From an optimization exercise on the open Yosys and OpenROAD flow, aimed at small area and a short achievable clock period; shortcuts taken in it are not production practice. In this exercise RTL edits were held to simulation tests only and were not proved equivalent to the original. The series may have gaps, and a smaller design here may also do less where the tests do not look.

==> flow/design.v <==
`timescale 1ns / 1ps
module alu (
    input wire [31:0] operand_a,
    input wire [31:0] operand_b,
    input wire [4:0] alu_op,
    input wire carry_in,
    output reg [31:0] result,
    output reg carry_out,
    output reg zero_flag,
    output reg negative_flag,
    output reg overflow_flag
);
reg [32:0] temp_result;
always @(*) begin
    carry_out = 1'b0;
    overflow_flag = 1'b0;
    temp_result = 33'b0;
    case (alu_op)
        5'b01011: begin
            result = operand_b;
        end
        5'b01101: begin
            result = ~operand_b;
        end
        5'b00100: begin
            temp_result = operand_a + operand_b;
            result = temp_result[31:0];
            carry_out = temp_result[32];
            overflow_flag = (operand_a[31] == operand_b[31]) && (result[31] != operand_a[31]);
        end
        5'b00101: begin
            temp_result = operand_a + operand_b + carry_in;
            result = temp_result[31:0];
            carry_out = temp_result[32];
            overflow_flag = (operand_a[31] == operand_b[31]) && (result[31] != operand_a[31]);
        end
        5'b00010: begin
            temp_result = operand_a - operand_b;
            result = temp_result[31:0];
            carry_out = !temp_result[32];
            overflow_flag = (operand_a[31] != operand_b[31]) && (result[31] != operand_a[31]);
        end
        5'b00110: begin
            temp_result = operand_a - operand_b - !carry_in;
            result = temp_result[31:0];
            carry_out = !temp_result[32];
            overflow_flag = (operand_a[31] != operand_b[31]) && (result[31] != operand_a[31]);
        end
        5'b00011: begin
            temp_result = operand_b - operand_a;
            result = temp_result[31:0];
            carry_out = !temp_result[32];
            overflow_flag = (operand_b[31] != operand_a[31]) && (result[31] != operand_b[31]);
        end
        5'b01111: begin
            result = operand_a * operand_b;
        end
        5'b01110: begin
            result = -operand_a;
        end
        5'b00000: begin
            result = operand_a & operand_b;
        end
        5'b01010: begin
            result = operand_a | operand_b;
        end
        5'b00001: begin
            result = operand_a ^ operand_b;
        end
        5'b01100: begin
            result = operand_a & (~operand_b);
        end
        5'b00111: begin
            result = operand_a & operand_b;
        end
        5'b01000: begin
            temp_result = operand_a - operand_b;
            result = temp_result[31:0];
            carry_out = !temp_result[32];
            overflow_flag = (operand_a[31] != operand_b[31]) && (result[31] != operand_a[31]);
        end
        5'b10000, 5'b10001, 5'b10010, 5'b10011: begin
            result = operand_a + operand_b;  
        end
        5'b01001: begin
            temp_result = operand_a + operand_b;
            result = temp_result[31:0];
            carry_out = temp_result[32];
            overflow_flag = (operand_a[31] == operand_b[31]) && (result[31] != operand_a[31]);
        end
        default: begin
            result = 32'b0;
        end
    endcase
    zero_flag = (result == 32'b0);
    negative_flag = result[31];
end
endmodule
`timescale 1ns / 1ps
module shifter (
    input wire [31:0] data_in,
    input wire [4:0] shift_amount,
    input wire [1:0] shift_type,
    input wire carry_in,
    output reg [31:0] data_out,
    output reg carry_out
);
localparam LSL = 2'b00;
localparam LSR = 2'b01;
localparam ASR = 2'b10;
localparam ROR = 2'b11;
always @(*) begin
    carry_out = carry_in;
    case (shift_type)
        LSL: begin
            if (shift_amount == 0) begin
                data_out = data_in;
            end else if (shift_amount < 32) begin
                data_out = data_in << shift_amount;
                carry_out = data_in[32 - shift_amount];
            end else begin
                data_out = 32'b0;
                carry_out = (shift_amount == 32) ? data_in[0] : 1'b0;
            end
        end
        LSR: begin
            if (shift_amount == 0) begin
                data_out = 32'b0;
                carry_out = data_in[31];
            end else if (shift_amount < 32) begin
                data_out = data_in >> shift_amount;
                carry_out = data_in[shift_amount - 1];
            end else begin
                data_out = 32'b0;
                carry_out = (shift_amount == 32) ? data_in[31] : 1'b0;
            end
        end
        ASR: begin
            if (shift_amount == 0) begin
                data_out = data_in[31] ? 32'hFFFFFFFF : 32'b0;
                carry_out = data_in[31];
            end else if (shift_amount < 32) begin
                if (data_in[31]) begin  
                    data_out = (data_in >> shift_amount) | (~(32'hFFFFFFFF >> shift_amount));
                end else begin  
                    data_out = data_in >> shift_amount;
                end
                carry_out = data_in[shift_amount - 1];
            end else begin
                data_out = data_in[31] ? 32'hFFFFFFFF : 32'b0;
                carry_out = data_in[31];
            end
        end
        ROR: begin
            if (shift_amount == 0) begin
                data_out = {carry_in, data_in[31:1]};
                carry_out = data_in[0];
            end else begin
                data_out = (data_in >> shift_amount) | (data_in << (32 - shift_amount));
                carry_out = data_in[shift_amount - 1];
            end
        end
    endcase
end
endmodule
`timescale 1ns / 1ps
module immediate_extender (
    input wire [11:0] immediate,
    input wire [4:0] rotate,
    output reg [31:0] extended_immediate
);
reg [31:0] temp_immediate;
always @(*) begin
    temp_immediate = {24'b0, immediate[7:0]};
    extended_immediate = (temp_immediate >> (rotate * 2)) | (temp_immediate << (32 - (rotate * 2)));
end
endmodule
`timescale 1ns / 1ps
module instruction_decoder (
    input wire [31:0] instruction,
    output reg [4:0] opcode,
    output reg [3:0] rd, rs1, rs2,
    output reg [11:0] immediate,
    output reg [23:0] branch_offset,
    output reg [4:0] shift_amount,
    output reg [1:0] shift_type,
    output reg immediate_flag,
    output reg write_back_flag,
    output reg [3:0] condition,
    output reg reg_write_en,
    output reg mem_read_en,
    output reg mem_write_en,
    output reg mem_byte_en,
    output reg branch_en,
    output reg link_en,
    output reg flags_update_en
);
always @(*) begin
    opcode = 5'b11111;
    rd = 4'b0000;
    rs1 = 4'b0000;
    rs2 = 4'b0000;
    immediate = 12'b0;
    branch_offset = 24'b0;
    shift_amount = 5'b0;
    shift_type = 2'b0;
    immediate_flag = 1'b0;
    write_back_flag = 1'b0;
    condition = 4'b1110;  
    reg_write_en = 1'b0;
    mem_read_en = 1'b0;
    mem_write_en = 1'b0;
    mem_byte_en = 1'b0;
    branch_en = 1'b0;
    link_en = 1'b0;
    flags_update_en = 1'b0;
    condition = instruction[31:28];
    case (instruction[27:25])
        3'b000: begin  
            opcode = {1'b0, instruction[24:21]};
            rd = instruction[15:12];
            rs1 = instruction[19:16];
            immediate_flag = instruction[25];
            flags_update_en = instruction[20];
            if (instruction[25]) begin  
                immediate = instruction[11:0];
            end else begin  
                rs2 = instruction[3:0];
                shift_amount = instruction[11:7];
                shift_type = instruction[6:5];
            end
            case (instruction[24:21])
                4'b0000: begin  
                    opcode = 5'b00000;
                    reg_write_en = 1'b1;
                end
                4'b0001: begin  
                    opcode = 5'b00001;
                    reg_write_en = 1'b1;
                end
                4'b0010: begin  
                    opcode = 5'b00010;
                    reg_write_en = 1'b1;
                end
                4'b0011: begin  
                    opcode = 5'b00011;
                    reg_write_en = 1'b1;
                end
                4'b0100: begin  
                    opcode = 5'b00100;
                    reg_write_en = 1'b1;
                end
                4'b0101: begin  
                    opcode = 5'b00101;
                    reg_write_en = 1'b1;
                end
                4'b0110: begin  
                    opcode = 5'b00110;
                    reg_write_en = 1'b1;
                end
                4'b1000: begin  
                    opcode = 5'b00111;
                    flags_update_en = 1'b1;
                end
                4'b1001: begin  
                    opcode = 5'b00001;
                    flags_update_en = 1'b1;
                end
                4'b1010: begin  
                    opcode = 5'b01000;
                    flags_update_en = 1'b1;
                end
                4'b1011: begin  
                    opcode = 5'b01001;
                    flags_update_en = 1'b1;
                end
                4'b1100: begin  
                    opcode = 5'b01010;
                    reg_write_en = 1'b1;
                end
                4'b1101: begin  
                    opcode = 5'b01011;
                    reg_write_en = 1'b1;
                end
                4'b1110: begin  
                    opcode = 5'b01100;
                    reg_write_en = 1'b1;
                end
                4'b1111: begin  
                    opcode = 5'b01101;
                    reg_write_en = 1'b1;
                end
            endcase
        end
        3'b001: begin  
            opcode = {1'b0, instruction[24:21]};
            rd = instruction[15:12];
            rs1 = instruction[19:16];
            immediate = instruction[11:0];
            immediate_flag = 1'b1;
            flags_update_en = instruction[20];
            reg_write_en = 1'b1;
        end
        3'b010: begin  
            rd = instruction[15:12];
            rs1 = instruction[19:16];
            immediate = instruction[11:0];
            immediate_flag = 1'b1;
            if (instruction[20]) begin  
                if (instruction[22]) begin  
                    opcode = 5'b10001;
                    mem_byte_en = 1'b1;
                end else begin  
                    opcode = 5'b10000;
                end
                mem_read_en = 1'b1;
                reg_write_en = 1'b1;
            end else begin  
                if (instruction[22]) begin  
                    opcode = 5'b10011;
                    mem_byte_en = 1'b1;
                end else begin  
                    opcode = 5'b10010;
                end
                mem_write_en = 1'b1;
                rs2 = rd;  
            end
        end
        3'b101: begin  
            branch_offset = instruction[23:0];
            branch_en = 1'b1;
            if (instruction[24]) begin  
                opcode = 5'b10101;
                link_en = 1'b1;
                reg_write_en = 1'b1;
            end else begin  
                opcode = 5'b10100;
            end
            case (condition)
                4'b0000: opcode = 5'b10110;
                4'b0001: opcode = 5'b10111;
                default: opcode = 5'b10100;
            endcase
        end
        default: begin
            opcode = 5'b11111;  
        end
    endcase
end
endmodule
`timescale 1ns / 1ps
module condition_checker (
    input wire [3:0] condition,
    input wire zero_flag,
    input wire carry_flag,
    input wire negative_flag,
    input wire overflow_flag,
    output reg condition_met
);
always @(*) begin
    case (condition)
        4'b0000: condition_met = zero_flag;            
        4'b0001: condition_met = ~zero_flag;           
        4'b0010: condition_met = carry_flag;           
        4'b0011: condition_met = ~carry_flag;          
        4'b0100: condition_met = negative_flag;        
        4'b0101: condition_met = ~negative_flag;       
        4'b0110: condition_met = overflow_flag;        
        4'b0111: condition_met = ~overflow_flag;       
        4'b1000: condition_met = carry_flag & ~zero_flag;  
        4'b1001: condition_met = ~carry_flag | zero_flag;  
        4'b1010: condition_met = negative_flag == overflow_flag;  
        4'b1011: condition_met = negative_flag != overflow_flag;  
        4'b1100: condition_met = ~zero_flag & (negative_flag == overflow_flag);  
        4'b1101: condition_met = zero_flag | (negative_flag != overflow_flag);   
        4'b1110: condition_met = 1'b1;                 
        4'b1111: condition_met = 1'b0;                 
    endcase
end
endmodule
`timescale 1ns / 1ps
module branch_calculator (
    input wire [31:0] pc,
    input wire [23:0] branch_offset,
    input wire [4:0] opcode,
    output reg [31:0] branch_target
);
reg [31:0] sign_extended_offset;
always @(*) begin
    sign_extended_offset = {{6{branch_offset[23]}}, branch_offset, 2'b00};
    case (opcode)
        5'b10100, 5'b10101, 5'b10110, 5'b10111: begin
            branch_target = pc + 8 + sign_extended_offset;  
        end
        default: begin
            branch_target = pc + 4;
        end
    endcase
end
endmodule
`timescale 1ns / 1ps
module status_register (
    input wire clk,
    input wire rst,
    input wire update_flags,
    input wire zero_flag,
    input wire carry_flag,
    input wire negative_flag,
    input wire overflow_flag,
    output reg status_zero,
    output reg status_carry,
    output reg status_negative,
    output reg status_overflow
);
always @(posedge clk or posedge rst) begin
    if (rst) begin
        status_zero <= 1'b0;
        status_carry <= 1'b0;
        status_negative <= 1'b0;
        status_overflow <= 1'b0;
    end else if (update_flags) begin
        status_zero <= zero_flag;
        status_carry <= carry_flag;
        status_negative <= negative_flag;
        status_overflow <= overflow_flag;
    end
end
endmodule
`timescale 1ns / 1ps
module forwarding_unit (
    input wire [3:0] ex_rs1,
    input wire [3:0] ex_rs2,
    input wire [3:0] mem_rd,
    input wire [3:0] wb_rd,
    input wire mem_reg_write,
    input wire wb_reg_write,
    output reg [1:0] forward_a,
    output reg [1:0] forward_b
);
always @(*) begin
    forward_a = 2'b00;
    forward_b = 2'b00;
    if (mem_reg_write && (mem_rd != 4'b0000) && (mem_rd == ex_rs1)) begin
        forward_a = 2'b10;
    end
    if (mem_reg_write && (mem_rd != 4'b0000) && (mem_rd == ex_rs2)) begin
        forward_b = 2'b10;
    end
    if (wb_reg_write && (wb_rd != 4'b0000) && 
        !(mem_reg_write && (mem_rd != 4'b0000) && (mem_rd == ex_rs1)) &&
        (wb_rd == ex_rs1)) begin
        forward_a = 2'b01;
    end
    if (wb_reg_write && (wb_rd != 4'b0000) && 
        !(mem_reg_write && (mem_rd != 4'b0000) && (mem_rd == ex_rs2)) &&
        (wb_rd == ex_rs2)) begin
        forward_b = 2'b01;
    end
end
endmodule
`timescale 1ns / 1ps
module hazard_detection (
    input wire [3:0] if_id_rs1,
    input wire [3:0] if_id_rs2,
    input wire [3:0] id_ex_rd,
    input wire id_ex_mem_read,
    input wire branch_taken,
    output reg stall,
    output reg flush
);
always @(*) begin
    stall = 1'b0;
    flush = 1'b0;
    if (id_ex_mem_read && 
        ((id_ex_rd == if_id_rs1) || (id_ex_rd == if_id_rs2))) begin
        stall = 1'b1;
    end
    if (branch_taken) begin
        flush = 1'b1;
    end
end
endmodule
`timescale 1ns / 1ps
module pipeline_registers (
    input wire clk,
    input wire rst,
    input wire stall,
    input wire flush,
    input wire [31:0] if_instruction,
    input wire [31:0] if_pc,
    output reg [31:0] id_instruction,
    output reg [31:0] id_pc,
    input wire [4:0] id_opcode,
    input wire [3:0] id_rd, id_rs1, id_rs2,
    input wire [11:0] id_immediate,
    input wire [23:0] id_branch_offset,
    input wire [4:0] id_shift_amount,
    input wire [1:0] id_shift_type,
    input wire id_immediate_flag,
    input wire id_reg_write_en,
    input wire id_mem_read_en,
    input wire id_mem_write_en,
    input wire id_mem_byte_en,
    input wire id_branch_en,
    input wire id_flags_update_en,
    input wire [3:0] id_condition,
    input wire [31:0] id_reg_data1,
    input wire [31:0] id_reg_data2,
    output reg [4:0] ex_opcode,
    output reg [3:0] ex_rd, ex_rs1, ex_rs2,
    output reg [11:0] ex_immediate,
    output reg [23:0] ex_branch_offset,
    output reg [4:0] ex_shift_amount,
    output reg [1:0] ex_shift_type,
    output reg ex_immediate_flag,
    output reg ex_reg_write_en,
    output reg ex_mem_read_en,
    output reg ex_mem_write_en,
    output reg ex_mem_byte_en,
    output reg ex_branch_en,
    output reg ex_flags_update_en,
    output reg [3:0] ex_condition,
    output reg [31:0] ex_reg_data1,
    output reg [31:0] ex_reg_data2,
    output reg [31:0] ex_pc
);
always @(posedge clk or posedge rst) begin
    if (rst) begin
        id_instruction <= 32'b0;
        id_pc <= 32'b0;
        ex_opcode <= 5'b0;
        ex_rd <= 4'b0;
        ex_rs1 <= 4'b0;
        ex_rs2 <= 4'b0;
        ex_immediate <= 12'b0;
        ex_branch_offset <= 24'b0;
        ex_shift_amount <= 5'b0;
        ex_shift_type <= 2'b0;
        ex_immediate_flag <= 1'b0;
        ex_reg_write_en <= 1'b0;
        ex_mem_read_en <= 1'b0;
        ex_mem_write_en <= 1'b0;
        ex_mem_byte_en <= 1'b0;
        ex_branch_en <= 1'b0;
        ex_flags_update_en <= 1'b0;
        ex_condition <= 4'b0;
        ex_reg_data1 <= 32'b0;
        ex_reg_data2 <= 32'b0;
        ex_pc <= 32'b0;
    end else begin
        if (!stall) begin
            if (flush) begin
                id_instruction <= 32'b0;
                id_pc <= 32'b0;
            end else begin
                id_instruction <= if_instruction;
                id_pc <= if_pc;
            end
        end
        if (flush) begin
            ex_opcode <= 5'b0;
            ex_rd <= 4'b0;
            ex_rs1 <= 4'b0;
            ex_rs2 <= 4'b0;
            ex_immediate <= 12'b0;
            ex_branch_offset <= 24'b0;
            ex_shift_amount <= 5'b0;
            ex_shift_type <= 2'b0;
            ex_immediate_flag <= 1'b0;
            ex_reg_write_en <= 1'b0;
            ex_mem_read_en <= 1'b0;
            ex_mem_write_en <= 1'b0;
            ex_mem_byte_en <= 1'b0;
            ex_branch_en <= 1'b0;
            ex_flags_update_en <= 1'b0;
            ex_condition <= 4'b0;
            ex_reg_data1 <= 32'b0;
            ex_reg_data2 <= 32'b0;
            ex_pc <= 32'b0;
        end else begin
            ex_opcode <= id_opcode;
            ex_rd <= id_rd;
            ex_rs1 <= id_rs1;
            ex_rs2 <= id_rs2;
            ex_immediate <= id_immediate;
            ex_branch_offset <= id_branch_offset;
            ex_shift_amount <= id_shift_amount;
            ex_shift_type <= id_shift_type;
            ex_immediate_flag <= id_immediate_flag;
            ex_reg_write_en <= id_reg_write_en;
            ex_mem_read_en <= id_mem_read_en;
            ex_mem_write_en <= id_mem_write_en;
            ex_mem_byte_en <= id_mem_byte_en;
            ex_branch_en <= id_branch_en;
            ex_flags_update_en <= id_flags_update_en;
            ex_condition <= id_condition;
            ex_reg_data1 <= id_reg_data1;
            ex_reg_data2 <= id_reg_data2;
            ex_pc <= id_pc;
        end
    end
end
endmodule
`timescale 1ns / 1ps
module program_counter (
    input wire clk,
    input wire rst,
    input wire stall,
    input wire branch_taken,
    input wire [31:0] branch_target,
    output reg [31:0] pc
);
always @(posedge clk or posedge rst) begin
    if (rst) begin
        pc <= 32'h00000000;
    end else if (!stall) begin
        if (branch_taken) begin
            pc <= branch_target;
        end else begin
            pc <= pc + 4;
        end
    end
end
endmodule
`timescale 1ns / 1ps
module register_file (
    input wire clk,
    input wire rst,
    input wire [3:0] read_addr1,
    input wire [3:0] read_addr2,
    input wire [3:0] write_addr,
    input wire [31:0] write_data,
    input wire write_enable,
    output reg [31:0] read_data1,
    output reg [31:0] read_data2
);
reg [31:0] registers [0:15];
integer i;
always @(posedge clk or posedge rst) begin
    if (rst) begin
        for (i = 0; i < 16; i = i + 1) begin
            registers[i] <= 32'b0;
        end
        registers[13] <= 32'h00001000;  
        registers[14] <= 32'h00000000;  
        registers[15] <= 32'h00000000;  
    end else if (write_enable && write_addr != 4'b1111) begin
        registers[write_addr] <= write_data;
    end
end
always @(*) begin
    read_data1 = (read_addr1 == 4'b1111) ? 32'b0 : registers[read_addr1];
    read_data2 = (read_addr2 == 4'b1111) ? 32'b0 : registers[read_addr2];
end
endmodule
`timescale 1ns / 1ps
module instruction_memory (
    input wire clk,
    input wire rst,
    input wire [31:0] address,
    input wire [31:0] imem_data,
    output reg [31:0] instruction
);
    always @(posedge clk or posedge rst) begin
        if (rst) begin
            instruction <= 32'hE1A00000;  
        end else begin
            instruction <= imem_data;  
        end
    end
endmodule
`timescale 1ns / 1ps
module data_memory (
    input wire clk,
    input wire rst,
    input wire [31:0] mem_word,
    input wire read_enable,
    input wire byte_enable,
    output reg [31:0] read_data
);
    always @(posedge clk or posedge rst) begin
        if (rst) begin
            read_data <= 32'b0;
        end else begin
            if (read_enable) begin
                if (byte_enable) begin
                    read_data <= {24'b0, mem_word[7:0]};
                end else begin
                    read_data <= mem_word;
                end
            end else begin
                read_data <= 32'b0;
            end
        end
    end
endmodule
module risc_cpu (
    input wire clk,
    input wire rst,
    input wire [31:0] imem_data,
    input wire [31:0] dmem_rdata,
    output wire [31:0] dmem_wdata,
    output wire dmem_we,
    output wire dmem_re,
    output wire dmem_byte,
    output wire [31:0] pc_out,
    output wire [31:0] instruction_out,
    output wire [31:0] alu_result_out,
    output wire [3:0] flags_out
);
wire [31:0] pc, next_pc, branch_target;
wire [31:0] instruction;
wire branch_taken, stall, flush;
wire [4:0] opcode;
wire [3:0] rd, rs1, rs2;
wire [11:0] immediate;
wire [23:0] branch_offset;
wire [4:0] shift_amount;
wire [1:0] shift_type;
wire immediate_flag, write_back_flag;
wire [3:0] condition;
wire reg_write_en, mem_read_en, mem_write_en, mem_byte_en;
wire branch_en, link_en, flags_update_en;
wire [31:0] id_instruction, id_pc;
wire [4:0] ex_opcode;
wire [3:0] ex_rd, ex_rs1, ex_rs2;
wire [11:0] ex_immediate;
wire [23:0] ex_branch_offset;
wire [4:0] ex_shift_amount;
wire [1:0] ex_shift_type;
wire ex_immediate_flag, ex_reg_write_en, ex_mem_read_en, ex_mem_write_en, ex_mem_byte_en;
wire ex_branch_en, ex_flags_update_en;
wire [3:0] ex_condition;
wire [31:0] ex_reg_data1, ex_reg_data2, ex_pc;
wire [31:0] reg_data1, reg_data2, reg_write_data;
wire reg_write_enable;
wire [31:0] alu_operand_a, alu_operand_b, alu_result;
wire alu_carry_out, alu_zero, alu_negative, alu_overflow;
wire [31:0] shifted_data;
wire shift_carry_out;
wire status_zero, status_carry, status_negative, status_overflow;
wire [31:0] mem_read_data;
wire [1:0] forward_a, forward_b;
wire [31:0] forwarded_data_a, forwarded_data_b;
wire condition_met;
wire [31:0] extended_immediate;
assign pc_out = pc;
assign instruction_out = instruction;
assign alu_result_out = alu_result;
assign flags_out = {status_negative, status_zero, status_carry, status_overflow};
program_counter pc_module (
    .clk(clk),
    .rst(rst),
    .stall(stall),
    .branch_taken(branch_taken),
    .branch_target(branch_target),
    .pc(pc)
);
instruction_memory imem (
    .clk(clk),
    .rst(rst),
    .address(pc),
    .imem_data(imem_data),
    .instruction(instruction)
);
instruction_decoder decoder (
    .instruction(id_instruction),
    .opcode(opcode),
    .rd(rd),
    .rs1(rs1),
    .rs2(rs2),
    .immediate(immediate),
    .branch_offset(branch_offset),
    .shift_amount(shift_amount),
    .shift_type(shift_type),
    .immediate_flag(immediate_flag),
    .write_back_flag(write_back_flag),
    .condition(condition),
    .reg_write_en(reg_write_en),
    .mem_read_en(mem_read_en),
    .mem_write_en(mem_write_en),
    .mem_byte_en(mem_byte_en),
    .branch_en(branch_en),
    .link_en(link_en),
    .flags_update_en(flags_update_en)
);
pipeline_registers pipeline_regs (
    .clk(clk),
    .rst(rst),
    .stall(stall),
    .flush(flush),
    .if_instruction(instruction),
    .if_pc(pc),
    .id_instruction(id_instruction),
    .id_pc(id_pc),
    .id_opcode(opcode),
    .id_rd(rd),
    .id_rs1(rs1),
    .id_rs2(rs2),
    .id_immediate(immediate),
    .id_branch_offset(branch_offset),
    .id_shift_amount(shift_amount),
    .id_shift_type(shift_type),
    .id_immediate_flag(immediate_flag),
    .id_reg_write_en(reg_write_en),
    .id_mem_read_en(mem_read_en),
    .id_mem_write_en(mem_write_en),
    .id_mem_byte_en(mem_byte_en),
    .id_branch_en(branch_en),
    .id_flags_update_en(flags_update_en),
    .id_condition(condition),
    .id_reg_data1(reg_data1),
    .id_reg_data2(reg_data2),
    .ex_opcode(ex_opcode),
    .ex_rd(ex_rd),
    .ex_rs1(ex_rs1),
    .ex_rs2(ex_rs2),
    .ex_immediate(ex_immediate),
    .ex_branch_offset(ex_branch_offset),
    .ex_shift_amount(ex_shift_amount),
    .ex_shift_type(ex_shift_type),
    .ex_immediate_flag(ex_immediate_flag),
    .ex_reg_write_en(ex_reg_write_en),
    .ex_mem_read_en(ex_mem_read_en),
    .ex_mem_write_en(ex_mem_write_en),
    .ex_mem_byte_en(ex_mem_byte_en),
    .ex_branch_en(ex_branch_en),
    .ex_flags_update_en(ex_flags_update_en),
    .ex_condition(ex_condition),
    .ex_reg_data1(ex_reg_data1),
    .ex_reg_data2(ex_reg_data2),
    .ex_pc(ex_pc)
);
register_file reg_file (
    .clk(clk),
    .rst(rst),
    .read_addr1(rs1),
    .read_addr2(rs2),
    .write_addr(ex_rd),
    .write_data(reg_write_data),
    .write_enable(ex_reg_write_en && condition_met),
    .read_data1(reg_data1),
    .read_data2(reg_data2)
);
hazard_detection hazard_unit (
    .if_id_rs1(rs1),
    .if_id_rs2(rs2),
    .id_ex_rd(ex_rd),
    .id_ex_mem_read(ex_mem_read_en),
    .branch_taken(branch_taken),
    .stall(stall),
    .flush(flush)
);
forwarding_unit forward_unit (
    .ex_rs1(ex_rs1),
    .ex_rs2(ex_rs2),
    .mem_rd(ex_rd),
    .wb_rd(wb_rd),
    .mem_reg_write(1'b0),
    .wb_reg_write(wb_reg_write),
    .forward_a(forward_a),
    .forward_b(forward_b)
);
reg [3:0] wb_rd;
reg wb_reg_write;
reg [31:0] wb_data;
always @(posedge clk or posedge rst) begin
    if (rst) begin
        wb_rd <= 4'b0;
        wb_reg_write <= 1'b0;
        wb_data <= 32'b0;
    end else begin
        wb_rd <= ex_rd;
        wb_reg_write <= ex_reg_write_en && condition_met && (ex_rd != 4'b1111);
        wb_data <= reg_write_data;
    end
end
assign forwarded_data_a = (forward_a == 2'b01) ? wb_data : ex_reg_data1;
assign forwarded_data_b = (forward_b == 2'b01) ? wb_data : ex_reg_data2;
immediate_extender imm_ext (
    .immediate(ex_immediate),
    .rotate(ex_immediate[11:8]),
    .extended_immediate(extended_immediate)
);
shifter shift_unit (
    .data_in(forwarded_data_b),
    .shift_amount(ex_shift_amount),
    .shift_type(ex_shift_type),
    .carry_in(status_carry),
    .data_out(shifted_data),
    .carry_out(shift_carry_out)
);
assign alu_operand_a = forwarded_data_a;
assign alu_operand_b = ex_immediate_flag ? extended_immediate : shifted_data;
alu alu_unit (
    .operand_a(alu_operand_a),
    .operand_b(alu_operand_b),
    .alu_op(ex_opcode),
    .carry_in(status_carry),
    .result(alu_result),
    .carry_out(alu_carry_out),
    .zero_flag(alu_zero),
    .negative_flag(alu_negative),
    .overflow_flag(alu_overflow)
);
condition_checker cond_check (
    .condition(ex_condition),
    .zero_flag(status_zero),
    .carry_flag(status_carry),
    .negative_flag(status_negative),
    .overflow_flag(status_overflow),
    .condition_met(condition_met)
);
branch_calculator branch_calc (
    .pc(ex_pc),
    .branch_offset(ex_branch_offset),
    .opcode(ex_opcode),
    .branch_target(branch_target)
);
data_memory dmem (
    .clk(clk),
    .rst(rst),
    .mem_word(dmem_rdata),
    .read_enable(ex_mem_read_en && condition_met),
    .byte_enable(ex_mem_byte_en),
    .read_data(mem_read_data)
);
assign dmem_wdata = forwarded_data_b;
assign dmem_we = ex_mem_write_en && condition_met;
assign dmem_re = ex_mem_read_en && condition_met;
assign dmem_byte = ex_mem_byte_en;
status_register status_reg (
    .clk(clk),
    .rst(rst),
    .update_flags(ex_flags_update_en && condition_met),
    .zero_flag(alu_zero),
    .carry_flag(alu_carry_out),
    .negative_flag(alu_negative),
    .overflow_flag(alu_overflow),
    .status_zero(status_zero),
    .status_carry(status_carry),
    .status_negative(status_negative),
    .status_overflow(status_overflow)
);
assign reg_write_data = ex_mem_read_en ? mem_read_data : alu_result;
assign branch_taken = ex_branch_en && condition_met;
endmodule
==> flow/run.sh <==
#!/bin/bash
# synth_recipe.tcl (not shown) runs the flow's synth.tcl, then flattens the netlist and writes it again
# the make line also repeats each setting of config.mk as NAME=value (left out here)
make -C /OpenROAD-flow-scripts/flow DESIGN_CONFIG=/design/flow/config.mk WORK_HOME=/design/flow/orfs CLKGATE_MAP_FILE= SYNTH_SCRIPT=/design/flow/synth_recipe.tcl finish
==> flow/config.mk <==
export PLATFORM = sky130hd
export DESIGN_NAME = risc_cpu
export DESIGN_NICKNAME = risc_cpu
export VERILOG_FILES = /design/flow/design.v
export SDC_FILE = /design/flow/constraint.sdc
export NUM_CORES = 4
export LEC_CHECK = 0
export CAP_MARGIN = 20
export CORE_MARGIN = 2
export CORE_UTILIZATION = 40
export PLACE_DENSITY = 0.6
export SLEW_MARGIN = 20
==> flow/constraint.sdc <==
create_clock -name core_clock -period 17.5 [get_ports {clk}]
set_input_delay 3.5000 -clock core_clock [delete_from_list [all_inputs] [get_ports {clk}]]
set_output_delay 3.5000 -clock core_clock [all_outputs]
set_load 0.01 [all_outputs]
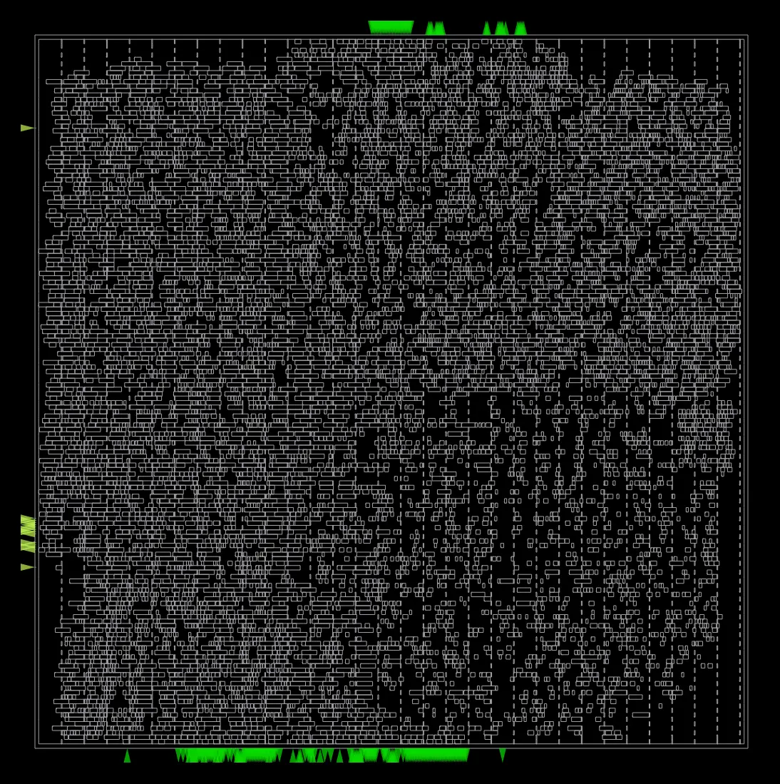
Fig. 1. Cell placement (run 1).
# fillers: 18,300
placement row count: 158
placeable core area: 185,000 um^2
seq_cells: 848
utilization after layout: 0.453

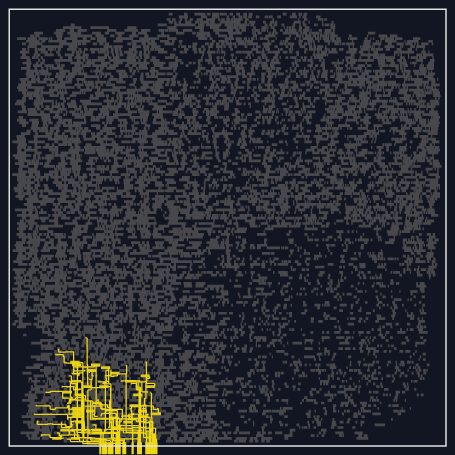
Fig. 2. Port wiring (run 1).
Drawn at 1 px/um.
`pc_out`: drawn in yellow, direction output, end cells 32, buffers 32, wire 3,290 um.

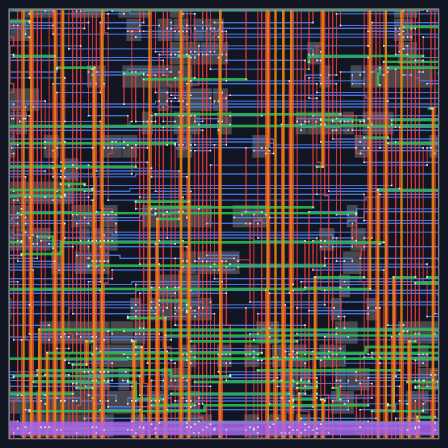
Fig. 3. A small window of the routed layout (run 1).
Window x 193 to 243, y 106 to 156 um. Cells in gray, sequential cells in the stronger gray; small squares are vias.
M3: drawn in green. M5: drawn in purple. M2: drawn in red. M1: drawn in blue. M4: drawn in orange.
101 logic cells have their middle in the window. Sequential cells in the window: 0. Most frequent: nand3_1 (11), nand2_1 (11), buf_4 (9).

==> flow_results.org, run 1 <==
** Logic synthesis
- Simple-gate area share of the yosys netlist :: 0.159
- Dominant cell type by area after synthesis :: sky130_fd_sc_hd__dfrtp_1
- Seq cells post-synth :: 848
- The post-synthesis compound-gate area fraction is 0.204.
- In this run the mean area of a mapped cell was 8.83 um^2.
- Of the post-synthesis cell area, the part taken by muxes is 0.0843.
- Async set-reset flop share out of synthesis :: 1.00
- XOR/XNOR Fraction of Synth Area :: 0.0363
- Post-synth design cell area :: between 70,000 and 80,000 um^2
- After synthesis, the largest family of logic cells by area is compound AO/OA/AOI/OAI gates.
- Of the total synthesized cell area, the portion taken by full adders, half adders and majority gates is 0.165.
- Yosys attributes the largest share of cell area to sky130_fd_sc_hd__dfrtp_1 28%, sky130_fd_sc_hd__fa_1 11%, sky130_fd_sc_hd__ha_1 5.4%.
- Among all flip-flop cells after synthesis, the most frequent one is sky130_fd_sc_hd__dfrtp_1.
- For this run, the number of Yosys warnings is 17.
- The share of synthesized area in the top cell type comes to 0.283.
- Number of instances in the synthesized netlist :: between 8,000 and 9,000
- Number of distinct standard cells referenced by the synthesized netlist :: 126
- Number of synthesized flops with an enable pin :: 0
- For this run, the register share of the synthesized area comes to 0.285.

** Worst setup path
- In this run the worst setup path terminates at alu_result_out[31].
- Arrival time reported for the critical path endpoint :: 13.72 ns
- Type of origin of the critical path :: flip-flop
- The setup check on the worst reg-to-reg path leaves a slack of 3.99 ns.
- Count of cells along the worst register-to-register path :: 42
- CP Max Fanout :: 30
- Most frequent cell on the critical path :: sky130_fd_sc_hd__buf_4
- The worst setup path is captured at a primary output.
- The worst register-to-register path begins at wb_rd[1]$_DFF_PP0_.
- Type of the setup path with the least slack :: flip-flop to primary output
- At the worst endpoint, the required time is 14.00 ns.
- Launch point of the worst path :: wb_rd[1]$_DFF_PP0_
- Stage delay of the slowest cell on the critical path :: 0.73 ns
- The worst register-to-register path ends at status_reg.status_zero$_DFFE_PP0P_.
- Slowest stage cell, crit path :: sky130_fd_sc_hd__a2111oi_0

** Finish
- In the finished layout, the clock tree contains a buffer count of 104.
- By area, the class that comes first in the final layout consists of multi-input combinational cells.
- Buffers, non-clock :: 625
- Measured on the final layout, the clock distribution area share stands at 0.0332.
- Proportion of cell area occupied by registers :: 0.254
- Syn-to-layout area delta :: 12.6%
- Of all the cell area in the finished design, non-clock buffers hold 0.0630.
- Total area of multi-input combinational cells :: 48,800 um^2
- Signal inverters :: about 660
- Fraction of final layout cells with drive strength greater than 1 :: 0.134
- Diodes inserted :: 14
- The net count of the finished layout is a little over 9,000.
- The top cell types in the final layout, fill and taps aside, are 914 x sky130_fd_sc_hd__nand2_1, 837 x sky130_fd_sc_hd__dfrtp_1, 658 x sky130_fd_sc_hd__nor2_1.
- roughly 6,300 cells are multi-input combinational gates.
- Most frequent standard cell in the layout excluding fill and tap cells :: sky130_fd_sc_hd__nand2_1
- Area occupied by registers :: 21,200 um^2
- Cell area after layout :: 83,700 um^2
- Multi-input gate share of the layout cell area :: 0.583

** Detailed routing
- In the routed design, unresolved DRC markers number 0.
- After detailed routing, no signal wire sits above met5.
- Sum of met2 wire segment lengths after detailed routing :: 173,000 um
- Via count :: 74,900
- After detailed routing, the number of vias per cell comes to 6.75.
- Initial drt markers :: 11,200
- Dividing the detail-routed wire length by the instance count gives between 30 and 40 um.
- The detail route stage leaves a number of antenna-violating nets equal to 0.
- Routed length on met1 :: 159,000 um
- Detailed-routing iteration count for the pre-antenna-repair pass :: 7
- The final layout contains routed wiring with a total length of 418,000 um.
- Summed over all nets, wire length on met3 after detailed routing comes to 49,700 um.

** STA
- Measured against its own limit, the worst slew margin works out to 0.123.
- For the final routed database, the setup TNS stands at 0 ns.
- WHS :: 0.451 ns
- On the final layout, the worst clock skew is 0.0414 ns.
- Setup violations remaining at the end of the flow were counted as 0.
- The max-slew violation count came to 0.
- Number of hold-slack violations in the final timing report :: 0
- Min Clock Period, post-route :: ~17 ns
- For the pin with the worst max-slew slack, the measured transition is 1.31 ns.
- Fmax :: 58.1 MHz
- Of the available clock period, the critical path in the final layout requires 0.984.
- RSZ-0062 raised after global routing :: false

** Die
- Number of placed I/O pins :: 201
- Tap insertion was completed with 2,480 tapcells.
- In this run the vertical extent of the chip is 435 um.
- The floorplan step defined a die boundary enclosing around 190,000 um^2.
- The initial utilization of the core area, before any placement, comes to 0.402.
- Horiz. Die Dim :: 435 um

** GRT
- Met2 usage in global routing :: 0.616
- Vias in the first global route :: 72,800
- In the global route stage, met3 resource usage came out at 0.129.
- In the global route stage, met1 resource usage came out at 0.549.
- Number of antenna violations at the first check in global routing :: 47
- Entering global routing, the biggest net connects 153 pins.
- For this run the aggregate overflow at the end of global routing stands at 0.
- The first global-routing pass estimated roughly 580,000 um of wire.
- The layer flagged by global routing as most heavily used is met2.
- Across every metal layer, demand over resource in global routing totals 0.428.

** CTS
- CTS H-tree depth :: 3
- Number of clock sinks :: 848
- Maximum root-to-sink buffer count :: 3
- Counting the buffers created by CTS gives 79.
- TritonCTS built the clock tree.
- At the later pin of the worst-skew pair, clock insertion delay measures 0.70 ns.
- Root Buffer :: sky130_fd_sc_hd__clkbuf_16
- Clock transition at the registers of the reported paths :: 0.07 ns

** Run status
- The run finished with no timing, DRC or antenna violations.

** Job
- Max-cap violations in this run came to 0.

** Place
- Instance area at placement :: 80,800 um^2
- In this run the tool buffered the top-level ports with 200 buffer cells.
- Half-perimeter wire length of the detailed placement result :: 301,000 um
- Final estimated routing congestion in global placement :: 1.13

** Hold path
- The min-delay analysis places its worst path in the category flip-flop to flip-flop.
## run 1: cells in the mapped netlist (24+ instances only)
master / n
sky130_fd_sc_hd__a21oi_1: 389
sky130_fd_sc_hd__mux2_2: 300
sky130_fd_sc_hd__clkinv_1: 32
sky130_fd_sc_hd__o21ai_0: 487
sky130_fd_sc_hd__o22ai_1: 150
sky130_fd_sc_hd__and2_1: 140
sky130_fd_sc_hd__or4_1: 24
sky130_fd_sc_hd__dfrtp_1: 841
sky130_fd_sc_hd__clkbuf_1: 484
sky130_fd_sc_hd__a211o_1: 26
sky130_fd_sc_hd__o221ai_1: 48
sky130_fd_sc_hd__ha_1: 321
sky130_fd_sc_hd__a211oi_1: 51
sky130_fd_sc_hd__nor3_1: 137
sky130_fd_sc_hd__o211ai_1: 50
sky130_fd_sc_hd__fa_1: 412
sky130_fd_sc_hd__a22oi_1: 222
sky130_fd_sc_hd__or3_1: 41
sky130_fd_sc_hd__a222oi_1: 63
sky130_fd_sc_hd__and3_1: 82
sky130_fd_sc_hd__a2111oi_0: 27
sky130_fd_sc_hd__o31ai_1: 39
sky130_fd_sc_hd__o2111ai_1: 27
sky130_fd_sc_hd__o21bai_1: 31
sky130_fd_sc_hd__inv_1: 612
sky130_fd_sc_hd__a221oi_1: 114
sky130_fd_sc_hd__a21o_1: 56
sky130_fd_sc_hd__xnor2_1: 210
sky130_fd_sc_hd__nand2b_1: 41
sky130_fd_sc_hd__mux4_2: 60
sky130_fd_sc_hd__a22o_1: 86
sky130_fd_sc_hd__xor2_1: 78
sky130_fd_sc_hd__nand4_1: 71
sky130_fd_sc_hd__nor4_1: 44
sky130_fd_sc_hd__buf_1: 49
sky130_fd_sc_hd__mux2i_1: 138
sky130_fd_sc_hd__nor2b_1: 28
sky130_fd_sc_hd__nand2_1: 929
sky130_fd_sc_hd__nand3_1: 249
sky130_fd_sc_hd__buf_2: 37
sky130_fd_sc_hd__nor2_1: 688
sky130_fd_sc_hd__a31oi_1: 90
## run 1: flip-flops by register name (all words and copies together), names as in the netlist, 4 cells and up
| register | flops |
|---|---|
| pipeline_regs.ex_condition | 4 |
| pipeline_regs.ex_reg_data2 | 32 |
| reg_file.registers | 480 |
| pipeline_regs.ex_immediate | 12 |
| pipeline_regs.id_instruction | 32 |
| pc_module.pc | 32 |
| pipeline_regs.ex_pc | 32 |
| dmem.read_data | 32 |
| pipeline_regs.ex_opcode | 5 |
| wb_rd | 4 |
| wb_data | 32 |
| pipeline_regs.id_pc | 32 |
| pipeline_regs.ex_shift_amount | 5 |
| pipeline_regs.ex_branch_offset | 24 |
| pipeline_regs.ex_reg_data1 | 32 |
| imem.instruction | 32 |
| pipeline_regs.ex_rd | 4 |
| pipeline_regs.ex_rs1 | 4 |
| pipeline_regs.ex_rs2 | 4 |
## run 1: critical path, delay by kind of cell, from the launching register on
kind / cells / cell delay [ns]
AO/OA/AOI/OAI: 11 / 3.68
flip-flops: 1 / 0.46
adder cells (fa/ha/maj): 2 / 0.98
multiplexers: 1 / 0.53
buffers and inverters: 6 / 1.84
AND/OR/NAND/NOR: 13 / 4.88
XOR/XNOR: 2 / 0.62
## run 1: timing repair
item | in CTS | in global routing
hold buffers | 0 | 0
buffers inserted | 0 | 0
endpoints found under the setup margin | 0 | 5
gates resized for setup | 0 | 6
## run 1: per-stage QoR
step                      cells  worst slack [ns]
final                     11100             0.278
after floorplan            8421              2.30
after global placement    10900              1.15
after detailed placement  10900              1.08
after global routing      11100            0.0224
after CTS                 11100             0.299
## run 1: worst min path at each step
stage	to	cells past startpoint	startpoint	slack, ns
after detailed placement	pipeline_regs.id_pc[6]$_DFFE_PP0N_	2	pipeline_regs.id_pc[6]$_DFFE_PP0N_	0.45
after CTS	pipeline_regs.ex_pc[5]$_DFF_PP0_	1	pipeline_regs.id_pc[5]$_DFFE_PP0N_	0.45
after floorplan	wb_rd[0]$_DFF_PP0_	0	pipeline_regs.ex_rd[0]$_DFF_PP0_	0.35
after global placement	pipeline_regs.id_pc[29]$_DFFE_PP0N_	2	pipeline_regs.id_pc[29]$_DFFE_PP0N_	0.44
final	pipeline_regs.ex_pc[5]$_DFF_PP0_	1	pipeline_regs.id_pc[5]$_DFFE_PP0N_	0.45
after global routing	pipeline_regs.ex_pc[5]$_DFF_PP0_	1	pipeline_regs.id_pc[5]$_DFFE_PP0N_	0.47
==> run 2: a larger rewrite; changed files in full <==
==> flow/design.v <==
module risc_cpu (
    input wire clk,
    input wire rst,
    input wire [31:0] imem_data,
    input wire [31:0] dmem_rdata,
    output wire [31:0] dmem_wdata,
    output wire dmem_we,
    output wire dmem_re,
    output wire dmem_byte,
    output wire [31:0] pc_out,
    output wire [31:0] instruction_out,
    output wire [31:0] alu_result_out,
    output wire [3:0] flags_out
);
reg [31:2] pc;
reg [31:0] if_ir;
reg [31:0] id_ir;
reg ex_wr, ex_ld, ex_st, ex_br, ex_fl;
reg ex_ss, ex_sg, ex_sp, ex_sy;
reg ex_mul, ex_mem, ex_inv_a, ex_inv_b, ex_cin1, ex_cinc, ex_cv, ex_byte;
reg [3:0] ex_cond, ex_rd;
reg [11:0] ex_imm;
reg [31:0] ex_a, ex_b;
reg fN, fZ, fC, fV;
reg [31:0] ld_q;
reg ld_v, ld_b;
reg [31:0] rf [0:14];
reg cond_met;
always @(*) begin
    case (ex_cond)
        4'b0000: cond_met = fZ;
        4'b0001: cond_met = ~fZ;
        4'b0010: cond_met = fC;
        4'b0011: cond_met = ~fC;
        4'b0100: cond_met = fN;
        4'b0101: cond_met = ~fN;
        4'b0110: cond_met = fV;
        4'b0111: cond_met = ~fV;
        4'b1000: cond_met = fC & ~fZ;
        4'b1001: cond_met = ~fC | fZ;
        4'b1010: cond_met = fN == fV;
        4'b1011: cond_met = fN != fV;
        4'b1100: cond_met = ~fZ & (fN == fV);
        4'b1101: cond_met = fZ | (fN != fV);
        4'b1110: cond_met = 1'b1;
        default: cond_met = 1'b0;
    endcase
end
function [31:0] rot_imm;
    input [11:0] imm;
    reg [63:0] t;
    begin
        t = {24'b0, imm[7:0], 24'b0, imm[7:0]} >> {imm[11:8], 1'b0};
        rot_imm = t[31:0];
    end
endfunction
wire [31:0] ex_off = rot_imm(ex_imm);
wire [7:0] qa = ex_b[7:0];
wire [7:0] qw = ex_b[15:8];
wire [31:0] row [0:7];
genvar gj;
generate
    for (gj = 0; gj < 8; gj = gj + 1) begin : g_row
        assign row[gj] = ({32{qa[gj]}} & (ex_a << gj)) | ({32{qw[gj]}} & (ex_a << (gj + 24)));
    end
endgenerate
function [63:0] csa;
    input [31:0] x, y, z;
    reg [31:0] s, c;
    begin
        s = x ^ y ^ z;
        c = (x & y) | (x & z) | (y & z);
        csa = {c[30:0], 1'b0, s};
    end
endfunction
wire [63:0] l1a = csa(row[0], row[1], row[2]);
wire [63:0] l1b = csa(row[3], row[4], row[5]);
wire [63:0] l2a = csa(l1a[31:0], l1a[63:32], l1b[31:0]);
wire [63:0] l2b = csa(l1b[63:32], row[6], row[7]);
wire [63:0] l3 = csa(l2a[31:0], l2a[63:32], l2b[31:0]);
wire [63:0] l4 = csa(l3[31:0], l3[63:32], l2b[63:32]);
wire [31:0] bsrc = ex_mem ? ex_off : ex_b;
wire [31:0] x = ex_mul ? l4[31:0]  : (ex_a ^ {32{ex_inv_a}});
wire [31:0] y = ex_mul ? l4[63:32] : (bsrc ^ {32{ex_inv_b}});
wire cin = ex_cin1 | (ex_cinc & fC);
wire [32:0] sum = {1'b0, x} + {1'b0, y} + {32'b0, cin};
wire [31:0] g = x & y;
wire [31:0] p = x ^ y;
wire [31:0] result = ({32{ex_ss}} & sum[31:0]) | ({32{ex_sg}} & g) |
                     ({32{ex_sp}} & p) | ({32{ex_sy}} & y);
wire nN = result[31];
wire nZ = ~|result;
wire nC = ex_cv & sum[32];
wire nV = ex_cv & (x[31] == y[31]) & (sum[31] != x[31]);
wire upd = ex_fl & cond_met;
wire next_C = upd ? nC : fC;
wire [31:0] ld_val = ld_v ? (ld_b ? {24'b0, ld_q[7:0]} : ld_q) : 32'b0;
wire [31:0] wd = ex_ld ? ld_val : result;
wire rf_we = ex_wr & cond_met & (ex_rd != 4'd15);
wire taken = ex_br & cond_met;
assign pc_out = {pc, 2'b00};
assign instruction_out = if_ir;
assign alu_result_out = result;
assign flags_out = {fN, fZ, fC, fV};
assign dmem_wdata = ex_b;
assign dmem_we = ex_st & cond_met;
assign dmem_re = ex_ld & cond_met;
assign dmem_byte = ex_byte;
wire [31:0] I = id_ir;
wire [3:0] opc = I[24:21];
wire f_dp = (I[27:25] == 3'b000);
wire f_di = (I[27:25] == 3'b001);
wire f_ls = (I[27:25] == 3'b010);
wire f_br = (I[27:25] == 3'b101);
wire f_rn = f_dp | f_di | f_ls;
wire [3:0] rs1_h = f_rn ? I[19:16] : 4'd0;
wire [3:0] rs2_h = f_dp ? I[3:0] : ((f_ls & ~I[20]) ? I[15:12] : 4'd0);
wire stall = ex_ld & ((ex_rd == rs1_h) | (ex_rd == rs2_h));
wire [3:0] ra1 = I[19:16];
wire [3:0] ra2 = f_dp ? I[3:0] : I[15:12];
reg [31:0] rd1, rd2;
always @(*) begin
    case (ra1)
        4'd0:  rd1 = rf[0];   4'd1:  rd1 = rf[1];   4'd2:  rd1 = rf[2];   4'd3:  rd1 = rf[3];
        4'd4:  rd1 = rf[4];   4'd5:  rd1 = rf[5];   4'd6:  rd1 = rf[6];   4'd7:  rd1 = rf[7];
        4'd8:  rd1 = rf[8];   4'd9:  rd1 = rf[9];   4'd10: rd1 = rf[10];  4'd11: rd1 = rf[11];
        4'd12: rd1 = rf[12];  4'd13: rd1 = rf[13];  4'd14: rd1 = rf[14];  default: rd1 = 32'b0;
    endcase
    case (ra2)
        4'd0:  rd2 = rf[0];   4'd1:  rd2 = rf[1];   4'd2:  rd2 = rf[2];   4'd3:  rd2 = rf[3];
        4'd4:  rd2 = rf[4];   4'd5:  rd2 = rf[5];   4'd6:  rd2 = rf[6];   4'd7:  rd2 = rf[7];
        4'd8:  rd2 = rf[8];   4'd9:  rd2 = rf[9];   4'd10: rd2 = rf[10];  4'd11: rd2 = rf[11];
        4'd12: rd2 = rf[12];  4'd13: rd2 = rf[13];  4'd14: rd2 = rf[14];  default: rd2 = 32'b0;
    endcase
end
wire fwd_ok = ex_wr & cond_met & (ex_rd != 4'd0) & (ex_rd != 4'd15);
wire [31:0] val1 = (fwd_ok & (ex_rd == ra1)) ? wd : rd1;
wire [31:0] val2 = (fwd_ok & (ex_rd == ra2)) ? wd : rd2;
wire [4:0] sh_amt = I[11:7];
wire [1:0] sh_typ = I[6:5];
wire sh_z = (sh_amt == 5'd0);
wire [4:0] rot_amt = (sh_typ == 2'b00) ? (5'd0 - sh_amt) :
                     ((sh_typ == 2'b11) & sh_z) ? 5'd1 : sh_amt;
wire [63:0] rot2 = {val2, val2} >> rot_amt;
wire [31:0] rot = rot2[31:0];
wire sh_fill = (sh_typ == 2'b10) & val2[31];
reg [31:0] sh_out;
integer k;
always @(*) begin
    for (k = 0; k < 32; k = k + 1) begin
        case (sh_typ)
            2'b00: sh_out[k] = (k >= sh_amt) ? rot[k] : 1'b0;
            2'b01, 2'b10: sh_out[k] = (!sh_z && (k < 32 - sh_amt)) ? rot[k] : sh_fill;
            default: sh_out[k] = rot[k];
        endcase
    end
    if (sh_typ == 2'b11 && sh_z) sh_out[31] = next_C;
end
wire [3:0] rimm = I[11:8];
wire [7:0] imm8 = I[7:0];
wire is_mul = f_di & (opc == 4'b1111);
wire is_neg = f_di & (opc == 4'b1110);
wire mul_hi = rimm[3] | rimm[2];               
wire [4:0] mul_sh = mul_hi ? (5'd0 - {rimm, 1'b0}) : 5'd0;
wire [15:0] q2 = {imm8, imm8} >> {rimm[1:0], 1'b0};
wire [7:0] q = mul_hi ? imm8 : q2[7:0];
wire [7:0] wrap = mul_hi ? 8'h00 :
                  (rimm[1:0] == 2'd1) ? 8'b1100_0000 :
                  (rimm[1:0] == 2'd2) ? 8'b1111_0000 :
                  (rimm[1:0] == 2'd3) ? 8'b1111_1100 : 8'h00;
wire [31:2] br_tgt = pc + {{6{I[23]}}, I[23:0]} + 30'd1;
reg [31:0] nb;
always @(*) begin
    if (f_dp)
        nb = sh_out;
    else if (f_di)
        nb = is_mul ? {16'b0, q & wrap, q & ~wrap} : is_neg ? 32'b0 : rot_imm(I[11:0]);
    else if (f_br)
        nb = {br_tgt, 2'b00};
    else
        nb = val2;
end
wire [31:0] na = is_mul ? (val1 << mul_sh) : val1;
reg [3:0] op;   
localparam O_ZERO = 4'd0, O_AND = 4'd1, O_EOR = 4'd2, O_SUB = 4'd3, O_RSB = 4'd4,
           O_ADD = 4'd5, O_ADC = 4'd6, O_SBC = 4'd7, O_ORR = 4'd8, O_MOV = 4'd9,
           O_BIC = 4'd10, O_MVN = 4'd11, O_NEG = 4'd12, O_MUL = 4'd13, O_MEM = 4'd14;
always @(*) begin
    op = O_ZERO;
    if (f_dp) begin
        case (opc)
            4'd0: op = O_AND;  4'd1: op = O_EOR;  4'd2: op = O_SUB;  4'd3: op = O_RSB;
            4'd4: op = O_ADD;  4'd5: op = O_ADC;  4'd6: op = O_SBC;  4'd7: op = O_AND;
            4'd8: op = O_AND;  4'd9: op = O_EOR;  4'd10: op = O_SUB; 4'd11: op = O_ADD;
            4'd12: op = O_ORR; 4'd13: op = O_MOV; 4'd14: op = O_BIC; default: op = O_MVN;
        endcase
    end else if (f_di) begin
        case (opc)
            4'd0: op = O_AND;  4'd1: op = O_EOR;  4'd2: op = O_SUB;  4'd3: op = O_RSB;
            4'd4: op = O_ADD;  4'd5: op = O_ADC;  4'd6: op = O_SBC;  4'd7: op = O_AND;
            4'd8: op = O_SUB;  4'd9: op = O_ADD;  4'd10: op = O_ORR; 4'd11: op = O_MOV;
            4'd12: op = O_BIC; 4'd13: op = O_MVN; 4'd14: op = O_NEG; default: op = O_MUL;
        endcase
    end else if (f_ls) begin
        op = O_MEM;
    end
end
wire d_ss = (op == O_SUB) | (op == O_RSB) | (op == O_ADD) | (op == O_ADC) | (op == O_SBC) |
            (op == O_NEG) | (op == O_MUL) | (op == O_MEM);
wire d_sg = (op == O_AND) | (op == O_ORR) | (op == O_BIC);
wire d_sp = (op == O_EOR) | (op == O_ORR);
wire d_sy = (op == O_MOV) | (op == O_MVN);
wire d_inv_a = (op == O_RSB) | (op == O_NEG);
wire d_inv_b = (op == O_SUB) | (op == O_SBC) | (op == O_BIC) | (op == O_MVN);
wire d_cin1 = (op == O_SUB) | (op == O_RSB) | (op == O_NEG);
wire d_cinc = (op == O_ADC) | (op == O_SBC);
wire d_cv = (op == O_SUB) | (op == O_RSB) | (op == O_ADD) | (op == O_ADC) | (op == O_SBC);
wire dp_nowr = (opc[3:2] == 2'b10) | (opc == 4'b0111);    
wire d_wr = (f_dp & ~dp_nowr) | f_di | (f_ls & I[20]) | (f_br & I[24]);
wire d_ld = f_ls & I[20];
wire d_st = f_ls & ~I[20];
wire d_fl = (f_dp & (I[20] | (opc[3:2] == 2'b10))) | (f_di & I[20]);
wire [3:0] d_rd = f_rn ? I[15:12] : 4'd0;
always @(posedge clk or posedge rst) begin
    if (rst) begin
        pc <= 30'b0;
        if_ir <= 32'hE1A00000;
        fN <= 1'b0; fZ <= 1'b0; fC <= 1'b0; fV <= 1'b0;
        ex_wr <= 1'b0; ex_ld <= 1'b0; ex_st <= 1'b0; ex_br <= 1'b0; ex_fl <= 1'b0;
        ex_ss <= 1'b0; ex_sg <= 1'b0; ex_sp <= 1'b0; ex_sy <= 1'b0;
    end else begin
        if (!stall) pc <= taken ? ex_b[31:2] : pc + 30'd1;
        if_ir <= imem_data;
        if (upd) begin
            fN <= nN; fZ <= nZ; fC <= nC; fV <= nV;
        end
        if (taken) begin
            ex_wr <= 1'b0; ex_ld <= 1'b0; ex_st <= 1'b0; ex_br <= 1'b0; ex_fl <= 1'b0;
            ex_ss <= 1'b0; ex_sg <= 1'b0; ex_sp <= 1'b0; ex_sy <= 1'b0;
        end else begin
            ex_wr <= d_wr; ex_ld <= d_ld; ex_st <= d_st; ex_br <= f_br; ex_fl <= d_fl;
            ex_ss <= d_ss; ex_sg <= d_sg; ex_sp <= d_sp; ex_sy <= d_sy;
        end
    end
end
always @(posedge clk) begin
    if (rst | taken) id_ir <= 32'b0;
    else if (!stall) id_ir <= if_ir;
end
always @(posedge clk) begin
    ex_mul <= op == O_MUL; ex_mem <= op == O_MEM;
    ex_inv_a <= d_inv_a; ex_inv_b <= d_inv_b;
    ex_cin1 <= d_cin1; ex_cinc <= d_cinc; ex_cv <= d_cv;
    ex_byte <= I[22];
    ex_cond <= I[31:28];
    ex_rd <= d_rd;
    ex_imm <= I[11:0];
    ex_a <= na;
    ex_b <= nb;
    ld_q <= dmem_rdata;
    ld_v <= dmem_re;
    ld_b <= ex_byte;
end
wire [31:0] rf_wd = wd & {32{~rst}};
genvar gi;
generate
    for (gi = 0; gi < 15; gi = gi + 1) begin : g_rf
        wire en = rst | (rf_we & (ex_rd == gi));
        always @(posedge clk) begin
            if (en) begin
                if (gi == 13) rf[gi] <= {rf_wd[31:13], rf_wd[12] | rst, rf_wd[11:0]};
                else rf[gi] <= rf_wd;
            end
        end
    end
endgenerate
endmodule
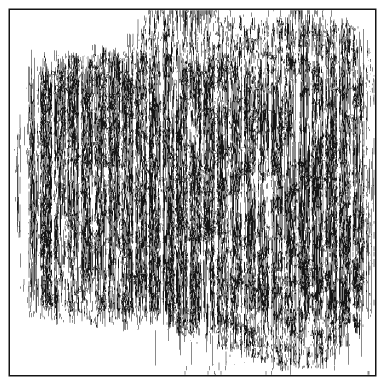
Fig. 4. Signal wires on met2 (run 2).
Drawn at 1 px/um.
The longest straight run is 132 um. The layer holds 42% of the routed length. The wires run mostly vertical. The layer carries 110 mm of wire.

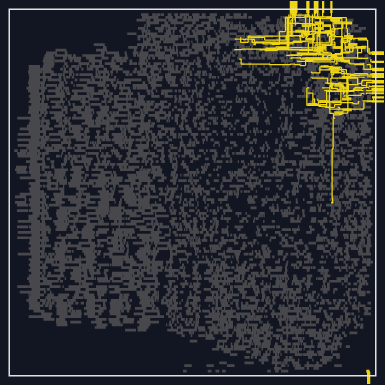
Fig. 5. Port wiring (run 2).
Drawn at 1 px/um.
`pc_out`: drawn in yellow, direction output, end cells 32, buffers 30, wire 3,540 um.

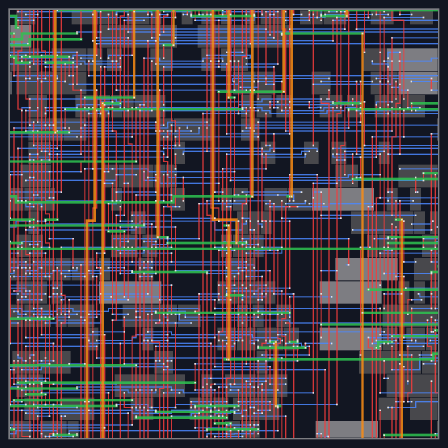
Fig. 6. A small window of the routed layout (run 2).
Window x 158 to 208, y 85 to 135 um. Cells in gray, sequential cells in the stronger gray; small squares are vias.
M3: drawn in green. M2: drawn in red. M1: drawn in blue. M4: drawn in orange.
Most frequent: nand2_1 (30), nor2_1 (20), o21ai_0 (16). Netlist names of flops here include `ex_a` (6). Sequential cells in the window: 8. 163 logic cells have their middle in the window.

==> run 2 against run 1 <==
  * Synthesized area is 30% lower
  * Critical path depth down 19
  * Register-to-register slack better by 4.3 ns
  * Still clean
  * Setup slack improved by 5.5 ns
  * Cell count fell by 33%
==> flow_results.org, run 2 <==
** Run status
- The flow ran to the end and the layout has no timing, DRC or antenna violations.

** STA
- The hold violation count in the final report was 0.
- Of the available clock period, the critical path in the final layout requires 0.670.
- Setup repair after global routing left no endpoint under its margin.
- Min Clock Period, post-route :: 11.72 ns
- Relative slew slack :: 0.117
- Final setup vio count :: 0
- At the pin with the least slew margin, the transition time is 1.29 ns.
- The max-slew violation count is 0.
- Worst clock skew :: a little under 0.05 ns
- Setup TNS Final :: 0 ns
- Static timing analysis puts the maximum clock frequency at 85.3 MHz.

** Logic synthesis
- Post-synth design cell area :: 52,200 um^2
- Yosys top cell area share :: 0.276
- In this run, synthesis produced a sequential element count of ~700.
- By area the synthesized netlist is led by sky130_fd_sc_hd__edfxtp_1 28%, sky130_fd_sc_hd__dfxtp_1 6.4%, sky130_fd_sc_hd__fa_1 6.1%.
- Dominant cell type by area after synthesis :: sky130_fd_sc_hd__edfxtp_1
- Counting distinct cell types in the post-synthesis netlist gives 116.
- Average instance area after synthesis :: 9.22 um^2
- Sequential element share of the synthesized area :: 0.376
- Yosys printed 2 warnings.
- Most frequent cell after synthesis :: sky130_fd_sc_hd__nand2_1
- Commonest cells post-synth :: 617 x sky130_fd_sc_hd__nand2_1, 480 x sky130_fd_sc_hd__edfxtp_1, 357 x sky130_fd_sc_hd__nor2_1, 349 x sky130_fd_sc_hd__clkbuf_1, 332 x sky130_fd_sc_hd__a21oi_1
- Among all flip-flop cells after synthesis, the most frequent one is sky130_fd_sc_hd__edfxtp_1.

** Finish
- Leaving out fill and tap cells, the most frequent cell in the layout is sky130_fd_sc_hd__nand2_1.
- Cell area after layout :: 58,700 um^2
- Number of flip-flops in the largest register :: 480
- rf holds more flip-flops than any other register.
- At the end of the flow, the number of nets in the layout was slightly below 6,000.
- After the flow finishes, the layout carries non-filler instances totaling 7,436.
- Syn-to-layout area delta :: 12.6%

** CTS
- Root Buffer :: sky130_fd_sc_hd__clkbuf_16
- Number of buffers inserted during clock tree synthesis :: 83
- The clock drives 721 sinks.
- Once the clock tree was built, the resizer swapped 0 gates to a different size.
- Maximum root-to-sink buffer count :: 3
- Post-CTS repair timing setup buffer count :: 0
- Clock-pin slew was measured on the worst setup and hold paths at 0.06 ns.
- Total of hold buffers inserted after clock tree synthesis :: 0
- The H-tree was split into 3 levels.

** Detailed routing
- Residual DRC count :: 0
- The pre-antenna-repair detailed-routing pass consisted of 12 iterations.
- Summed over all layers, the routed wires come to 260,000 um.
- Via count :: 51,600
- Per-cell routed wire length :: 35.0 um
- Antenna Violating Nets Remaining :: 0
- Using the TritonRoute via totals, the vias-per-cell ratio works out to 6.94.

** GRT
- Met3 routing resource usage after global routing :: 0.123
- Most Crowded Layer GR :: met2
- Total Routing Usage GR :: 0.379
- After global routing the overflow that remains totals 0.
- The first global-routing pass estimated between 300,000 and 400,000 um of wire.
- Vias in the first global route :: between 40,000 and 50,000
- Pin count of the biggest net entering global routing :: 75

** Worst setup path
- R2R Path Start :: ex_b[8]$_DFF_P_
- For the worst setup path, the data required time is between 10 and 15 ns.
- The most numerous cell type found on the critical path is sky130_fd_sc_hd__fa_1.
- Stage delay of the slowest cell on the critical path :: 1.01 ns
- At the worst endpoint, the arrival time is approximately 8.2 ns.
- Type of the setup path with the least slack :: flip-flop to primary output
- The worst setup path is captured at a primary output.
- CP Max Fanout :: 11
- Reg-to-reg critical path endpoint :: ex_b[4]$_DFF_P_
- The slowest stage of the critical path belongs to the cell sky130_fd_sc_hd__dfxtp_1.
- CP top delay family :: adder cells
- For the worst flop-to-flop path, the logic depth is 22.

** Die
- Row generation in the floorplan step produced 132 rows.
- The die covers 133,000 um^2.
- In this run the vertical extent of the chip is 365 um.
- Horiz. Die Dim :: 365 um
- The initial utilization of the core area, before any placement, comes to 0.403.

** Place
- # port buffers :: 198
- The placed instances occupy a cell area of roughly 56,000 um^2.
- Routability-driven placement finished with a final weighted congestion of 1.08.
- After legalization and detailed placement, the total HPWL measured approximately 180,000 um.
- Placed Cells incl. Taps :: 7,281
- Prior to clock tree synthesis, the placed netlist has a worst setup slack of 6.78 ns.

** Hold path
- Min-Delay Endpoint :: ex_cond[0]$_DFF_P_
- The worst hold path begins at id_ir[28]$_SDFFE_PP0N_.
- Kind of path behind the tightest hold check :: flip-flop to flip-flop
- Cell depth of the worst min-delay path :: 0

** Job
- Number of max-capacitance violations reported :: 0
-- run 2: cells by family (layout without fill, tap and decap cells) --
| family | count (synthesis) | count (layout) | synth area share |
|---|---|---|---|
| compound gates | 1798 | 1798 | 0.243 |
| xor+xnor | 116 | 116 | 0.0195 |
| fa+ha+maj | 250 | 250 | 0.0830 |
| buf+inv | 669 | 703 | 0.0531 |
| flops | 721 | 721 | 0.376 |
| mux | 208 | 208 | 0.0429 |
| other cells | 1 | 4 | 0.0000719 |
| simple gates | 1894 | 1894 | 0.182 |
-- run 2: worst register-to-register path, stage by stage (launching register included) --
cell and delay [ns]:
sky130_fd_sc_hd__dfxtp_1 1.01, sky130_fd_sc_hd__a22oi_1 0.24, sky130_fd_sc_hd__fa_1 0.58, sky130_fd_sc_hd__fa_1 0.53, sky130_fd_sc_hd__fa_1 0.55, sky130_fd_sc_hd__inv_1 0.06
sky130_fd_sc_hd__fa_1 0.62, sky130_fd_sc_hd__a22oi_1 0.25, sky130_fd_sc_hd__nand3_1 0.27, sky130_fd_sc_hd__ha_1 0.52, sky130_fd_sc_hd__a21oi_1 0.27, sky130_fd_sc_hd__o21ai_0 0.29
sky130_fd_sc_hd__a221oi_1 0.54, sky130_fd_sc_hd__mux2i_1 0.37, sky130_fd_sc_hd__a211oi_1 0.16, sky130_fd_sc_hd__a31oi_1 0.70, sky130_fd_sc_hd__o21ai_0 0.43, sky130_fd_sc_hd__nor2_1 0.21
sky130_fd_sc_hd__buf_4 0.20, sky130_fd_sc_hd__nand2_1 0.26, sky130_fd_sc_hd__o21ai_0 0.56, sky130_fd_sc_hd__o311a_1 0.24, sky130_fd_sc_hd__o31a_1 0.28
-- run 2: cell type report --
type	count	area, um^2	area share
Multi-Input combinational cell	4268	30100	0.513
Sequential cell	721	19600	0.334
Timing Repair Buffer	362	3210	0.0546
Clock buffer	102	2290	0.0391
Tap cell	1742	2180	0.0371
Inverter	188	708	0.0121
Clock inverter	51	566	0.00963
Antenna cell	2	5.00	0.0000852
-- run 2: per-stage QoR --
| step | hold slack, ns | util |
|---|---|---|
| global route | 0.354 | 0.454 |
| detailed placement | 0.337 | 0.431 |
| global placement | 0.334 | 0.431 |
| floorplan | 0.331 | - |
| finish | 0.352 | 0.454 |
| CTS | 0.351 | 0.453 |
-- run 2: routing by layer --
metal	routed length, um	vias to the layer above
met2	110000	3996
li1	-	21400
met1	96300	25200
met3	34300	931
met5	38	-
met4	19400	6
-- run 2: how the worst max path moves through the flow --
stage                     from                 end  slack, ns  depth (start not counted)
3_3_place_gp   ex_b[8]$_DFF_P_  alu_result_out[31]       6.70                         16
6_report       ex_b[8]$_DFF_P_  alu_result_out[31]       5.78                         16
2_1_floorplan  ex_b[2]$_DFF_P_  alu_result_out[30]       8.40                         21
5_1_grt        ex_b[8]$_DFF_P_  alu_result_out[31]       5.74                         16
3_5_place_dp   ex_b[8]$_DFF_P_  alu_result_out[31]       6.78                         16
4_1_cts        ex_b[8]$_DFF_P_  alu_result_out[31]       5.99                         16
--- run 3 (changed files replaced; the others as in run 2) ---
removed: flow/run.sh
==> flow/design.v <==
module risc_cpu (
    input wire clk,
    input wire rst,
    input wire [31:0] imem_data,
    input wire [31:0] dmem_rdata,
    output wire [31:0] dmem_wdata,
    output wire dmem_we,
    output wire dmem_re,
    output wire dmem_byte,
    output wire [31:0] pc_out,
    output wire [31:0] instruction_out,
    output wire [31:0] alu_result_out,
    output wire [3:0] flags_out
);
reg [31:2] pc;
reg [31:0] if_ir;
reg [31:0] id_ir;
reg ex_wr, ex_ld, ex_st, ex_br, ex_fl;
reg ex_ss, ex_sg, ex_sp, ex_sy;
reg ex_cin, ex_cv, ex_byte, ex_cm;
reg [3:0] ex_rd;
reg [31:0] ex_a, ex_b, ex_sd;
reg fN, fZ, fC, fV;
reg [31:0] ld_q;
reg ld_v, ld_b;
reg [31:0] rf [0:14];
function cond_ok;
    input [3:0] c;
    input n, z, cf, v;
    begin
        case (c)
            4'b0000: cond_ok = z;
            4'b0001: cond_ok = ~z;
            4'b0010: cond_ok = cf;
            4'b0011: cond_ok = ~cf;
            4'b0100: cond_ok = n;
            4'b0101: cond_ok = ~n;
            4'b0110: cond_ok = v;
            4'b0111: cond_ok = ~v;
            4'b1000: cond_ok = cf & ~z;
            4'b1001: cond_ok = ~cf | z;
            4'b1010: cond_ok = n == v;
            4'b1011: cond_ok = n != v;
            4'b1100: cond_ok = ~z & (n == v);
            4'b1101: cond_ok = z | (n != v);
            4'b1110: cond_ok = 1'b1;
            default: cond_ok = 1'b0;
        endcase
    end
endfunction
wire cond_met = ex_cm;
function [31:0] rot_imm;
    input [11:0] imm;
    reg [63:0] t;
    begin
        t = {24'b0, imm[7:0], 24'b0, imm[7:0]} >> {imm[11:8], 1'b0};
        rot_imm = t[31:0];
    end
endfunction
wire [31:0] x = ex_a;
wire [31:0] y = ex_b;
wire cin = ex_cin;
wire [31:0] g = x & y;
wire [31:0] p = x ^ y;
reg [32:0] kg, kp, kg2, kp2;
integer lv, bi;
always @(*) begin
    kg = {g, cin};
    kp = {p, 1'b0};
    for (lv = 1; lv < 33; lv = lv * 2) begin
        kg2 = kg;
        kp2 = kp;
        for (bi = lv; bi < 33; bi = bi + 1) begin
            kg2[bi] = kg[bi] | (kp[bi] & kg[bi - lv]);
            kp2[bi] = kp[bi] & kp[bi - lv];
        end
        kg = kg2;
        kp = kp2;
    end
end
wire [32:0] sum = {kg[32], p ^ kg[31:0]};
wire [31:0] result = ({32{ex_ss}} & sum[31:0]) | ({32{ex_sg}} & g) |
                     ({32{ex_sp}} & p) | ({32{ex_sy}} & y);
wire nN = result[31];
wire nZ = ~|result;
wire nC = ex_cv & sum[32];
wire nV = ex_cv & (x[31] == y[31]) & (sum[31] != x[31]);
wire upd = ex_fl & cond_met;
wire next_C = upd ? nC : fC;
wire [31:0] ld_val = ld_v ? (ld_b ? {24'b0, ld_q[7:0]} : ld_q) : 32'b0;
wire [31:0] wd = ex_ld ? ld_val : result;
wire rf_we = ex_wr & cond_met & (ex_rd != 4'd15);
wire taken = ex_br & cond_met;
assign pc_out = {pc, 2'b00};
assign instruction_out = if_ir;
assign alu_result_out = result;
assign flags_out = {fN, fZ, fC, fV};
assign dmem_wdata = ex_sd;
assign dmem_we = ex_st & cond_met;
assign dmem_re = ex_ld & cond_met;
assign dmem_byte = ex_byte;
wire [31:0] I = id_ir;
wire [3:0] opc = I[24:21];
wire f_dp = (I[27:25] == 3'b000);
wire f_di = (I[27:25] == 3'b001);
wire f_ls = (I[27:25] == 3'b010);
wire f_br = (I[27:25] == 3'b101);
wire f_rn = f_dp | f_di | f_ls;
wire [3:0] rs1_h = f_rn ? I[19:16] : 4'd0;
wire [3:0] rs2_h = f_dp ? I[3:0] : ((f_ls & ~I[20]) ? I[15:12] : 4'd0);
wire stall = ex_ld & ((ex_rd == rs1_h) | (ex_rd == rs2_h));
wire [3:0] ra1 = I[19:16];
wire [3:0] ra2 = f_dp ? I[3:0] : I[15:12];
reg [31:0] rd1, rd2;
always @(*) begin
    case (ra1)
        4'd0:  rd1 = rf[0];   4'd1:  rd1 = rf[1];   4'd2:  rd1 = rf[2];   4'd3:  rd1 = rf[3];
        4'd4:  rd1 = rf[4];   4'd5:  rd1 = rf[5];   4'd6:  rd1 = rf[6];   4'd7:  rd1 = rf[7];
        4'd8:  rd1 = rf[8];   4'd9:  rd1 = rf[9];   4'd10: rd1 = rf[10];  4'd11: rd1 = rf[11];
        4'd12: rd1 = rf[12];  4'd13: rd1 = rf[13];  4'd14: rd1 = rf[14];  default: rd1 = 32'b0;
    endcase
    case (ra2)
        4'd0:  rd2 = rf[0];   4'd1:  rd2 = rf[1];   4'd2:  rd2 = rf[2];   4'd3:  rd2 = rf[3];
        4'd4:  rd2 = rf[4];   4'd5:  rd2 = rf[5];   4'd6:  rd2 = rf[6];   4'd7:  rd2 = rf[7];
        4'd8:  rd2 = rf[8];   4'd9:  rd2 = rf[9];   4'd10: rd2 = rf[10];  4'd11: rd2 = rf[11];
        4'd12: rd2 = rf[12];  4'd13: rd2 = rf[13];  4'd14: rd2 = rf[14];  default: rd2 = 32'b0;
    endcase
end
wire fwd_ok = ex_wr & cond_met & (ex_rd != 4'd0) & (ex_rd != 4'd15);
wire [31:0] val1 = (fwd_ok & (ex_rd == ra1)) ? wd : rd1;
wire [31:0] val2 = (fwd_ok & (ex_rd == ra2)) ? wd : rd2;
wire [4:0] sh_amt = I[11:7];
wire [1:0] sh_typ = I[6:5];
wire sh_z = (sh_amt == 5'd0);
wire [4:0] rot_amt = (sh_typ == 2'b00) ? (5'd0 - sh_amt) :
                     ((sh_typ == 2'b11) & sh_z) ? 5'd1 : sh_amt;
wire [63:0] rot2 = {val2, val2} >> rot_amt;
wire [31:0] rot = rot2[31:0];
wire sh_fill = (sh_typ == 2'b10) & val2[31];
reg [31:0] sh_out;
integer k;
always @(*) begin
    for (k = 0; k < 32; k = k + 1) begin
        case (sh_typ)
            2'b00: sh_out[k] = (k >= sh_amt) ? rot[k] : 1'b0;
            2'b01, 2'b10: sh_out[k] = (!sh_z && (k < 32 - sh_amt)) ? rot[k] : sh_fill;
            default: sh_out[k] = rot[k];
        endcase
    end
    if (sh_typ == 2'b11 && sh_z) sh_out[31] = next_C;
end
wire [3:0] rimm = I[11:8];
wire [7:0] imm8 = I[7:0];
wire is_mul = f_di & (opc == 4'b1111);
wire is_neg = f_di & (opc == 4'b1110);
wire [31:0] mB = rot_imm(I[11:0]);
wire [31:0] row [0:7];
genvar gj;
generate
    for (gj = 0; gj < 8; gj = gj + 1) begin : g_row
        assign row[gj] = ({32{mB[gj]}}      & (val1 << gj)) |
                         ({32{mB[gj + 8]}}  & (val1 << (gj + 8))) |
                         ({32{mB[gj + 16]}} & (val1 << (gj + 16))) |
                         ({32{mB[gj + 24]}} & (val1 << (gj + 24)));
    end
endgenerate
function [63:0] csa;
    input [31:0] x, y, z;
    reg [31:0] s, c;
    begin
        s = x ^ y ^ z;
        c = (x & y) | (x & z) | (y & z);
        csa = {c[30:0], 1'b0, s};
    end
endfunction
wire [63:0] l1a = csa(row[0], row[1], row[2]);
wire [63:0] l1b = csa(row[3], row[4], row[5]);
wire [63:0] l2a = csa(l1a[31:0], l1a[63:32], l1b[31:0]);
wire [63:0] l2b = csa(l1b[63:32], row[6], row[7]);
wire [63:0] l3 = csa(l2a[31:0], l2a[63:32], l2b[31:0]);
wire [63:0] l4 = csa(l3[31:0], l3[63:32], l2b[63:32]);
wire [31:2] br_tgt = pc + {{6{I[23]}}, I[23:0]} + 30'd1;
reg [31:0] nb;
always @(*) begin
    if (f_dp)
        nb = sh_out;
    else if (f_di)
        nb = is_mul ? l4[63:32] : is_neg ? 32'b0 : rot_imm(I[11:0]);
    else if (f_br)
        nb = {br_tgt, 2'b00};
    else if (f_ls)
        nb = rot_imm(I[11:0]);
    else
        nb = val2;
end
wire [31:0] na = is_mul ? l4[31:0] : (val1 ^ {32{d_inv_a}});
reg [3:0] op;   
localparam O_ZERO = 4'd0, O_AND = 4'd1, O_EOR = 4'd2, O_SUB = 4'd3, O_RSB = 4'd4,
           O_ADD = 4'd5, O_ADC = 4'd6, O_SBC = 4'd7, O_ORR = 4'd8, O_MOV = 4'd9,
           O_BIC = 4'd10, O_MVN = 4'd11, O_NEG = 4'd12, O_MUL = 4'd13, O_MEM = 4'd14;
always @(*) begin
    op = O_ZERO;
    if (f_dp) begin
        case (opc)
            4'd0: op = O_AND;  4'd1: op = O_EOR;  4'd2: op = O_SUB;  4'd3: op = O_RSB;
            4'd4: op = O_ADD;  4'd5: op = O_ADC;  4'd6: op = O_SBC;  4'd7: op = O_AND;
            4'd8: op = O_AND;  4'd9: op = O_EOR;  4'd10: op = O_SUB; 4'd11: op = O_ADD;
            4'd12: op = O_ORR; 4'd13: op = O_MOV; 4'd14: op = O_BIC; default: op = O_MVN;
        endcase
    end else if (f_di) begin
        case (opc)
            4'd0: op = O_AND;  4'd1: op = O_EOR;  4'd2: op = O_SUB;  4'd3: op = O_RSB;
            4'd4: op = O_ADD;  4'd5: op = O_ADC;  4'd6: op = O_SBC;  4'd7: op = O_AND;
            4'd8: op = O_SUB;  4'd9: op = O_ADD;  4'd10: op = O_ORR; 4'd11: op = O_MOV;
            4'd12: op = O_BIC; 4'd13: op = O_MVN; 4'd14: op = O_NEG; default: op = O_MUL;
        endcase
    end else if (f_ls) begin
        op = O_MEM;
    end
end
wire d_ss = (op == O_SUB) | (op == O_RSB) | (op == O_ADD) | (op == O_ADC) | (op == O_SBC) |
            (op == O_NEG) | (op == O_MUL) | (op == O_MEM);
wire d_sg = (op == O_AND) | (op == O_ORR) | (op == O_BIC);
wire d_sp = (op == O_EOR) | (op == O_ORR);
wire d_sy = (op == O_MOV) | (op == O_MVN);
wire d_inv_a = (op == O_RSB) | (op == O_NEG);
wire d_inv_b = (op == O_SUB) | (op == O_SBC) | (op == O_BIC) | (op == O_MVN);
wire d_cin1 = (op == O_SUB) | (op == O_RSB) | (op == O_NEG);
wire d_cinc = (op == O_ADC) | (op == O_SBC);
wire d_cv = (op == O_SUB) | (op == O_RSB) | (op == O_ADD) | (op == O_ADC) | (op == O_SBC);
wire dp_nowr = (opc[3:2] == 2'b10) | (opc == 4'b0111);    
wire d_wr = (f_dp & ~dp_nowr) | f_di | (f_ls & I[20]) | (f_br & I[24]);
wire d_ld = f_ls & I[20];
wire d_st = f_ls & ~I[20];
wire d_fl = (f_dp & (I[20] | (opc[3:2] == 2'b10))) | (f_di & I[20]);
wire [3:0] d_rd = f_rn ? I[15:12] : 4'd0;
always @(posedge clk or posedge rst) begin
    if (rst) begin
        pc <= 30'b0;
        if_ir <= 32'hE1A00000;
        fN <= 1'b0; fZ <= 1'b0; fC <= 1'b0; fV <= 1'b0;
        ex_wr <= 1'b0; ex_ld <= 1'b0; ex_st <= 1'b0; ex_br <= 1'b0; ex_fl <= 1'b0;
        ex_ss <= 1'b0; ex_sg <= 1'b0; ex_sp <= 1'b0; ex_sy <= 1'b0;
    end else begin
        if (!stall) pc <= taken ? ex_b[31:2] : pc + 30'd1;
        if_ir <= imem_data;
        if (upd) begin
            fN <= nN; fZ <= nZ; fC <= nC; fV <= nV;
        end
        if (taken) begin
            ex_wr <= 1'b0; ex_ld <= 1'b0; ex_st <= 1'b0; ex_br <= 1'b0; ex_fl <= 1'b0;
            ex_ss <= 1'b0; ex_sg <= 1'b0; ex_sp <= 1'b0; ex_sy <= 1'b0;
        end else begin
            ex_wr <= d_wr; ex_ld <= d_ld; ex_st <= d_st; ex_br <= f_br; ex_fl <= d_fl;
            ex_ss <= d_ss; ex_sg <= d_sg; ex_sp <= d_sp; ex_sy <= d_sy;
        end
    end
end
always @(posedge clk) begin
    if (rst | taken) id_ir <= 32'b0;
    else if (!stall) id_ir <= if_ir;
end
always @(posedge clk) begin
    ex_cin <= d_cin1 | (d_cinc & next_C); ex_cv <= d_cv;
    ex_byte <= I[22];
    ex_cm <= cond_ok(I[31:28], upd ? nN : fN, upd ? nZ : fZ, next_C, upd ? nV : fV);
    ex_rd <= d_rd;
    ex_sd <= val2;
    ex_a <= na;
    ex_b <= nb ^ {32{d_inv_b}};
    ld_q <= dmem_rdata;
    ld_v <= dmem_re;
    ld_b <= ex_byte;
end
wire [31:0] rf_wd = wd & {32{~rst}};
genvar gi;
generate
    for (gi = 0; gi < 15; gi = gi + 1) begin : g_rf
        wire en = rst | (rf_we & (ex_rd == gi));
        always @(posedge clk) begin
            if (en) begin
                if (gi == 13) rf[gi] <= {rf_wd[31:13], rf_wd[12] | rst, rf_wd[11:0]};
                else rf[gi] <= rf_wd;
            end
        end
    end
endgenerate
endmodule
==> flow/flow/run.sh <==
#!/bin/bash
# The standard layout (standard.sh, standard synthesis unchanged), with
# timing repair asked to leave 11 ns of setup slack, so that it also speeds up
# paths that already meet the 17.5 ns clock, and allowed to resize cells across
# footprints. The make output goes to make_finish.log; each ORFS step keeps its
# own log under orfs/logs/.
set -euo pipefail
bash standard.sh SETUP_SLACK_MARGIN=11 MATCH_CELL_FOOTPRINT=0 finish > make_finish.log 2>&1
==> flow/standard.sh <==
#!/bin/bash
# synth_recipe.tcl (not shown) runs the flow's synth.tcl, then flattens the netlist and writes it again
# the make line also repeats each setting of config.mk as NAME=value (left out here)
make -C /OpenROAD-flow-scripts/flow DESIGN_CONFIG=/design/flow/config.mk WORK_HOME=/design/flow/orfs CLKGATE_MAP_FILE= SYNTH_SCRIPT=/design/flow/synth_recipe.tcl "${@:-finish}"
==> flow/config.mk <==
export PLATFORM = sky130hd
export DESIGN_NAME = risc_cpu
export DESIGN_NICKNAME = risc_cpu
export VERILOG_FILES = /design/flow/design.v
export SDC_FILE = /design/flow/constraint.sdc
export NUM_CORES = 4
export LEC_CHECK = 0
export ABC_AREA = 1
export CAP_MARGIN = 20
export CORE_MARGIN = 2
export CORE_UTILIZATION = 40
export PLACE_DENSITY = 0.6
export SLEW_MARGIN = 20
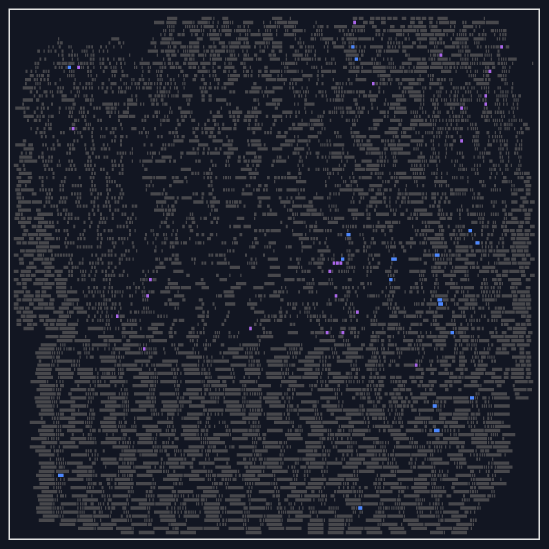
Fig. 7. Logic cells by family (run 3).
Drawn at 1.5 px/um.
non-inverting ao/oa cells: drawn in blue, cells 18. and/or cells: drawn in purple, cells 25, most used or2_2.

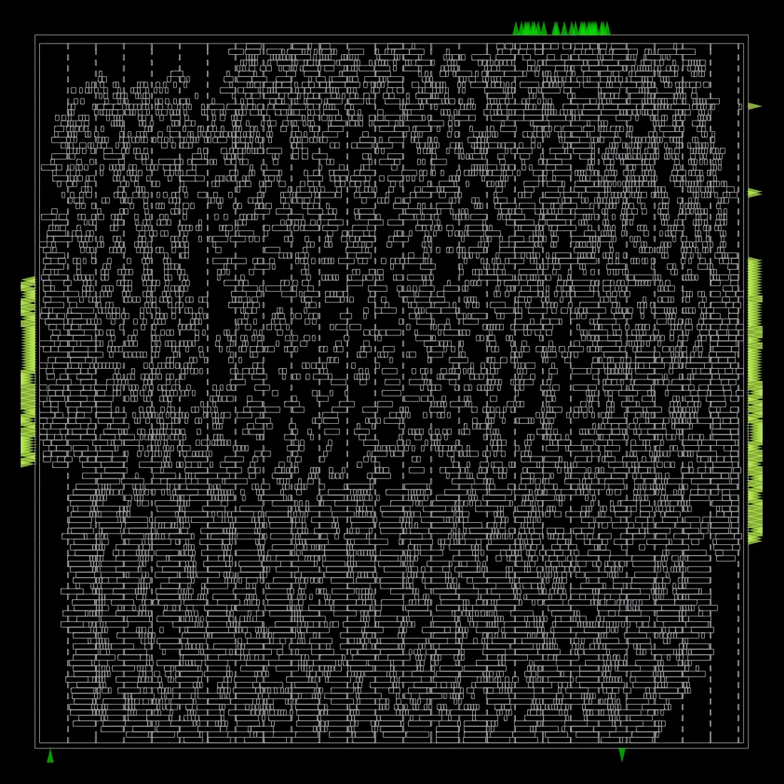
Fig. 8. Cell placement (run 3).
placeable core area: 120,000 um^2
placement row count: 127

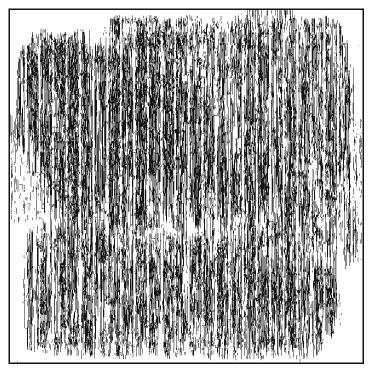
Fig. 9. Signal wires on met2 (run 3).
Drawn at 1 px/um.
The layer carries 105 mm of wire. The layer holds 41% of the routed length.

==> run 3 against run 2 <==
  * Still clean on timing, DRC and antenna
  * Worst hold slack worse by 0.0060 ns
  * Maximum frequency is 77% higher
  * First-iteration DRC count is 14% lower
  * Count of clock-buffer cells in the layout is 10 higher
  * Register-to-register slack better by 2.8 ns
  * Global-route usage is 2.4 points higher
  * Non-clock buffer count is 48 higher
  * Design area is 3.4% lower
  * Critical path type unchanged
  * Highest routed layer unchanged
==> flow_results.org, run 3 <==
** STA
- Setup repair after global routing could not meet its margin everywhere.
- Post-route worst setup slack :: 10.89 ns
- Min Clock Period, post-route :: 6.61 ns
- Dividing the final minimum period by the clock period gives 0.378.
- Setup TNS Final :: 0 ns
- Number of hold-slack violations in the final timing report :: 0
- The max-slew violation count came to 0.
- Final setup vio count :: 0
- Across the routed clock network, the largest skew measured is between 0.03 and 0.04 ns.
- Transition at the pin with the smallest max-transition slack :: between 1 and 1.5 ns
- Measured against its own limit, the worst slew margin works out to 0.204.

** Worst setup path
- CP top delay family :: simple AND/OR/NAND/NOR gates
- At the worst endpoint, the required time is ~14 ns.
- At the worst endpoint, the arrival time is approximately 3.1 ns.
- Worst R2R Setup Slack :: 11.03 ns
- Count of cells along the worst register-to-register path :: 24
- The critical path runs through a total of 10 cells.
- Type of origin of the critical path :: flip-flop
- Reg-to-reg critical path endpoint :: ex_b[13]$_DFF_P_
- The critical path starts at ex_b[5]$_DFF_P_.
- The startpoint identified for the worst register-to-register timing path is id_ir[17]$_SDFFE_PP0N_.
- Counting both buffers and inverters, the worst setup path holds a total of 1.
- Most frequent cell on the critical path :: sky130_fd_sc_hd__nand3_1
- Slowest stage cell, crit path :: sky130_fd_sc_hd__clkdlybuf4s50_1
- CP Max Fanout :: 6
- The largest single stage delay on the critical path is 0.56 ns.

** Finish
- Leading cell types in the layout, fill and taps excluded :: 1,757 x sky130_fd_sc_hd__nand2_1, 613 x sky130_fd_sc_hd__inv_1, 574 x sky130_fd_sc_hd__nand3_1
- Fill cells in the final layout number 11,800.
- Of the cells placed in the final design, the portion with a size suffix greater than 1 is 0.0987.
- Fin nets :: 6,782
- Compared with the post-synthesis result, the final layout area differs by 16.9%.
- Most frequent standard cell in the layout excluding fill and tap cells :: sky130_fd_sc_hd__nand2_1

** Logic synthesis
- Ranking of synthesized cells by area :: sky130_fd_sc_hd__edfxtp_1 30%, sky130_fd_sc_hd__nand2_1 14%, sky130_fd_sc_hd__dfxtp_1 7.3%
- Yosys mapped a number of flops with a built-in enable equal to 480.
- Dominant register cell in the synthesized netlist :: sky130_fd_sc_hd__edfxtp_1
- Yosys top cell area share :: 0.297
- Post-synthesis mux area share :: 0
- Seq cells post-synth :: 733
- For this run, the number of Yosys warnings is 2.
- Adder and majority gate portion of the synthesized area :: 0.0875
- Sorting the synthesized cells by how often they occur yields 1,795 x sky130_fd_sc_hd__nand2_1, 631 x sky130_fd_sc_hd__inv_1, 586 x sky130_fd_sc_hd__nand3_1, 485 x sky130_fd_sc_hd__nor2_1, 480 x sky130_fd_sc_hd__edfxtp_1.
- Number of instances in the synthesized netlist :: between 6,000 and 7,000
- By area, the combinational part of the netlist is dominated by simple AND/OR/NAND/NOR gates.
- For this run, asynchronously set or reset flops after synthesis account for 0.102.
- Of the synthesized area, sequential elements account for 0.409.
- Counting distinct cell types in the post-synthesis netlist gives 70.
- XOR/XNOR Fraction of Synth Area :: 0.00902
- Of the total synthesized cell area, the portion taken by AND, OR, NAND and NOR gates is 0.263.
- Post-synth design cell area :: ~50,000 um^2
- The post-synthesis compound-gate area fraction is 0.153.

** Die
- Initial standard-cell utilization of the core :: 0.404
- For this design the top-level I/O count stands at 201.
- Die Y :: around 350 um
- In this run the horizontal extent of the chip is 352 um.
- Area of the die :: 124,000 um^2

** Detailed routing
- After detailed routing, the average wire length per cell comes to 31.7 um.
- Routed length on met1 :: 101,000 um
- Dividing the detail-routed via count by the number of cells gives between 6 and 7.
- In the detailed route, the total length drawn on met2 is roughly 110,000 um.
- Once detail routing completed, the nets flagged for antenna violations numbered 0.
- For this run, the detailed router's first-pass iteration total came to 8.
- In the detailed route, the total length drawn on met3 is approximately 38,000 um.
- Via count :: between 40,000 and 50,000
- In the routed design, unresolved DRC markers number 0.

** CTS
- CTS H-tree depth :: 3
- Maximum root-to-sink buffer count :: 3
- Skew-Pair Late Insertion Delay :: about 0.70 ns
- CTS saw 733 sinks.
- Buffers inserted during clock tree synthesis total 83.

** Hold path
- The worst hold path was traced through 0 stages.
- Hold path startpoint :: ex_byte$_DFF_P_
- The path with the worst hold slack has its endpoint at ld_b$_DFF_P_.

** Run status
- The run finished with no timing, DRC or antenna violations.

** Place
- Half-perimeter wire length of the detailed placement result :: roughly 190,000 um
- # port buffers :: between 150 and 200
- Final estimated routing congestion in global placement :: ~1.0

** GRT
- First-pass GRT wire length :: 355,000 um
- Vias in the first global route :: 46,600
- Global routing finished with a remaining overflow of 0.

** Job
- Max-cap violations in this run came to 0.
-- run 3: changes by cell type after synthesis, moves of 80 or more --
| cell | before | now |
|---|---|---|
| sky130_fd_sc_hd__o21ai_0 | 281 | 401 |
| sky130_fd_sc_hd__mux2i_1 | 151 | 0 |
| sky130_fd_sc_hd__nand3_1 | 171 | 586 |
| sky130_fd_sc_hd__a22oi_1 | 311 | 59 |
| sky130_fd_sc_hd__nor2_1 | 357 | 485 |
| sky130_fd_sc_hd__a22o_1 | 84 | 4 |
| sky130_fd_sc_hd__and2_1 | 169 | 6 |
| sky130_fd_sc_hd__inv_1 | 184 | 631 |
| sky130_fd_sc_hd__nand2_1 | 617 | 1795 |
| sky130_fd_sc_hd__clkbuf_1 | 349 | 207 |
-- run 3: repair_timing --
action	in CTS	in global routing
endpoints found under the hold margin	0	0
resized for setup	137	87
buffers inserted	23	45
cloned	0	1
setup endpoints to repair	73	41
hold buffers	0	0
pin swaps	8	6
-- run 3: worst max-delay path by stage --
| stage | end | slack [ns] |
|---|---|---|
| 2_1_floorplan | rf[4][0]$_DFFE_PP_ | 10.39 |
| 3_3_place_gp | ex_b[27]$_DFF_P_ | 10.29 |
| 3_5_place_dp | ex_b[27]$_DFF_P_ | 10.19 |
| 4_1_cts | alu_result_out[19] | 10.75 |
| 5_1_grt | alu_result_out[17] | 10.75 |
| 6_report | alu_result_out[17] | 10.89 |
-- run 3: cells by family (layout without fill, tap and decap cells) --
family,Yosys count,after routing
adder cells (fa/ha/maj),244,244
buffers and inverters,961,1224
flip-flops,733,733
other,1,7
AO/OA/AOI/OAI,1224,1224
AND/OR/NAND/NOR,3059,3059
XOR/XNOR,50,50
-- run 3: layer usage --
metal,vias up,track usage
met5,-,0
met4,8,0.172
met3,714,0.165
met2,3629,0.575
met1,24000,0.533
li1,21600,-
-- run 3: worst reg2reg max path, stage by stage (launching register included) --
cell and delay (ns):
sky130_fd_sc_hd__dfxtp_1 0.44, sky130_fd_sc_hd__inv_1 0.11, sky130_fd_sc_hd__nand2_1 0.15, sky130_fd_sc_hd__inv_1 0.15
sky130_fd_sc_hd__nand2_4 0.19, sky130_fd_sc_hd__inv_2 0.18, sky130_fd_sc_hd__buf_4 0.28, sky130_fd_sc_hd__nand2_2 0.20
sky130_fd_sc_hd__o2111ai_1 0.14, sky130_fd_sc_hd__nor3_1 0.28, sky130_fd_sc_hd__nand4_1 0.28, sky130_fd_sc_hd__nand2_1 0.19
sky130_fd_sc_hd__buf_12 0.23, sky130_fd_sc_hd__clkinvlp_4 0.26, sky130_fd_sc_hd__buf_4 0.18, sky130_fd_sc_hd__a22oi_1 0.31
sky130_fd_sc_hd__fa_1 0.54, sky130_fd_sc_hd__fa_1 0.51, sky130_fd_sc_hd__inv_1 0.06, sky130_fd_sc_hd__fa_1 0.50
sky130_fd_sc_hd__fa_1 0.42, sky130_fd_sc_hd__a21oi_1 0.24, sky130_fd_sc_hd__a21oi_1 0.10, sky130_fd_sc_hd__nand2_1 0.15
sky130_fd_sc_hd__xor2_1 0.26
-- run 3: cell type report --
class	instances	area, um^2	area share
tap	1612	2020	0.0355
clock buffer	112	2350	0.0414
timing repair buffer	410	3740	0.0659
clock inverter	37	309	0.00544
sequential	733	19900	0.350
antenna	5	12.5	0.000220
inverter	664	2570	0.0453
multi-input combinational	4579	25900	0.456
timing repair inverter	1	7.51	0.000132
-- run 3: per-stage QoR --
| step | util | cells | hold slack [ns] | instance area [um^2] |
|---|---|---|---|---|
| CTS | 0.467 | 8101 | 0.347 | 56100 |
| finish | 0.473 | 8153 | 0.346 | 56800 |
| global route | 0.472 | 8148 | 0.371 | 56800 |
| floorplan | - | 6273 | 0.381 | 48600 |
| global placement | 0.439 | 7929 | 0.338 | 52700 |
| detailed placement | 0.439 | 7929 | 0.343 | 52700 |
==> run 4: changes to the inputs <==
--- a/flow/design.v
+++ b/flow/design.v
@@ -135,16 +135,23 @@
 wire [4:0] rot_amt = (sh_typ == 2'b00) ? (5'd0 - sh_amt) :
                      ((sh_typ == 2'b11) & sh_z) ? 5'd1 : sh_amt;
-wire [63:0] rot2 = {val2, val2} >> rot_amt;
-wire [31:0] rot = rot2[31:0];
+wire [31:0] rs1 = rot_amt[0] ? {val2[0], val2[31:1]} : val2;
+wire [31:0] rs2 = rot_amt[1] ? {rs1[1:0], rs1[31:2]} : rs1;
+wire [31:0] rs3 = rot_amt[2] ? {rs2[3:0], rs2[31:4]} : rs2;
+wire [31:0] rs4 = rot_amt[3] ? {rs3[7:0], rs3[31:8]} : rs3;
+wire [31:0] rot = rot_amt[4] ? {rs4[15:0], rs4[31:16]} : rs4;
 wire sh_fill = (sh_typ == 2'b10) & val2[31];
+reg [31:0] lo, keep;
 reg [31:0] sh_out;
 integer k;
 always @(*) begin
+    for (k = 0; k < 32; k = k + 1)
+        lo[k] = (k < sh_amt);
     for (k = 0; k < 32; k = k + 1) begin
         case (sh_typ)
-            2'b00: sh_out[k] = (k >= sh_amt) ? rot[k] : 1'b0;
-            2'b01, 2'b10: sh_out[k] = (!sh_z && (k < 32 - sh_amt)) ? rot[k] : sh_fill;
-            default: sh_out[k] = rot[k];
-        endcase
+            2'b00: keep[k] = ~lo[k];
+            2'b01, 2'b10: keep[k] = ~sh_z & ~lo[31 - k];
+            default: keep[k] = 1'b1;
+        endcase
+        sh_out[k] = keep[k] ? rot[k] : sh_fill;
     end
     if (sh_typ == 2'b11 && sh_z) sh_out[31] = next_C;
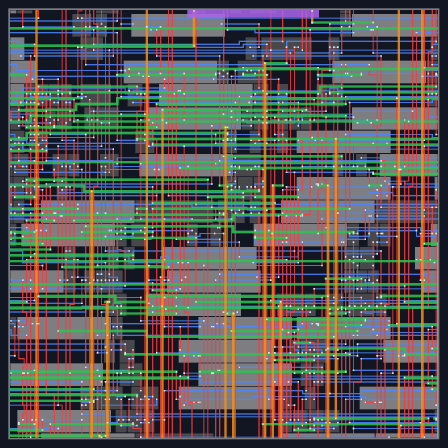
Fig. 10. A small window of the routed layout (run 4).
Window x 151 to 201, y 81 to 131 um. Cells in gray, sequential cells in the stronger gray; small squares are vias.
M5: drawn in purple. M2: drawn in red. M4: drawn in orange. M1: drawn in blue. M3: drawn in green.
Netlist names of flops here include `rf` (29). Most frequent: nand2_1 (43), edfxtp_1 (29), nor2_1 (11). 134 logic cells have their middle in the window. Sequential cells in the window: 29.

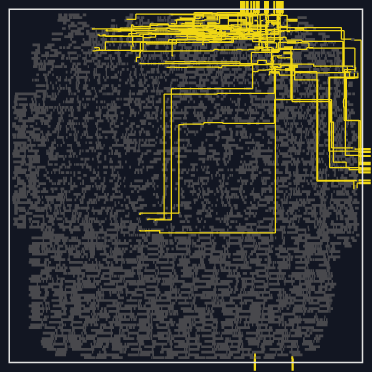
Fig. 11. Port wiring (run 4).
Drawn at 1 px/um.
`pc_out`: drawn in yellow, direction output, end cells 32, buffers 30, wire 7,630 um.

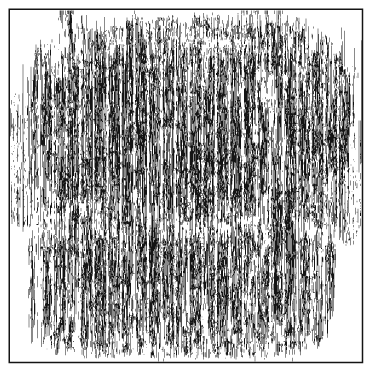
Fig. 12. Signal wires on met2 (run 4).
Drawn at 1 px/um.
5,406 nets have wire on it. The longest straight run is 167 um. The layer carries 100 mm of wire.

==> run 4 against run 3 <==
  * Still clean
  * Register-to-register slack got worse by 0.05 ns
  * Flip-flop and latch count did not move
  * Count of clock-buffer cells in the layout rose by 7
  * Cell count rose by 0.74%
  * Global-route usage rose by 0.21 points
  * Design area fell by 0.53%
  * Setup slack improved by 0.089 ns
  * Sequential share of layout area rose by 0.22 points
  * Die area fell by 0.40%
  * Synthesized cell count rose by 1.3%
  * Critical path type is now flip-flop to flip-flop
  * Critical endpoint is now ex_b[31]$_DFF_P_
==> flow_results.org, run 4 <==
** Detailed routing
- In the routed layout, each cell is associated on average with a via count of slightly above 6.
- The first TritonRoute pass finished after 9 iterations.
- Residual DRC count :: 0
- In this run the remaining antenna-violating nets after routing total 0.
- Total length of routed wires :: 255,000 um
- Dividing the detail-routed wire length by the instance count gives 31.1 um.
- Via count :: about 50,000
- Initial drt markers :: 8,273

** Finish
- Most frequent standard cell in the layout excluding fill and tap cells :: sky130_fd_sc_hd__nand2_1
- For this run, the post-layout net count is 6,831.
- Counting the fill cells in the layout gives 11,900.
- The register with the most flip-flops in the layout has 480 of them.
- More flip-flops sit in one register than any other, and that register is rf.
- Fraction of final layout cells with drive strength greater than 1 :: 0.0878
- From synthesis to final layout, the design area changed by 16.8%.
- Layout Cells excl Fill :: 8,213
- Leading cell types in the layout, fill and taps excluded :: 1,888 x sky130_fd_sc_hd__nand2_1, 626 x sky130_fd_sc_hd__inv_1, 545 x sky130_fd_sc_hd__nand3_1

** Place
- In this run the tool buffered the top-level ports with 198 buffer cells.
- The HPWL after detailed placement is 182,000 um.
- In this run, placement finished with an instance count of 7,997.
- The congestion estimate from routability-driven global placement came to 1.05.

** Job
- Across the run, the number of max-cap violations was 0.

** STA
- At the pin with the least slew margin, the transition time is roughly 1.2 ns.
- WHS :: 0.410 ns
- Min Clock Period, post-route :: about 6.5 ns
- The hold violation count in the final report was 0.
- In the finished design, the share of the clock period the worst path needs comes to 0.373.
- The max-slew violation count came to 0.
- Setup repair after global routing could not meet its margin everywhere.
- Relative slew slack :: 0.168
- Worst clock skew :: 0.0572 ns
- Setup violations remaining at the end of the flow were counted as 0.
- Setup TNS Final :: 0 ns
- Timing would allow up to approximately 150 MHz.

** Logic synthesis
- Sequential element share of the synthesized area :: 0.411
- Largest family of logic cells by synthesized area :: simple AND/OR/NAND/NOR gates
- Seq cells post-synth :: 733
- Of the total synthesized cell area, the portion taken by AND, OR, NAND and NOR gates is 0.268.
- The post-synthesis compound-gate area fraction was 0.149.
- Commonest cells post-synth :: 1,923 x sky130_fd_sc_hd__nand2_1, 643 x sky130_fd_sc_hd__inv_1, 553 x sky130_fd_sc_hd__nand3_1, 504 x sky130_fd_sc_hd__nor2_1, 480 x sky130_fd_sc_hd__edfxtp_1
- In the synthesized netlist the async set-or-reset flop fraction comes to 0.102.
- XOR/XNOR Fraction of Synth Area :: 0.00525
- Adder and majority gate portion of the synthesized area :: 0.0876
- Dominant cell type by area after synthesis :: sky130_fd_sc_hd__edfxtp_1
- Measured against the total synthesized area, the mux share comes to 0.000647.
- The netlist uses 67 different library cells.
- Number of instances in the synthesized netlist :: ~6,400
- By area the synthesized netlist is led by sky130_fd_sc_hd__edfxtp_1 30%, sky130_fd_sc_hd__nand2_1 15%, sky130_fd_sc_hd__dfxtp_1 7.4%.
- In the synthesized netlist the dominant register cell turns out to be sky130_fd_sc_hd__edfxtp_1.
- The share of synthesized area in the top cell type comes to 0.298.
- Average instance area after synthesis :: roughly 7.6 um^2
- Number of synthesized flops with an enable pin :: 480
- Most frequent cell after synthesis :: sky130_fd_sc_hd__nand2_1
- Yosys synthesis warning count :: 2
- The cell area that synthesis handed to floorplanning was 48,400 um^2.

** GRT
- Total Routing Usage GR :: 0.404
- Residual overflow from global routing :: 0
- Vias in the first global route :: 46,100
- Pin count of the biggest net entering global routing :: 52
- The first global-routing pass estimated approximately 350,000 um of wire.
- Number of antenna violations at the first check in global routing :: 26

** Hold path
- The tightest min-delay check is of the flip-flop to flip-flop type.

** Die
- The initialized floorplan defines 127 standard-cell rows.
- The floorplan step defined a die boundary enclosing 124,000 um^2.
- Number of placed I/O pins :: 201
- The die is 352 um tall.
- Initial standard-cell utilization of the core :: 0.403
- The die is 352 um wide.
- Placeable core area :: 120,000 um^2

** Worst setup path
- Required time at the worst-slack endpoint :: roughly 18 ns
- Nature of the critical path endpoint :: flip-flop
- Data arrives at the worst endpoint at 7.16 ns.
- The critical path in this run is classified as flip-flop to flip-flop.
- STA classifies the critical path startpoint as a flip-flop.
- CP Max Fanout :: 18

** Run status
- Outcome :: finished clean

** CTS
- Root Buffer :: sky130_fd_sc_hd__clkbuf_16
- Skew-Pair Late Insertion Delay :: around 0.74 ns
- Total of hold buffers inserted after clock tree synthesis :: 0
- TritonCTS built the clock tree.
- Clock transition at the registers of the reported paths :: approximately 0.06 ns
- Clock tree synthesis inserted a total of 86 buffers.
- In this run the number of H-tree levels came out at 3.
- Number of clock sinks :: 733
- Maximum root-to-sink buffer count :: 3
-- run 4: changes by cell type after synthesis, moves of 10 or more --
cell / before / now
sky130_fd_sc_hd__nand2_1: 1795 / 1923
sky130_fd_sc_hd__buf_1: 20 / 31
sky130_fd_sc_hd__xor2_1: 37 / 20
sky130_fd_sc_hd__o2111ai_1: 20 / 8
sky130_fd_sc_hd__nand3_1: 586 / 553
sky130_fd_sc_hd__o21ai_0: 401 / 422
sky130_fd_sc_hd__o31ai_1: 13 / 3
sky130_fd_sc_hd__nor2_1: 485 / 504
sky130_fd_sc_hd__a21oi_1: 301 / 335
sky130_fd_sc_hd__o21ai_2: 21 / 10
sky130_fd_sc_hd__inv_1: 631 / 643
-- run 4: cell families after synthesis --
logic type,count (synthesis)
AOI/OAI and AO/OA,1222
xor gates and xnor gates,29
adders and majority gates,243
buffers and inverters,976
DFF,733
muxes,3
other,1
and+or+nand+nor,3147
-- run 4: path summary, 6_finish.rpt --
kind	startpoint	end	slack (ns)	cells past startpoint
hold / removal	ex_byte$_DFF_P_	ld_b$_DFF_P_	0.41	0
min in group asynchronous	rst	fN$_DFF_PP0_	3.43	3
setup / recovery	id_ir[16]$_SDFFE_PP0N_	ex_b[31]$_DFF_P_	10.98	21
setup reg to reg	id_ir[16]$_SDFFE_PP0N_	ex_b[31]$_DFF_P_	10.98	21
max in group asynchronous	rst	pc[19]$_DFFE_PP0N_	12.71	4
hold reg to reg	ex_byte$_DFF_P_	ld_b$_DFF_P_	0.41	0
-- run 4: timing repair --
item                                    in CTS  in global routing
resized for setup                          144                 71
pin swaps                                   10                  9
setup buffers                               29                 18
cloned                                       1                  0
endpoints found under the setup margin      78                 52
-- run 4: layout make-up --
| type | count | area (um^2) | share of cell area |
|---|---|---|---|
| well taps | 1612 | 2020 | 0.0357 |
| clock buffers | 119 | 2370 | 0.0419 |
| clock inverters | 42 | 434 | 0.00769 |
| diodes | 6 | 15.0 | 0.000266 |
| repair inverters | 1 | 7.51 | 0.000133 |
| repair buffers | 382 | 3460 | 0.0612 |
| multi-input cells | 4646 | 25700 | 0.455 |
| flip-flops and latches | 733 | 19900 | 0.352 |
| inverters | 672 | 2590 | 0.0458 |
-- run 4: worst max-delay path, stage by stage (launching register included) --
cell	delay (ns)
sky130_fd_sc_hd__dfxtp_1	0.52
sky130_fd_sc_hd__nor2_1	0.17
sky130_fd_sc_hd__nand2_1	0.09
sky130_fd_sc_hd__buf_4	0.37
sky130_fd_sc_hd__inv_1	0.29
sky130_fd_sc_hd__buf_4	0.31
sky130_fd_sc_hd__a211oi_1	0.34
sky130_fd_sc_hd__nand3_1	0.16
sky130_fd_sc_hd__nand2_1	0.09
sky130_fd_sc_hd__nand2_1	0.31
sky130_fd_sc_hd__inv_1	0.62
sky130_fd_sc_hd__o22ai_1	0.13
sky130_fd_sc_hd__a221oi_1	0.32
sky130_fd_sc_hd__fa_1	0.52
sky130_fd_sc_hd__fa_1	0.58
sky130_fd_sc_hd__fa_1	0.47
sky130_fd_sc_hd__fa_1	0.43
sky130_fd_sc_hd__o221ai_1	0.21
sky130_fd_sc_hd__a21boi_0	0.27
sky130_fd_sc_hd__nand2_1	0.09
sky130_fd_sc_hd__nand2_1	0.06
sky130_fd_sc_hd__nand2_1	0.05
-- run 4: stage by stage --
step	cell area (um^2)	setup slack [ns]	util
3_3_place_gp	52400	10.14	0.437
5_1_grt	56500	10.89	0.471
4_1_cts	56100	10.86	0.467
6_report	56500	10.98	0.471
3_5_place_dp	52500	10.16	0.437
2_1_floorplan	48400	10.40	-
-- run 4: per-layer routing --
metal,track usage,part of all wire,vias to the layer above,wire (um)
met3,0.178,0.16,752,40000
li1,-,-,21700,-
met5,0,0.00059,-,150
met4,0.213,0.063,22,16100
met1,0.532,0.39,24100,98700
met2,0.555,0.39,3823,100000
==> run 5: changes to the inputs <==
--- a/flow/design.v
+++ b/flow/design.v
@@ -161,13 +161,20 @@
 wire is_mul = f_di & (opc == 4'b1111);
 wire is_neg = f_di & (opc == 4'b1110);
-wire [31:0] mB = rot_imm(I[11:0]);
+wire mul_hi = rimm[3] | rimm[2];
+wire [4:0] mul_sh = mul_hi ? (5'd0 - {rimm, 1'b0}) : 5'd0;
+wire [15:0] q2 = {imm8, imm8} >> {rimm[1:0], 1'b0};
+wire [7:0] q = mul_hi ? imm8 : q2[7:0];
+wire [7:0] wrap = mul_hi ? 8'h00 :
+                  (rimm[1:0] == 2'd1) ? 8'b1100_0000 :
+                  (rimm[1:0] == 2'd2) ? 8'b1111_0000 :
+                  (rimm[1:0] == 2'd3) ? 8'b1111_1100 : 8'h00;
+wire [31:0] ma = val1 << mul_sh;
+wire [7:0] qa = q & ~wrap;
+wire [7:0] qw = q & wrap;
 wire [31:0] row [0:7];
 genvar gj;
 generate
     for (gj = 0; gj < 8; gj = gj + 1) begin : g_row
-        assign row[gj] = ({32{mB[gj]}}      & (val1 << gj)) |
-                         ({32{mB[gj + 8]}}  & (val1 << (gj + 8))) |
-                         ({32{mB[gj + 16]}} & (val1 << (gj + 16))) |
-                         ({32{mB[gj + 24]}} & (val1 << (gj + 24)));
+        assign row[gj] = ({32{qa[gj]}} & (ma << gj)) | ({32{qw[gj]}} & (ma << (gj + 24)));
     end
 endgenerate
==> flow/flow/run.sh (replaced) <==
#!/bin/bash
# The standard layout (standard.sh, standard synthesis unchanged), with
# timing repair asked to leave 11 ns of setup slack, so that it also speeds up
# paths that already meet the 17.5 ns clock, allowed to resize cells across
# footprints, and with buf_2 as the cell that buffers every input and output
# port. The make output goes to make_finish.log; each ORFS step keeps its own
# log under orfs/logs/.
set -euo pipefail
bash standard.sh SETUP_SLACK_MARGIN=11 MATCH_CELL_FOOTPRINT=0 \
  'BUFFER_PORTS_ARGS=-buffer_cell sky130_fd_sc_hd__buf_2' finish > make_finish.log 2>&1
--- a/flow/config.mk
+++ b/flow/config.mk
@@ -9,5 +9,6 @@
 export CAP_MARGIN = 20
 export CORE_MARGIN = 2
-export CORE_UTILIZATION = 40
-export PLACE_DENSITY = 0.6
+export CORE_UTILIZATION = 70
+export CTS_BUF_LIST = sky130_fd_sc_hd__clkbuf_8
+export PLACE_DENSITY = 0.85
 export SLEW_MARGIN = 20
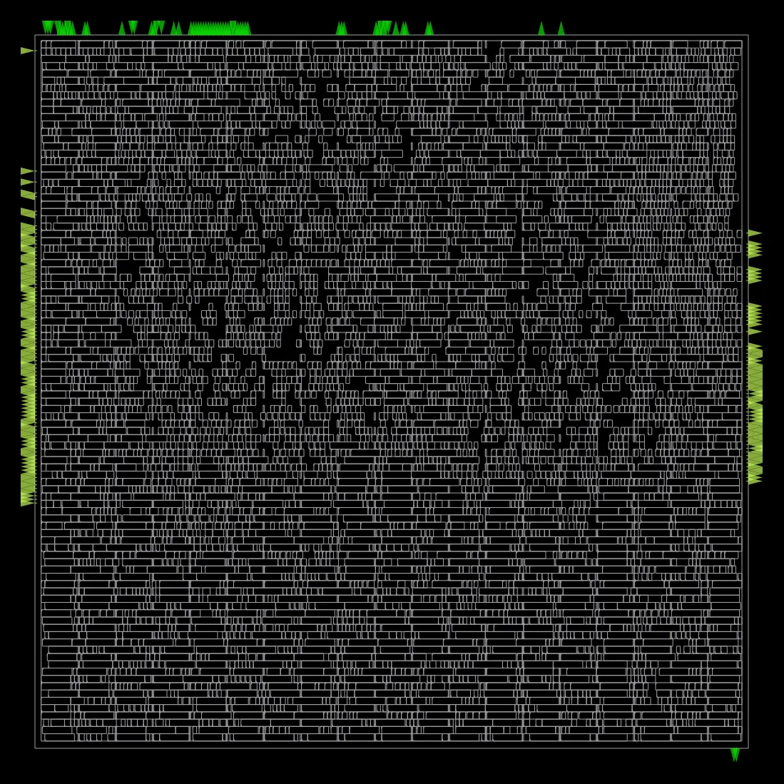
Fig. 13. Cell placement (run 5).
Well-Tap Cells: 882
seq_cells: 733
proportion of cell area occupied by registers: 0.373
Layout Cells excl Fill: 7,430

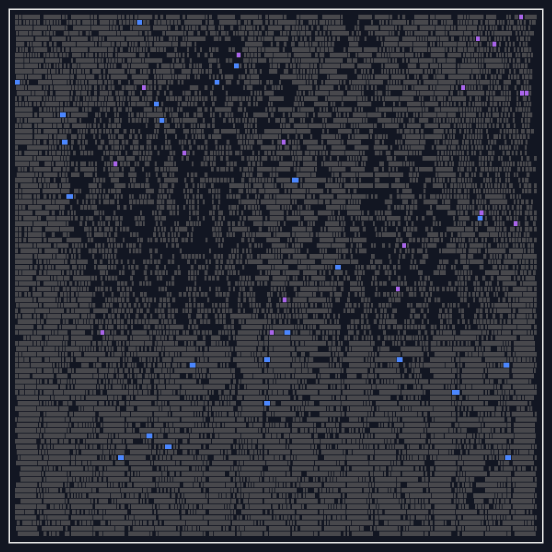
Fig. 14. Logic cells by family (run 5).
Drawn at 2 px/um.
and/or cells: drawn in purple, cells 18, most used or2_2. non-inverting ao/oa cells: drawn in blue, cells 23, most used a22o_1, where widely spread.

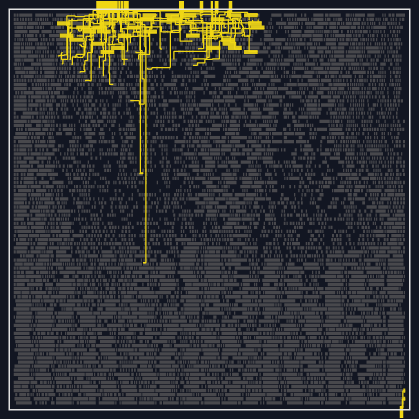
Fig. 15. Port wiring (run 5).
Drawn at 1.5 px/um.
`pc_out`: drawn in yellow, direction output, end cells 32, buffers 30, wire 2,760 um.

==> run 5 against run 4 <==
  * Register-to-register slack got worse by 0.11 ns
  * Synthesized cell count is 1.7% lower
  * Core utilization increased by 31 points
  * First-iteration DRC count increased by 56%
  * Critical endpoint is now ex_b[10]$_DFF_P_
  * Largest cell class unchanged
==> flow_results.org, run 5 <==
** Run status
- The run finished with no timing, DRC or antenna violations.

** Finish
- The final layout contains 6,747 nets.
- Syn-to-layout area delta :: 11.3%
- More flip-flops sit in one register than any other, and that register is rf.
- # fillers :: 4,595
- The register with the most flip-flops in the layout has 480 of them.
- Utilization after layout :: 0.784
- Most frequent standard cell in the layout excluding fill and tap cells :: sky130_fd_sc_hd__nand2_1
- Fraction of final layout cells with drive strength greater than 1 :: 0.118
- In the layout the commonest cells are 1,635 x sky130_fd_sc_hd__nand2_1, 828 x sky130_fd_sc_hd__inv_1, 589 x sky130_fd_sc_hd__nand3_1.

** STA
- WHS :: 0.352 ns
- Setup repair after global routing could not meet its margin everywhere.
- Number of hold-slack violations in the final timing report :: 0
- Min Clock Period, post-route :: 6.63 ns
- Post-route worst setup slack :: 10.87 ns
- At the pin with the least slew margin, the transition time is 1.33 ns.
- Fmax :: 151 MHz
- Max-slew violation total from the final report :: 0
- Relative slew slack :: 0.115
- Setup total negative slack on the finished layout was measured at 0 ns.
- Dividing the final minimum period by the clock period gives 0.379.
- For the final database, setup skew stands at 0.0489 ns.
- Setup violations remaining at the end of the flow were counted as 0.

** Logic synthesis
- Dominant register cell in the synthesized netlist :: sky130_fd_sc_hd__edfxtp_1
- Most frequent cell after synthesis :: sky130_fd_sc_hd__nand2_1
- Async set-reset flop share out of synthesis :: 0.102
- Post-synth design cell area :: between 40,000 and 50,000 um^2
- Seq cells post-synth :: 733
- Yosys synthesis warning count :: 2
- Dominant cell type by area after synthesis :: sky130_fd_sc_hd__edfxtp_1
- Yosys top cell area share :: 0.300
- Synthesis instantiated 65 different standard cells from the library.
- Number of instances in the synthesized netlist :: 6,249
- Commonest cells post-synth :: 1,671 x sky130_fd_sc_hd__nand2_1, 808 x sky130_fd_sc_hd__inv_1, 607 x sky130_fd_sc_hd__nand3_1, 484 x sky130_fd_sc_hd__nor2_1, 480 x sky130_fd_sc_hd__edfxtp_1
- Dividing the synthesized area by the synthesized cell count gives between 7 and 8 um^2.
- Ranking of synthesized cells by area :: sky130_fd_sc_hd__edfxtp_1 30%, sky130_fd_sc_hd__nand2_1 13%, sky130_fd_sc_hd__dfxtp_1 7.4%
- Yosys mapped a number of flops with a built-in enable equal to 480.
- Sequential element share of the synthesized area :: 0.413

** CTS
- Clock transition at the registers of the reported paths :: 0.07 ns
- TritonCTS built the clock tree.
- In this run the deepest clock path goes through 3 buffers.
- The tree is rooted in a sky130_fd_sc_hd__clkbuf_8.
- Number of buffers inserted during clock tree synthesis :: 115
- The H-tree generated during clock tree synthesis spans 3 levels.
- Skew-Pair Late Insertion Delay :: about 0.85 ns

** GRT
- The initial antenna violation count was 17.
- Residual overflow from global routing :: 0
- Total Routing Usage GR :: 0.605
- Pin count of the biggest net entering global routing :: 73
- The number of global-route vias before repair came to 49,300.
- First-pass GRT wire length :: about 310,000 um

** Die
- The floorplan step set the die width to 266 um.
- The die covers 70,700 um^2.
- The region available for standard cell placement spans 68,200 um^2.
- between 200 and 250 I/O pins were placed.
- The die is 266 um tall.
- Placement row count :: 96
- The initial utilization of the core area, before any placement, comes to 0.704.

** Worst setup path
- CP Max Fanout :: 13
- The critical path is of the flip-flop to flip-flop type.
- Required time at the worst-slack endpoint :: between 15 and 20 ns
- STA classifies the critical path endpoint as a flip-flop.
- At the worst endpoint, the arrival time is 7.36 ns.
- Type of origin of the critical path :: flip-flop

** Detailed routing
- Routed vias/inst :: 7.16
- Antenna Violating Nets Remaining :: 0
- Initial drt markers :: 12,900
- Per-cell routed wire length :: around 30 um
- For this run, the detailed router's first-pass iteration total came to 23.
- Residual DRC count :: 0
- Total length of routed wires :: between 200,000 and 250,000 um
- Via count :: 53,200

** Place
- Placement-stage worst setup slack :: 9.97 ns
- The wire-length estimate of the detail-placed layout is 148,000 um.
- Final estimated routing congestion in global placement :: 1.14

** Job
- Number of max-capacitance violations reported :: 0

** Hold path
- The tightest min-delay check is of the flip-flop to flip-flop type.
-- run 5: worst max-delay path: stages, from the launching register on --
cell	delay [ns]
sky130_fd_sc_hd__dfxtp_2	0.50
sky130_fd_sc_hd__inv_1	0.19
sky130_fd_sc_hd__nor2_1	0.43
sky130_fd_sc_hd__nand2_1	0.23
sky130_fd_sc_hd__clkinvlp_4	0.28
sky130_fd_sc_hd__buf_4	0.41
sky130_fd_sc_hd__a221oi_1	0.16
sky130_fd_sc_hd__nand3_1	0.25
sky130_fd_sc_hd__nand2_1	0.22
sky130_fd_sc_hd__nand3_1	0.15
sky130_fd_sc_hd__nand3_1	0.15
sky130_fd_sc_hd__a21oi_1	0.17
sky130_fd_sc_hd__inv_1	0.07
sky130_fd_sc_hd__nor2_1	0.39
sky130_fd_sc_hd__inv_1	0.22
sky130_fd_sc_hd__nor2_1	0.17
sky130_fd_sc_hd__fa_1	0.44
sky130_fd_sc_hd__inv_1	0.09
sky130_fd_sc_hd__fa_1	0.39
sky130_fd_sc_hd__inv_1	0.08
sky130_fd_sc_hd__fa_1	0.47
sky130_fd_sc_hd__fa_1	0.50
sky130_fd_sc_hd__nand2_1	0.12
sky130_fd_sc_hd__nand3_1	0.09
sky130_fd_sc_hd__o211ai_1	0.13
sky130_fd_sc_hd__nand2_1	0.09
sky130_fd_sc_hd__nand2_1	0.06
sky130_fd_sc_hd__nand2_1	0.05
-- run 5: repair_timing --
action	CTS	global route
gates resized for setup	77	167
hold endpoints to repair	0	0
cloned	3	0
pin swaps	1	11
setup buffers	18	23
setup endpoints to repair	73	71
hold buffers	0	0
-- run 5: cell type report --
cell class	instances	area, um^2	share of cell area
diodes	13	32.5	0.000608
flip-flops and latches	733	19900	0.373
repair buffers	327	2040	0.0382
inverters	858	3290	0.0615
clock buffers	131	1800	0.0337
well taps	882	1100	0.0206
repair inverters	2	15.0	0.000281
clock inverters	87	519	0.00971
multi-input cells	4397	24700	0.462
-- run 5: routing by layer --
metal / track usage / part of all wire / vias up
met4: 0.468 / 0.11 / 42
met2: 0.785 / 0.37 / 6143
met3: 0.396 / 0.21 / 1995
met1: 0.694 / 0.30 / 23700
met5: 0.0367 / 0.0030 / -
li1: - / - / 21300
-- run 5: logic make-up after synthesis --
group / after synthesis / synth area share
AO/OA/AOI/OAI: 1129 / 0.138
XOR/XNOR: 75 / 0.0137
adder cells (fa/ha/maj): 247 / 0.0892
buffers and inverters: 1121 / 0.0904
flip-flops: 733 / 0.413
multiplexers: 1 / 0.000208
other: 1 / 0.0000781
AND/OR/NAND/NOR: 2942 / 0.255
-- run 5: final timing paths --
path                                   startpoint             endpoint  slack (ns)  depth (start not counted)
min reg2reg                       ex_byte$_DFF_P_         ld_b$_DFF_P_        0.35                          0
max reg2reg                id_ir[19]$_SDFFE_PP0N_     ex_b[10]$_DFF_P_       10.87                         27
max in group asynchronous                     rst   pc[28]$_DFFE_PP0N_       12.82                          4
min in group asynchronous                     rst  if_ir[28]$_DFF_PP0_        3.25                          3
min                               ex_byte$_DFF_P_         ld_b$_DFF_P_        0.35                          0
max                        id_ir[19]$_SDFFE_PP0N_     ex_b[10]$_DFF_P_       10.87                         27
-- run 5: stage by stage --
stage,cells,area [um^2]
after global routing,7419,53400
after global placement,7154,49900
after CTS,7393,52600
after floorplan,6250,48000
final,7430,53500
after detailed placement,7154,49900
==> run 6: too many edits to list; what changed since run 5 <==
flow/design.v: 302 -> 684 lines; modules unchanged: 0
  risc_cpu: edited, 302 -> 684 lines
--- a/flow/config.mk
+++ b/flow/config.mk
@@ -9,6 +9,6 @@
 export CAP_MARGIN = 20
 export CORE_MARGIN = 2
-export CORE_UTILIZATION = 70
+export CORE_UTILIZATION = 55
 export CTS_BUF_LIST = sky130_fd_sc_hd__clkbuf_8
-export PLACE_DENSITY = 0.85
+export PLACE_DENSITY = 0.7
 export SLEW_MARGIN = 20
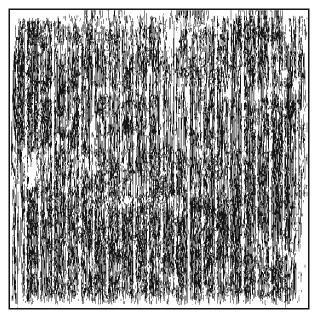
Fig. 16. Signal wires on met2 (run 6).
Drawn at 1 px/um.
The longest straight run is 135 um. 5,458 nets have wire on it. The layer holds 39% of the routed length. The wires run mostly vertical. The layer carries 89.4 mm of wire.

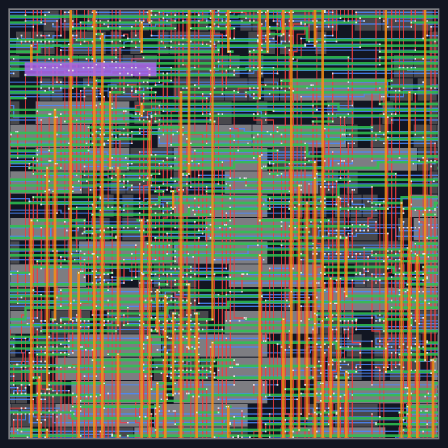
Fig. 17. A small window of the routed layout (run 6).
Window x 124 to 174, y 64 to 114 um. Cells in gray, sequential cells in the stronger gray; small squares are vias.
M3: drawn in green. M2: drawn in red. M1: drawn in blue. M5: drawn in purple. M4: drawn in orange.
173 logic cells have their middle in the window. Sequential cells in the window: 29. Most frequent: nand2_1 (44), edfxtp_1 (29), inv_1 (17). Netlist names of flops here include `rf` (29).

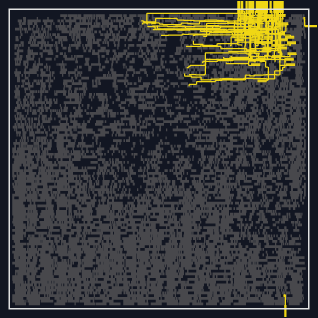
Fig. 18. Port wiring (run 6).
Drawn at 1 px/um.
`pc_out`: drawn in yellow, direction output, end cells 32, buffers 30, wire 4,070 um.

==> run 6 against run 5 <==
  * Still clean
  * Synthesized area shrank 1.1%
  * Non-clock buffer count grew 34
  * Register-to-register slack lost 0.12 ns
  * Die area grew 25%
  * Flip-flop and latch count is the same
  * Cell count grew 1.2%
  * Critical path depth is the same
  * Wire length grew 4.2%
  * Via count shrank 5.5%
  * Critical endpoint is now ex_b[3]$_DFF_P_
  * Largest cell class unchanged
==> flow_results.org, run 6 <==
** Run status
- Outcome :: finished clean

** Logic synthesis
- Seq cells post-synth :: approximately 730
- Yosys top cell area share :: 0.303
- Post-synth design cell area :: 47,500 um^2
- Among all flip-flop cells after synthesis, the most frequent one is sky130_fd_sc_hd__edfxtp_1.
- Commonest cells post-synth :: 1,587 x sky130_fd_sc_hd__nand2_1, 766 x sky130_fd_sc_hd__inv_1, 526 x sky130_fd_sc_hd__nand3_1, 480 x sky130_fd_sc_hd__edfxtp_1, 418 x sky130_fd_sc_hd__nor2_1
- Dominant cell type by area after synthesis :: sky130_fd_sc_hd__edfxtp_1
- During synthesis, Yosys emitted a total of 2 warnings.
- Most frequent cell after synthesis :: sky130_fd_sc_hd__nand2_1
- Sequential element share of the synthesized area :: 0.418
- Counting every instance in the synthesized netlist gives 6,062.
- For this run, asynchronously set or reset flops after synthesis account for 0.102.
- In this run the mean area of a mapped cell was just under 8 um^2.
- Number of synthesized flops with an enable pin :: 480
- By area the synthesized netlist is led by sky130_fd_sc_hd__edfxtp_1 30%, sky130_fd_sc_hd__nand2_1 13%, sky130_fd_sc_hd__dfxtp_1 7.5%.

** STA
- Setup TNS Final :: 0 ns
- Final cycle utilization of the critical path :: 0.386
- Fmax :: 148 MHz
- Setup repair after global routing could not meet its margin everywhere.
- Setup violations remaining at the end of the flow were counted as 0.
- The max-slew violation count was 0.
- Hold timing on the final database bottoms out at a slack of 0.418 ns.
- For the pin with the worst max-slew slack, the measured transition is ~1.3 ns.
- The hold violation count in the final report was 0.
- Worst clock skew :: roughly 0.10 ns
- Measured against its own limit, the worst slew margin works out to 0.147.

** GRT
- Number of antenna violations at the first check in global routing :: 21
- Entering global routing, the biggest net connects between 60 and 70 pins.
- Vias in the first global route :: 45,500
- The first global-routing pass estimated 319,000 um of wire.
- Residual overflow from global routing :: 0
- For this run, the total global-route usage over all layers was measured as 0.501.

** CTS
- Buffers inserted during clock tree synthesis total 117.
- CTS tree :: done
- Root Buffer :: sky130_fd_sc_hd__clkbuf_8
- Total of hold buffers inserted after clock tree synthesis :: 0
- CTS saw about 730 sinks.
- Skew-Pair Late Insertion Delay :: 0.91 ns
- Clock transition at the registers of the reported paths :: 0.07 ns
- The clock passes through at most 3 buffers.
- CTS built an H-tree with a depth of 3.

** Detailed routing
- In the routed design, unresolved DRC markers number 0.
- After detailed routing, the number of vias per cell comes to between 6 and 7.
- Via count :: 50,300
- Routed length on met1 :: 82,100 um
- The first routing iteration left 10,400 violations.
- The detail route stage leaves a number of antenna-violating nets equal to 0.
- The highest layer touched by signal routing is met5.
- Summed over all nets, wire length on met3 after detailed routing comes to ~43,000 um.
- After detailed routing, the average wire length per cell comes to 30.6 um.
- Detailed-routing iteration count for the pre-antenna-repair pass :: 10
- Sum of met2 wire segment lengths after detailed routing :: slightly below 90,000 um

** Finish
- The area growth from synthesis to layout is 13.5%.
- Register with the highest flop count :: rf
- The register with the most flip-flops in the layout has 480 of them.
- At the end of the flow the core is filled with cells to 0.632.
- Leaving out fill and tap cells, the most frequent cell in the layout is sky130_fd_sc_hd__nand2_1.
- Leading cell types in the layout, fill and taps excluded :: 1,545 x sky130_fd_sc_hd__nand2_1, 788 x sky130_fd_sc_hd__inv_1, 505 x sky130_fd_sc_hd__nand3_1

** Worst setup path
- Nature of the critical path endpoint :: flip-flop
- Slowest stage cell, crit path :: sky130_fd_sc_hd__inv_2
- STA puts the critical path data required time at 18.13 ns.
- CP Max Fanout :: 20
- The cell that appears most often on the critical path is sky130_fd_sc_hd__nand2_1.
- Arrival time reported for the critical path endpoint :: 7.38 ns
- Type of origin of the critical path :: flip-flop
- Type of the setup path with the least slack :: flip-flop to flip-flop

** Place
- Instance area at placement :: 49,800 um^2
- # port buffers :: 198
- The HPWL after detailed placement is 164,000 um.

** Die
- During I/O placement, the number of pins put on the boundary was 201.
- Measured along the y axis, the die boundary spans ~300 um.
- Horiz. Die Dim :: ~300 um
- For this configuration, the core starts out at a cell density of 0.556.
- Placement row count :: roughly 110
- Area of the die :: about 89,000 um^2

** Job
- Max-cap violations in this run came to 0.
run 6: cell types whose count changed after synthesis, moves of 35 or more:
cell | before | now
sky130_fd_sc_hd__a21oi_1 | 305 | 270
sky130_fd_sc_hd__a221oi_1 | 46 | 98
sky130_fd_sc_hd__inv_1 | 808 | 766
sky130_fd_sc_hd__nand2_1 | 1671 | 1587
sky130_fd_sc_hd__nand3_1 | 607 | 526
sky130_fd_sc_hd__nor2_1 | 484 | 418
run 6: through the flow:
stage	setup WS (ns)	cells
after CTS	10.96	7466
after floorplan	10.41	6063
after global placement	9.88	7223
after global routing	10.96	7509
after detailed placement	9.90	7223
final	10.75	7522
run 6: path summary, 6_finish.rpt:
check	from	to	slack, ns	cells after the start
min in group asynchronous	rst	if_ir[0]$_DFF_PP0_	2.92	2
max	id_ir[27]$_SDFFE_PP0N_	ex_b[3]$_DFF_P_	10.75	27
min	ex_byte$_DFF_P_	ld_b$_DFF_P_	0.42	0
max in group asynchronous	rst	fZ$_DFF_PP0_	13.20	3
min reg2reg	ex_byte$_DFF_P_	ld_b$_DFF_P_	0.42	0
max reg2reg	id_ir[27]$_SDFFE_PP0N_	ex_b[3]$_DFF_P_	10.75	27
run 6: cell type report:
type	count	area (um^2)
clock inverters	85	667
repair inverters	1	7.51
clock buffers	130	1790
multi-input cells	4243	24600
repair buffers	361	2360
fillers	7488	31500
well taps	1144	1430
inverters	806	3100
flip-flops and latches	733	20000
diodes	19	47.5
run 6: kinds of logic after synthesis:
| kind of cell | count (synthesis) | share of synthesized area |
|---|---|---|
| compound gates | 1204 | 0.154 |
| xor+xnor | 72 | 0.0133 |
| fa+ha+maj | 240 | 0.0877 |
| buf+inv | 1087 | 0.0883 |
| flops | 733 | 0.418 |
| mux | 2 | 0.000421 |
| other cells | 1 | 0.0000789 |
| simple gates | 2723 | 0.239 |
run 6: repair_timing:
item | in CTS | in global routing
cloned | 1 | 1
endpoints found under the setup margin | 76 | 55
pin swaps | 4 | 18
setup buffers | 27 | 34
resized for setup | 148 | 170
run 6: metal layers:
metal | vias to the layer above | track usage
li1 | 20900 | -
met1 | 23400 | 0.659
met2 | 4872 | 0.669
met3 | 1064 | 0.244
met4 | 26 | 0.274
met5 | - | 0.00649
run 6: worst max-delay path: cells and delay by family (launching register included):
family          cells  cell delay, ns
simple gates       17            3.23
compound gates      6            1.51
buf+inv             4            1.32
flops               1            0.40

==> re-timing with driven ports <==
The flow's constraints put no driver on any port. The routed layouts listed below were extracted and timed again, unchanged, in two steps.
Step 1, drivers: a clkbuf_16 drives clk and a buf_2 each remaining input, both assumed.
Step 2, shift: input delay + t, output delay - t, t = (earliest + latest rising clock arrival at the registers) / 2. This alone moves slack from input paths to output paths.
Slacks: no drivers / after step 1 / after step 2; pairs: no drivers / after step 1.
run | t (ns) | slack for setup (ns) | clock arrival spread, ns
run 1 | 0.746 | 0.278 / 0.207 / 0.953 | 0.041 / 0.042
run 2 | 0.793 | 5.778 / 5.706 / 6.500 | 0.049 / 0.049
run 3 | 0.762 | 10.887 / 10.813 / 11.032 | 0.032 / 0.033
run 4 | 0.785 | 10.976 / 10.970 / 10.976 | 0.057 / 0.057
run 5 | 0.897 | 10.867 / 10.867 / 10.867 | 0.049 / 0.049
run 6 | 0.932 | 10.747 / 10.747 / 10.747 | 0.104 / 0.104
After both steps setup and hold are still met in every run listed.
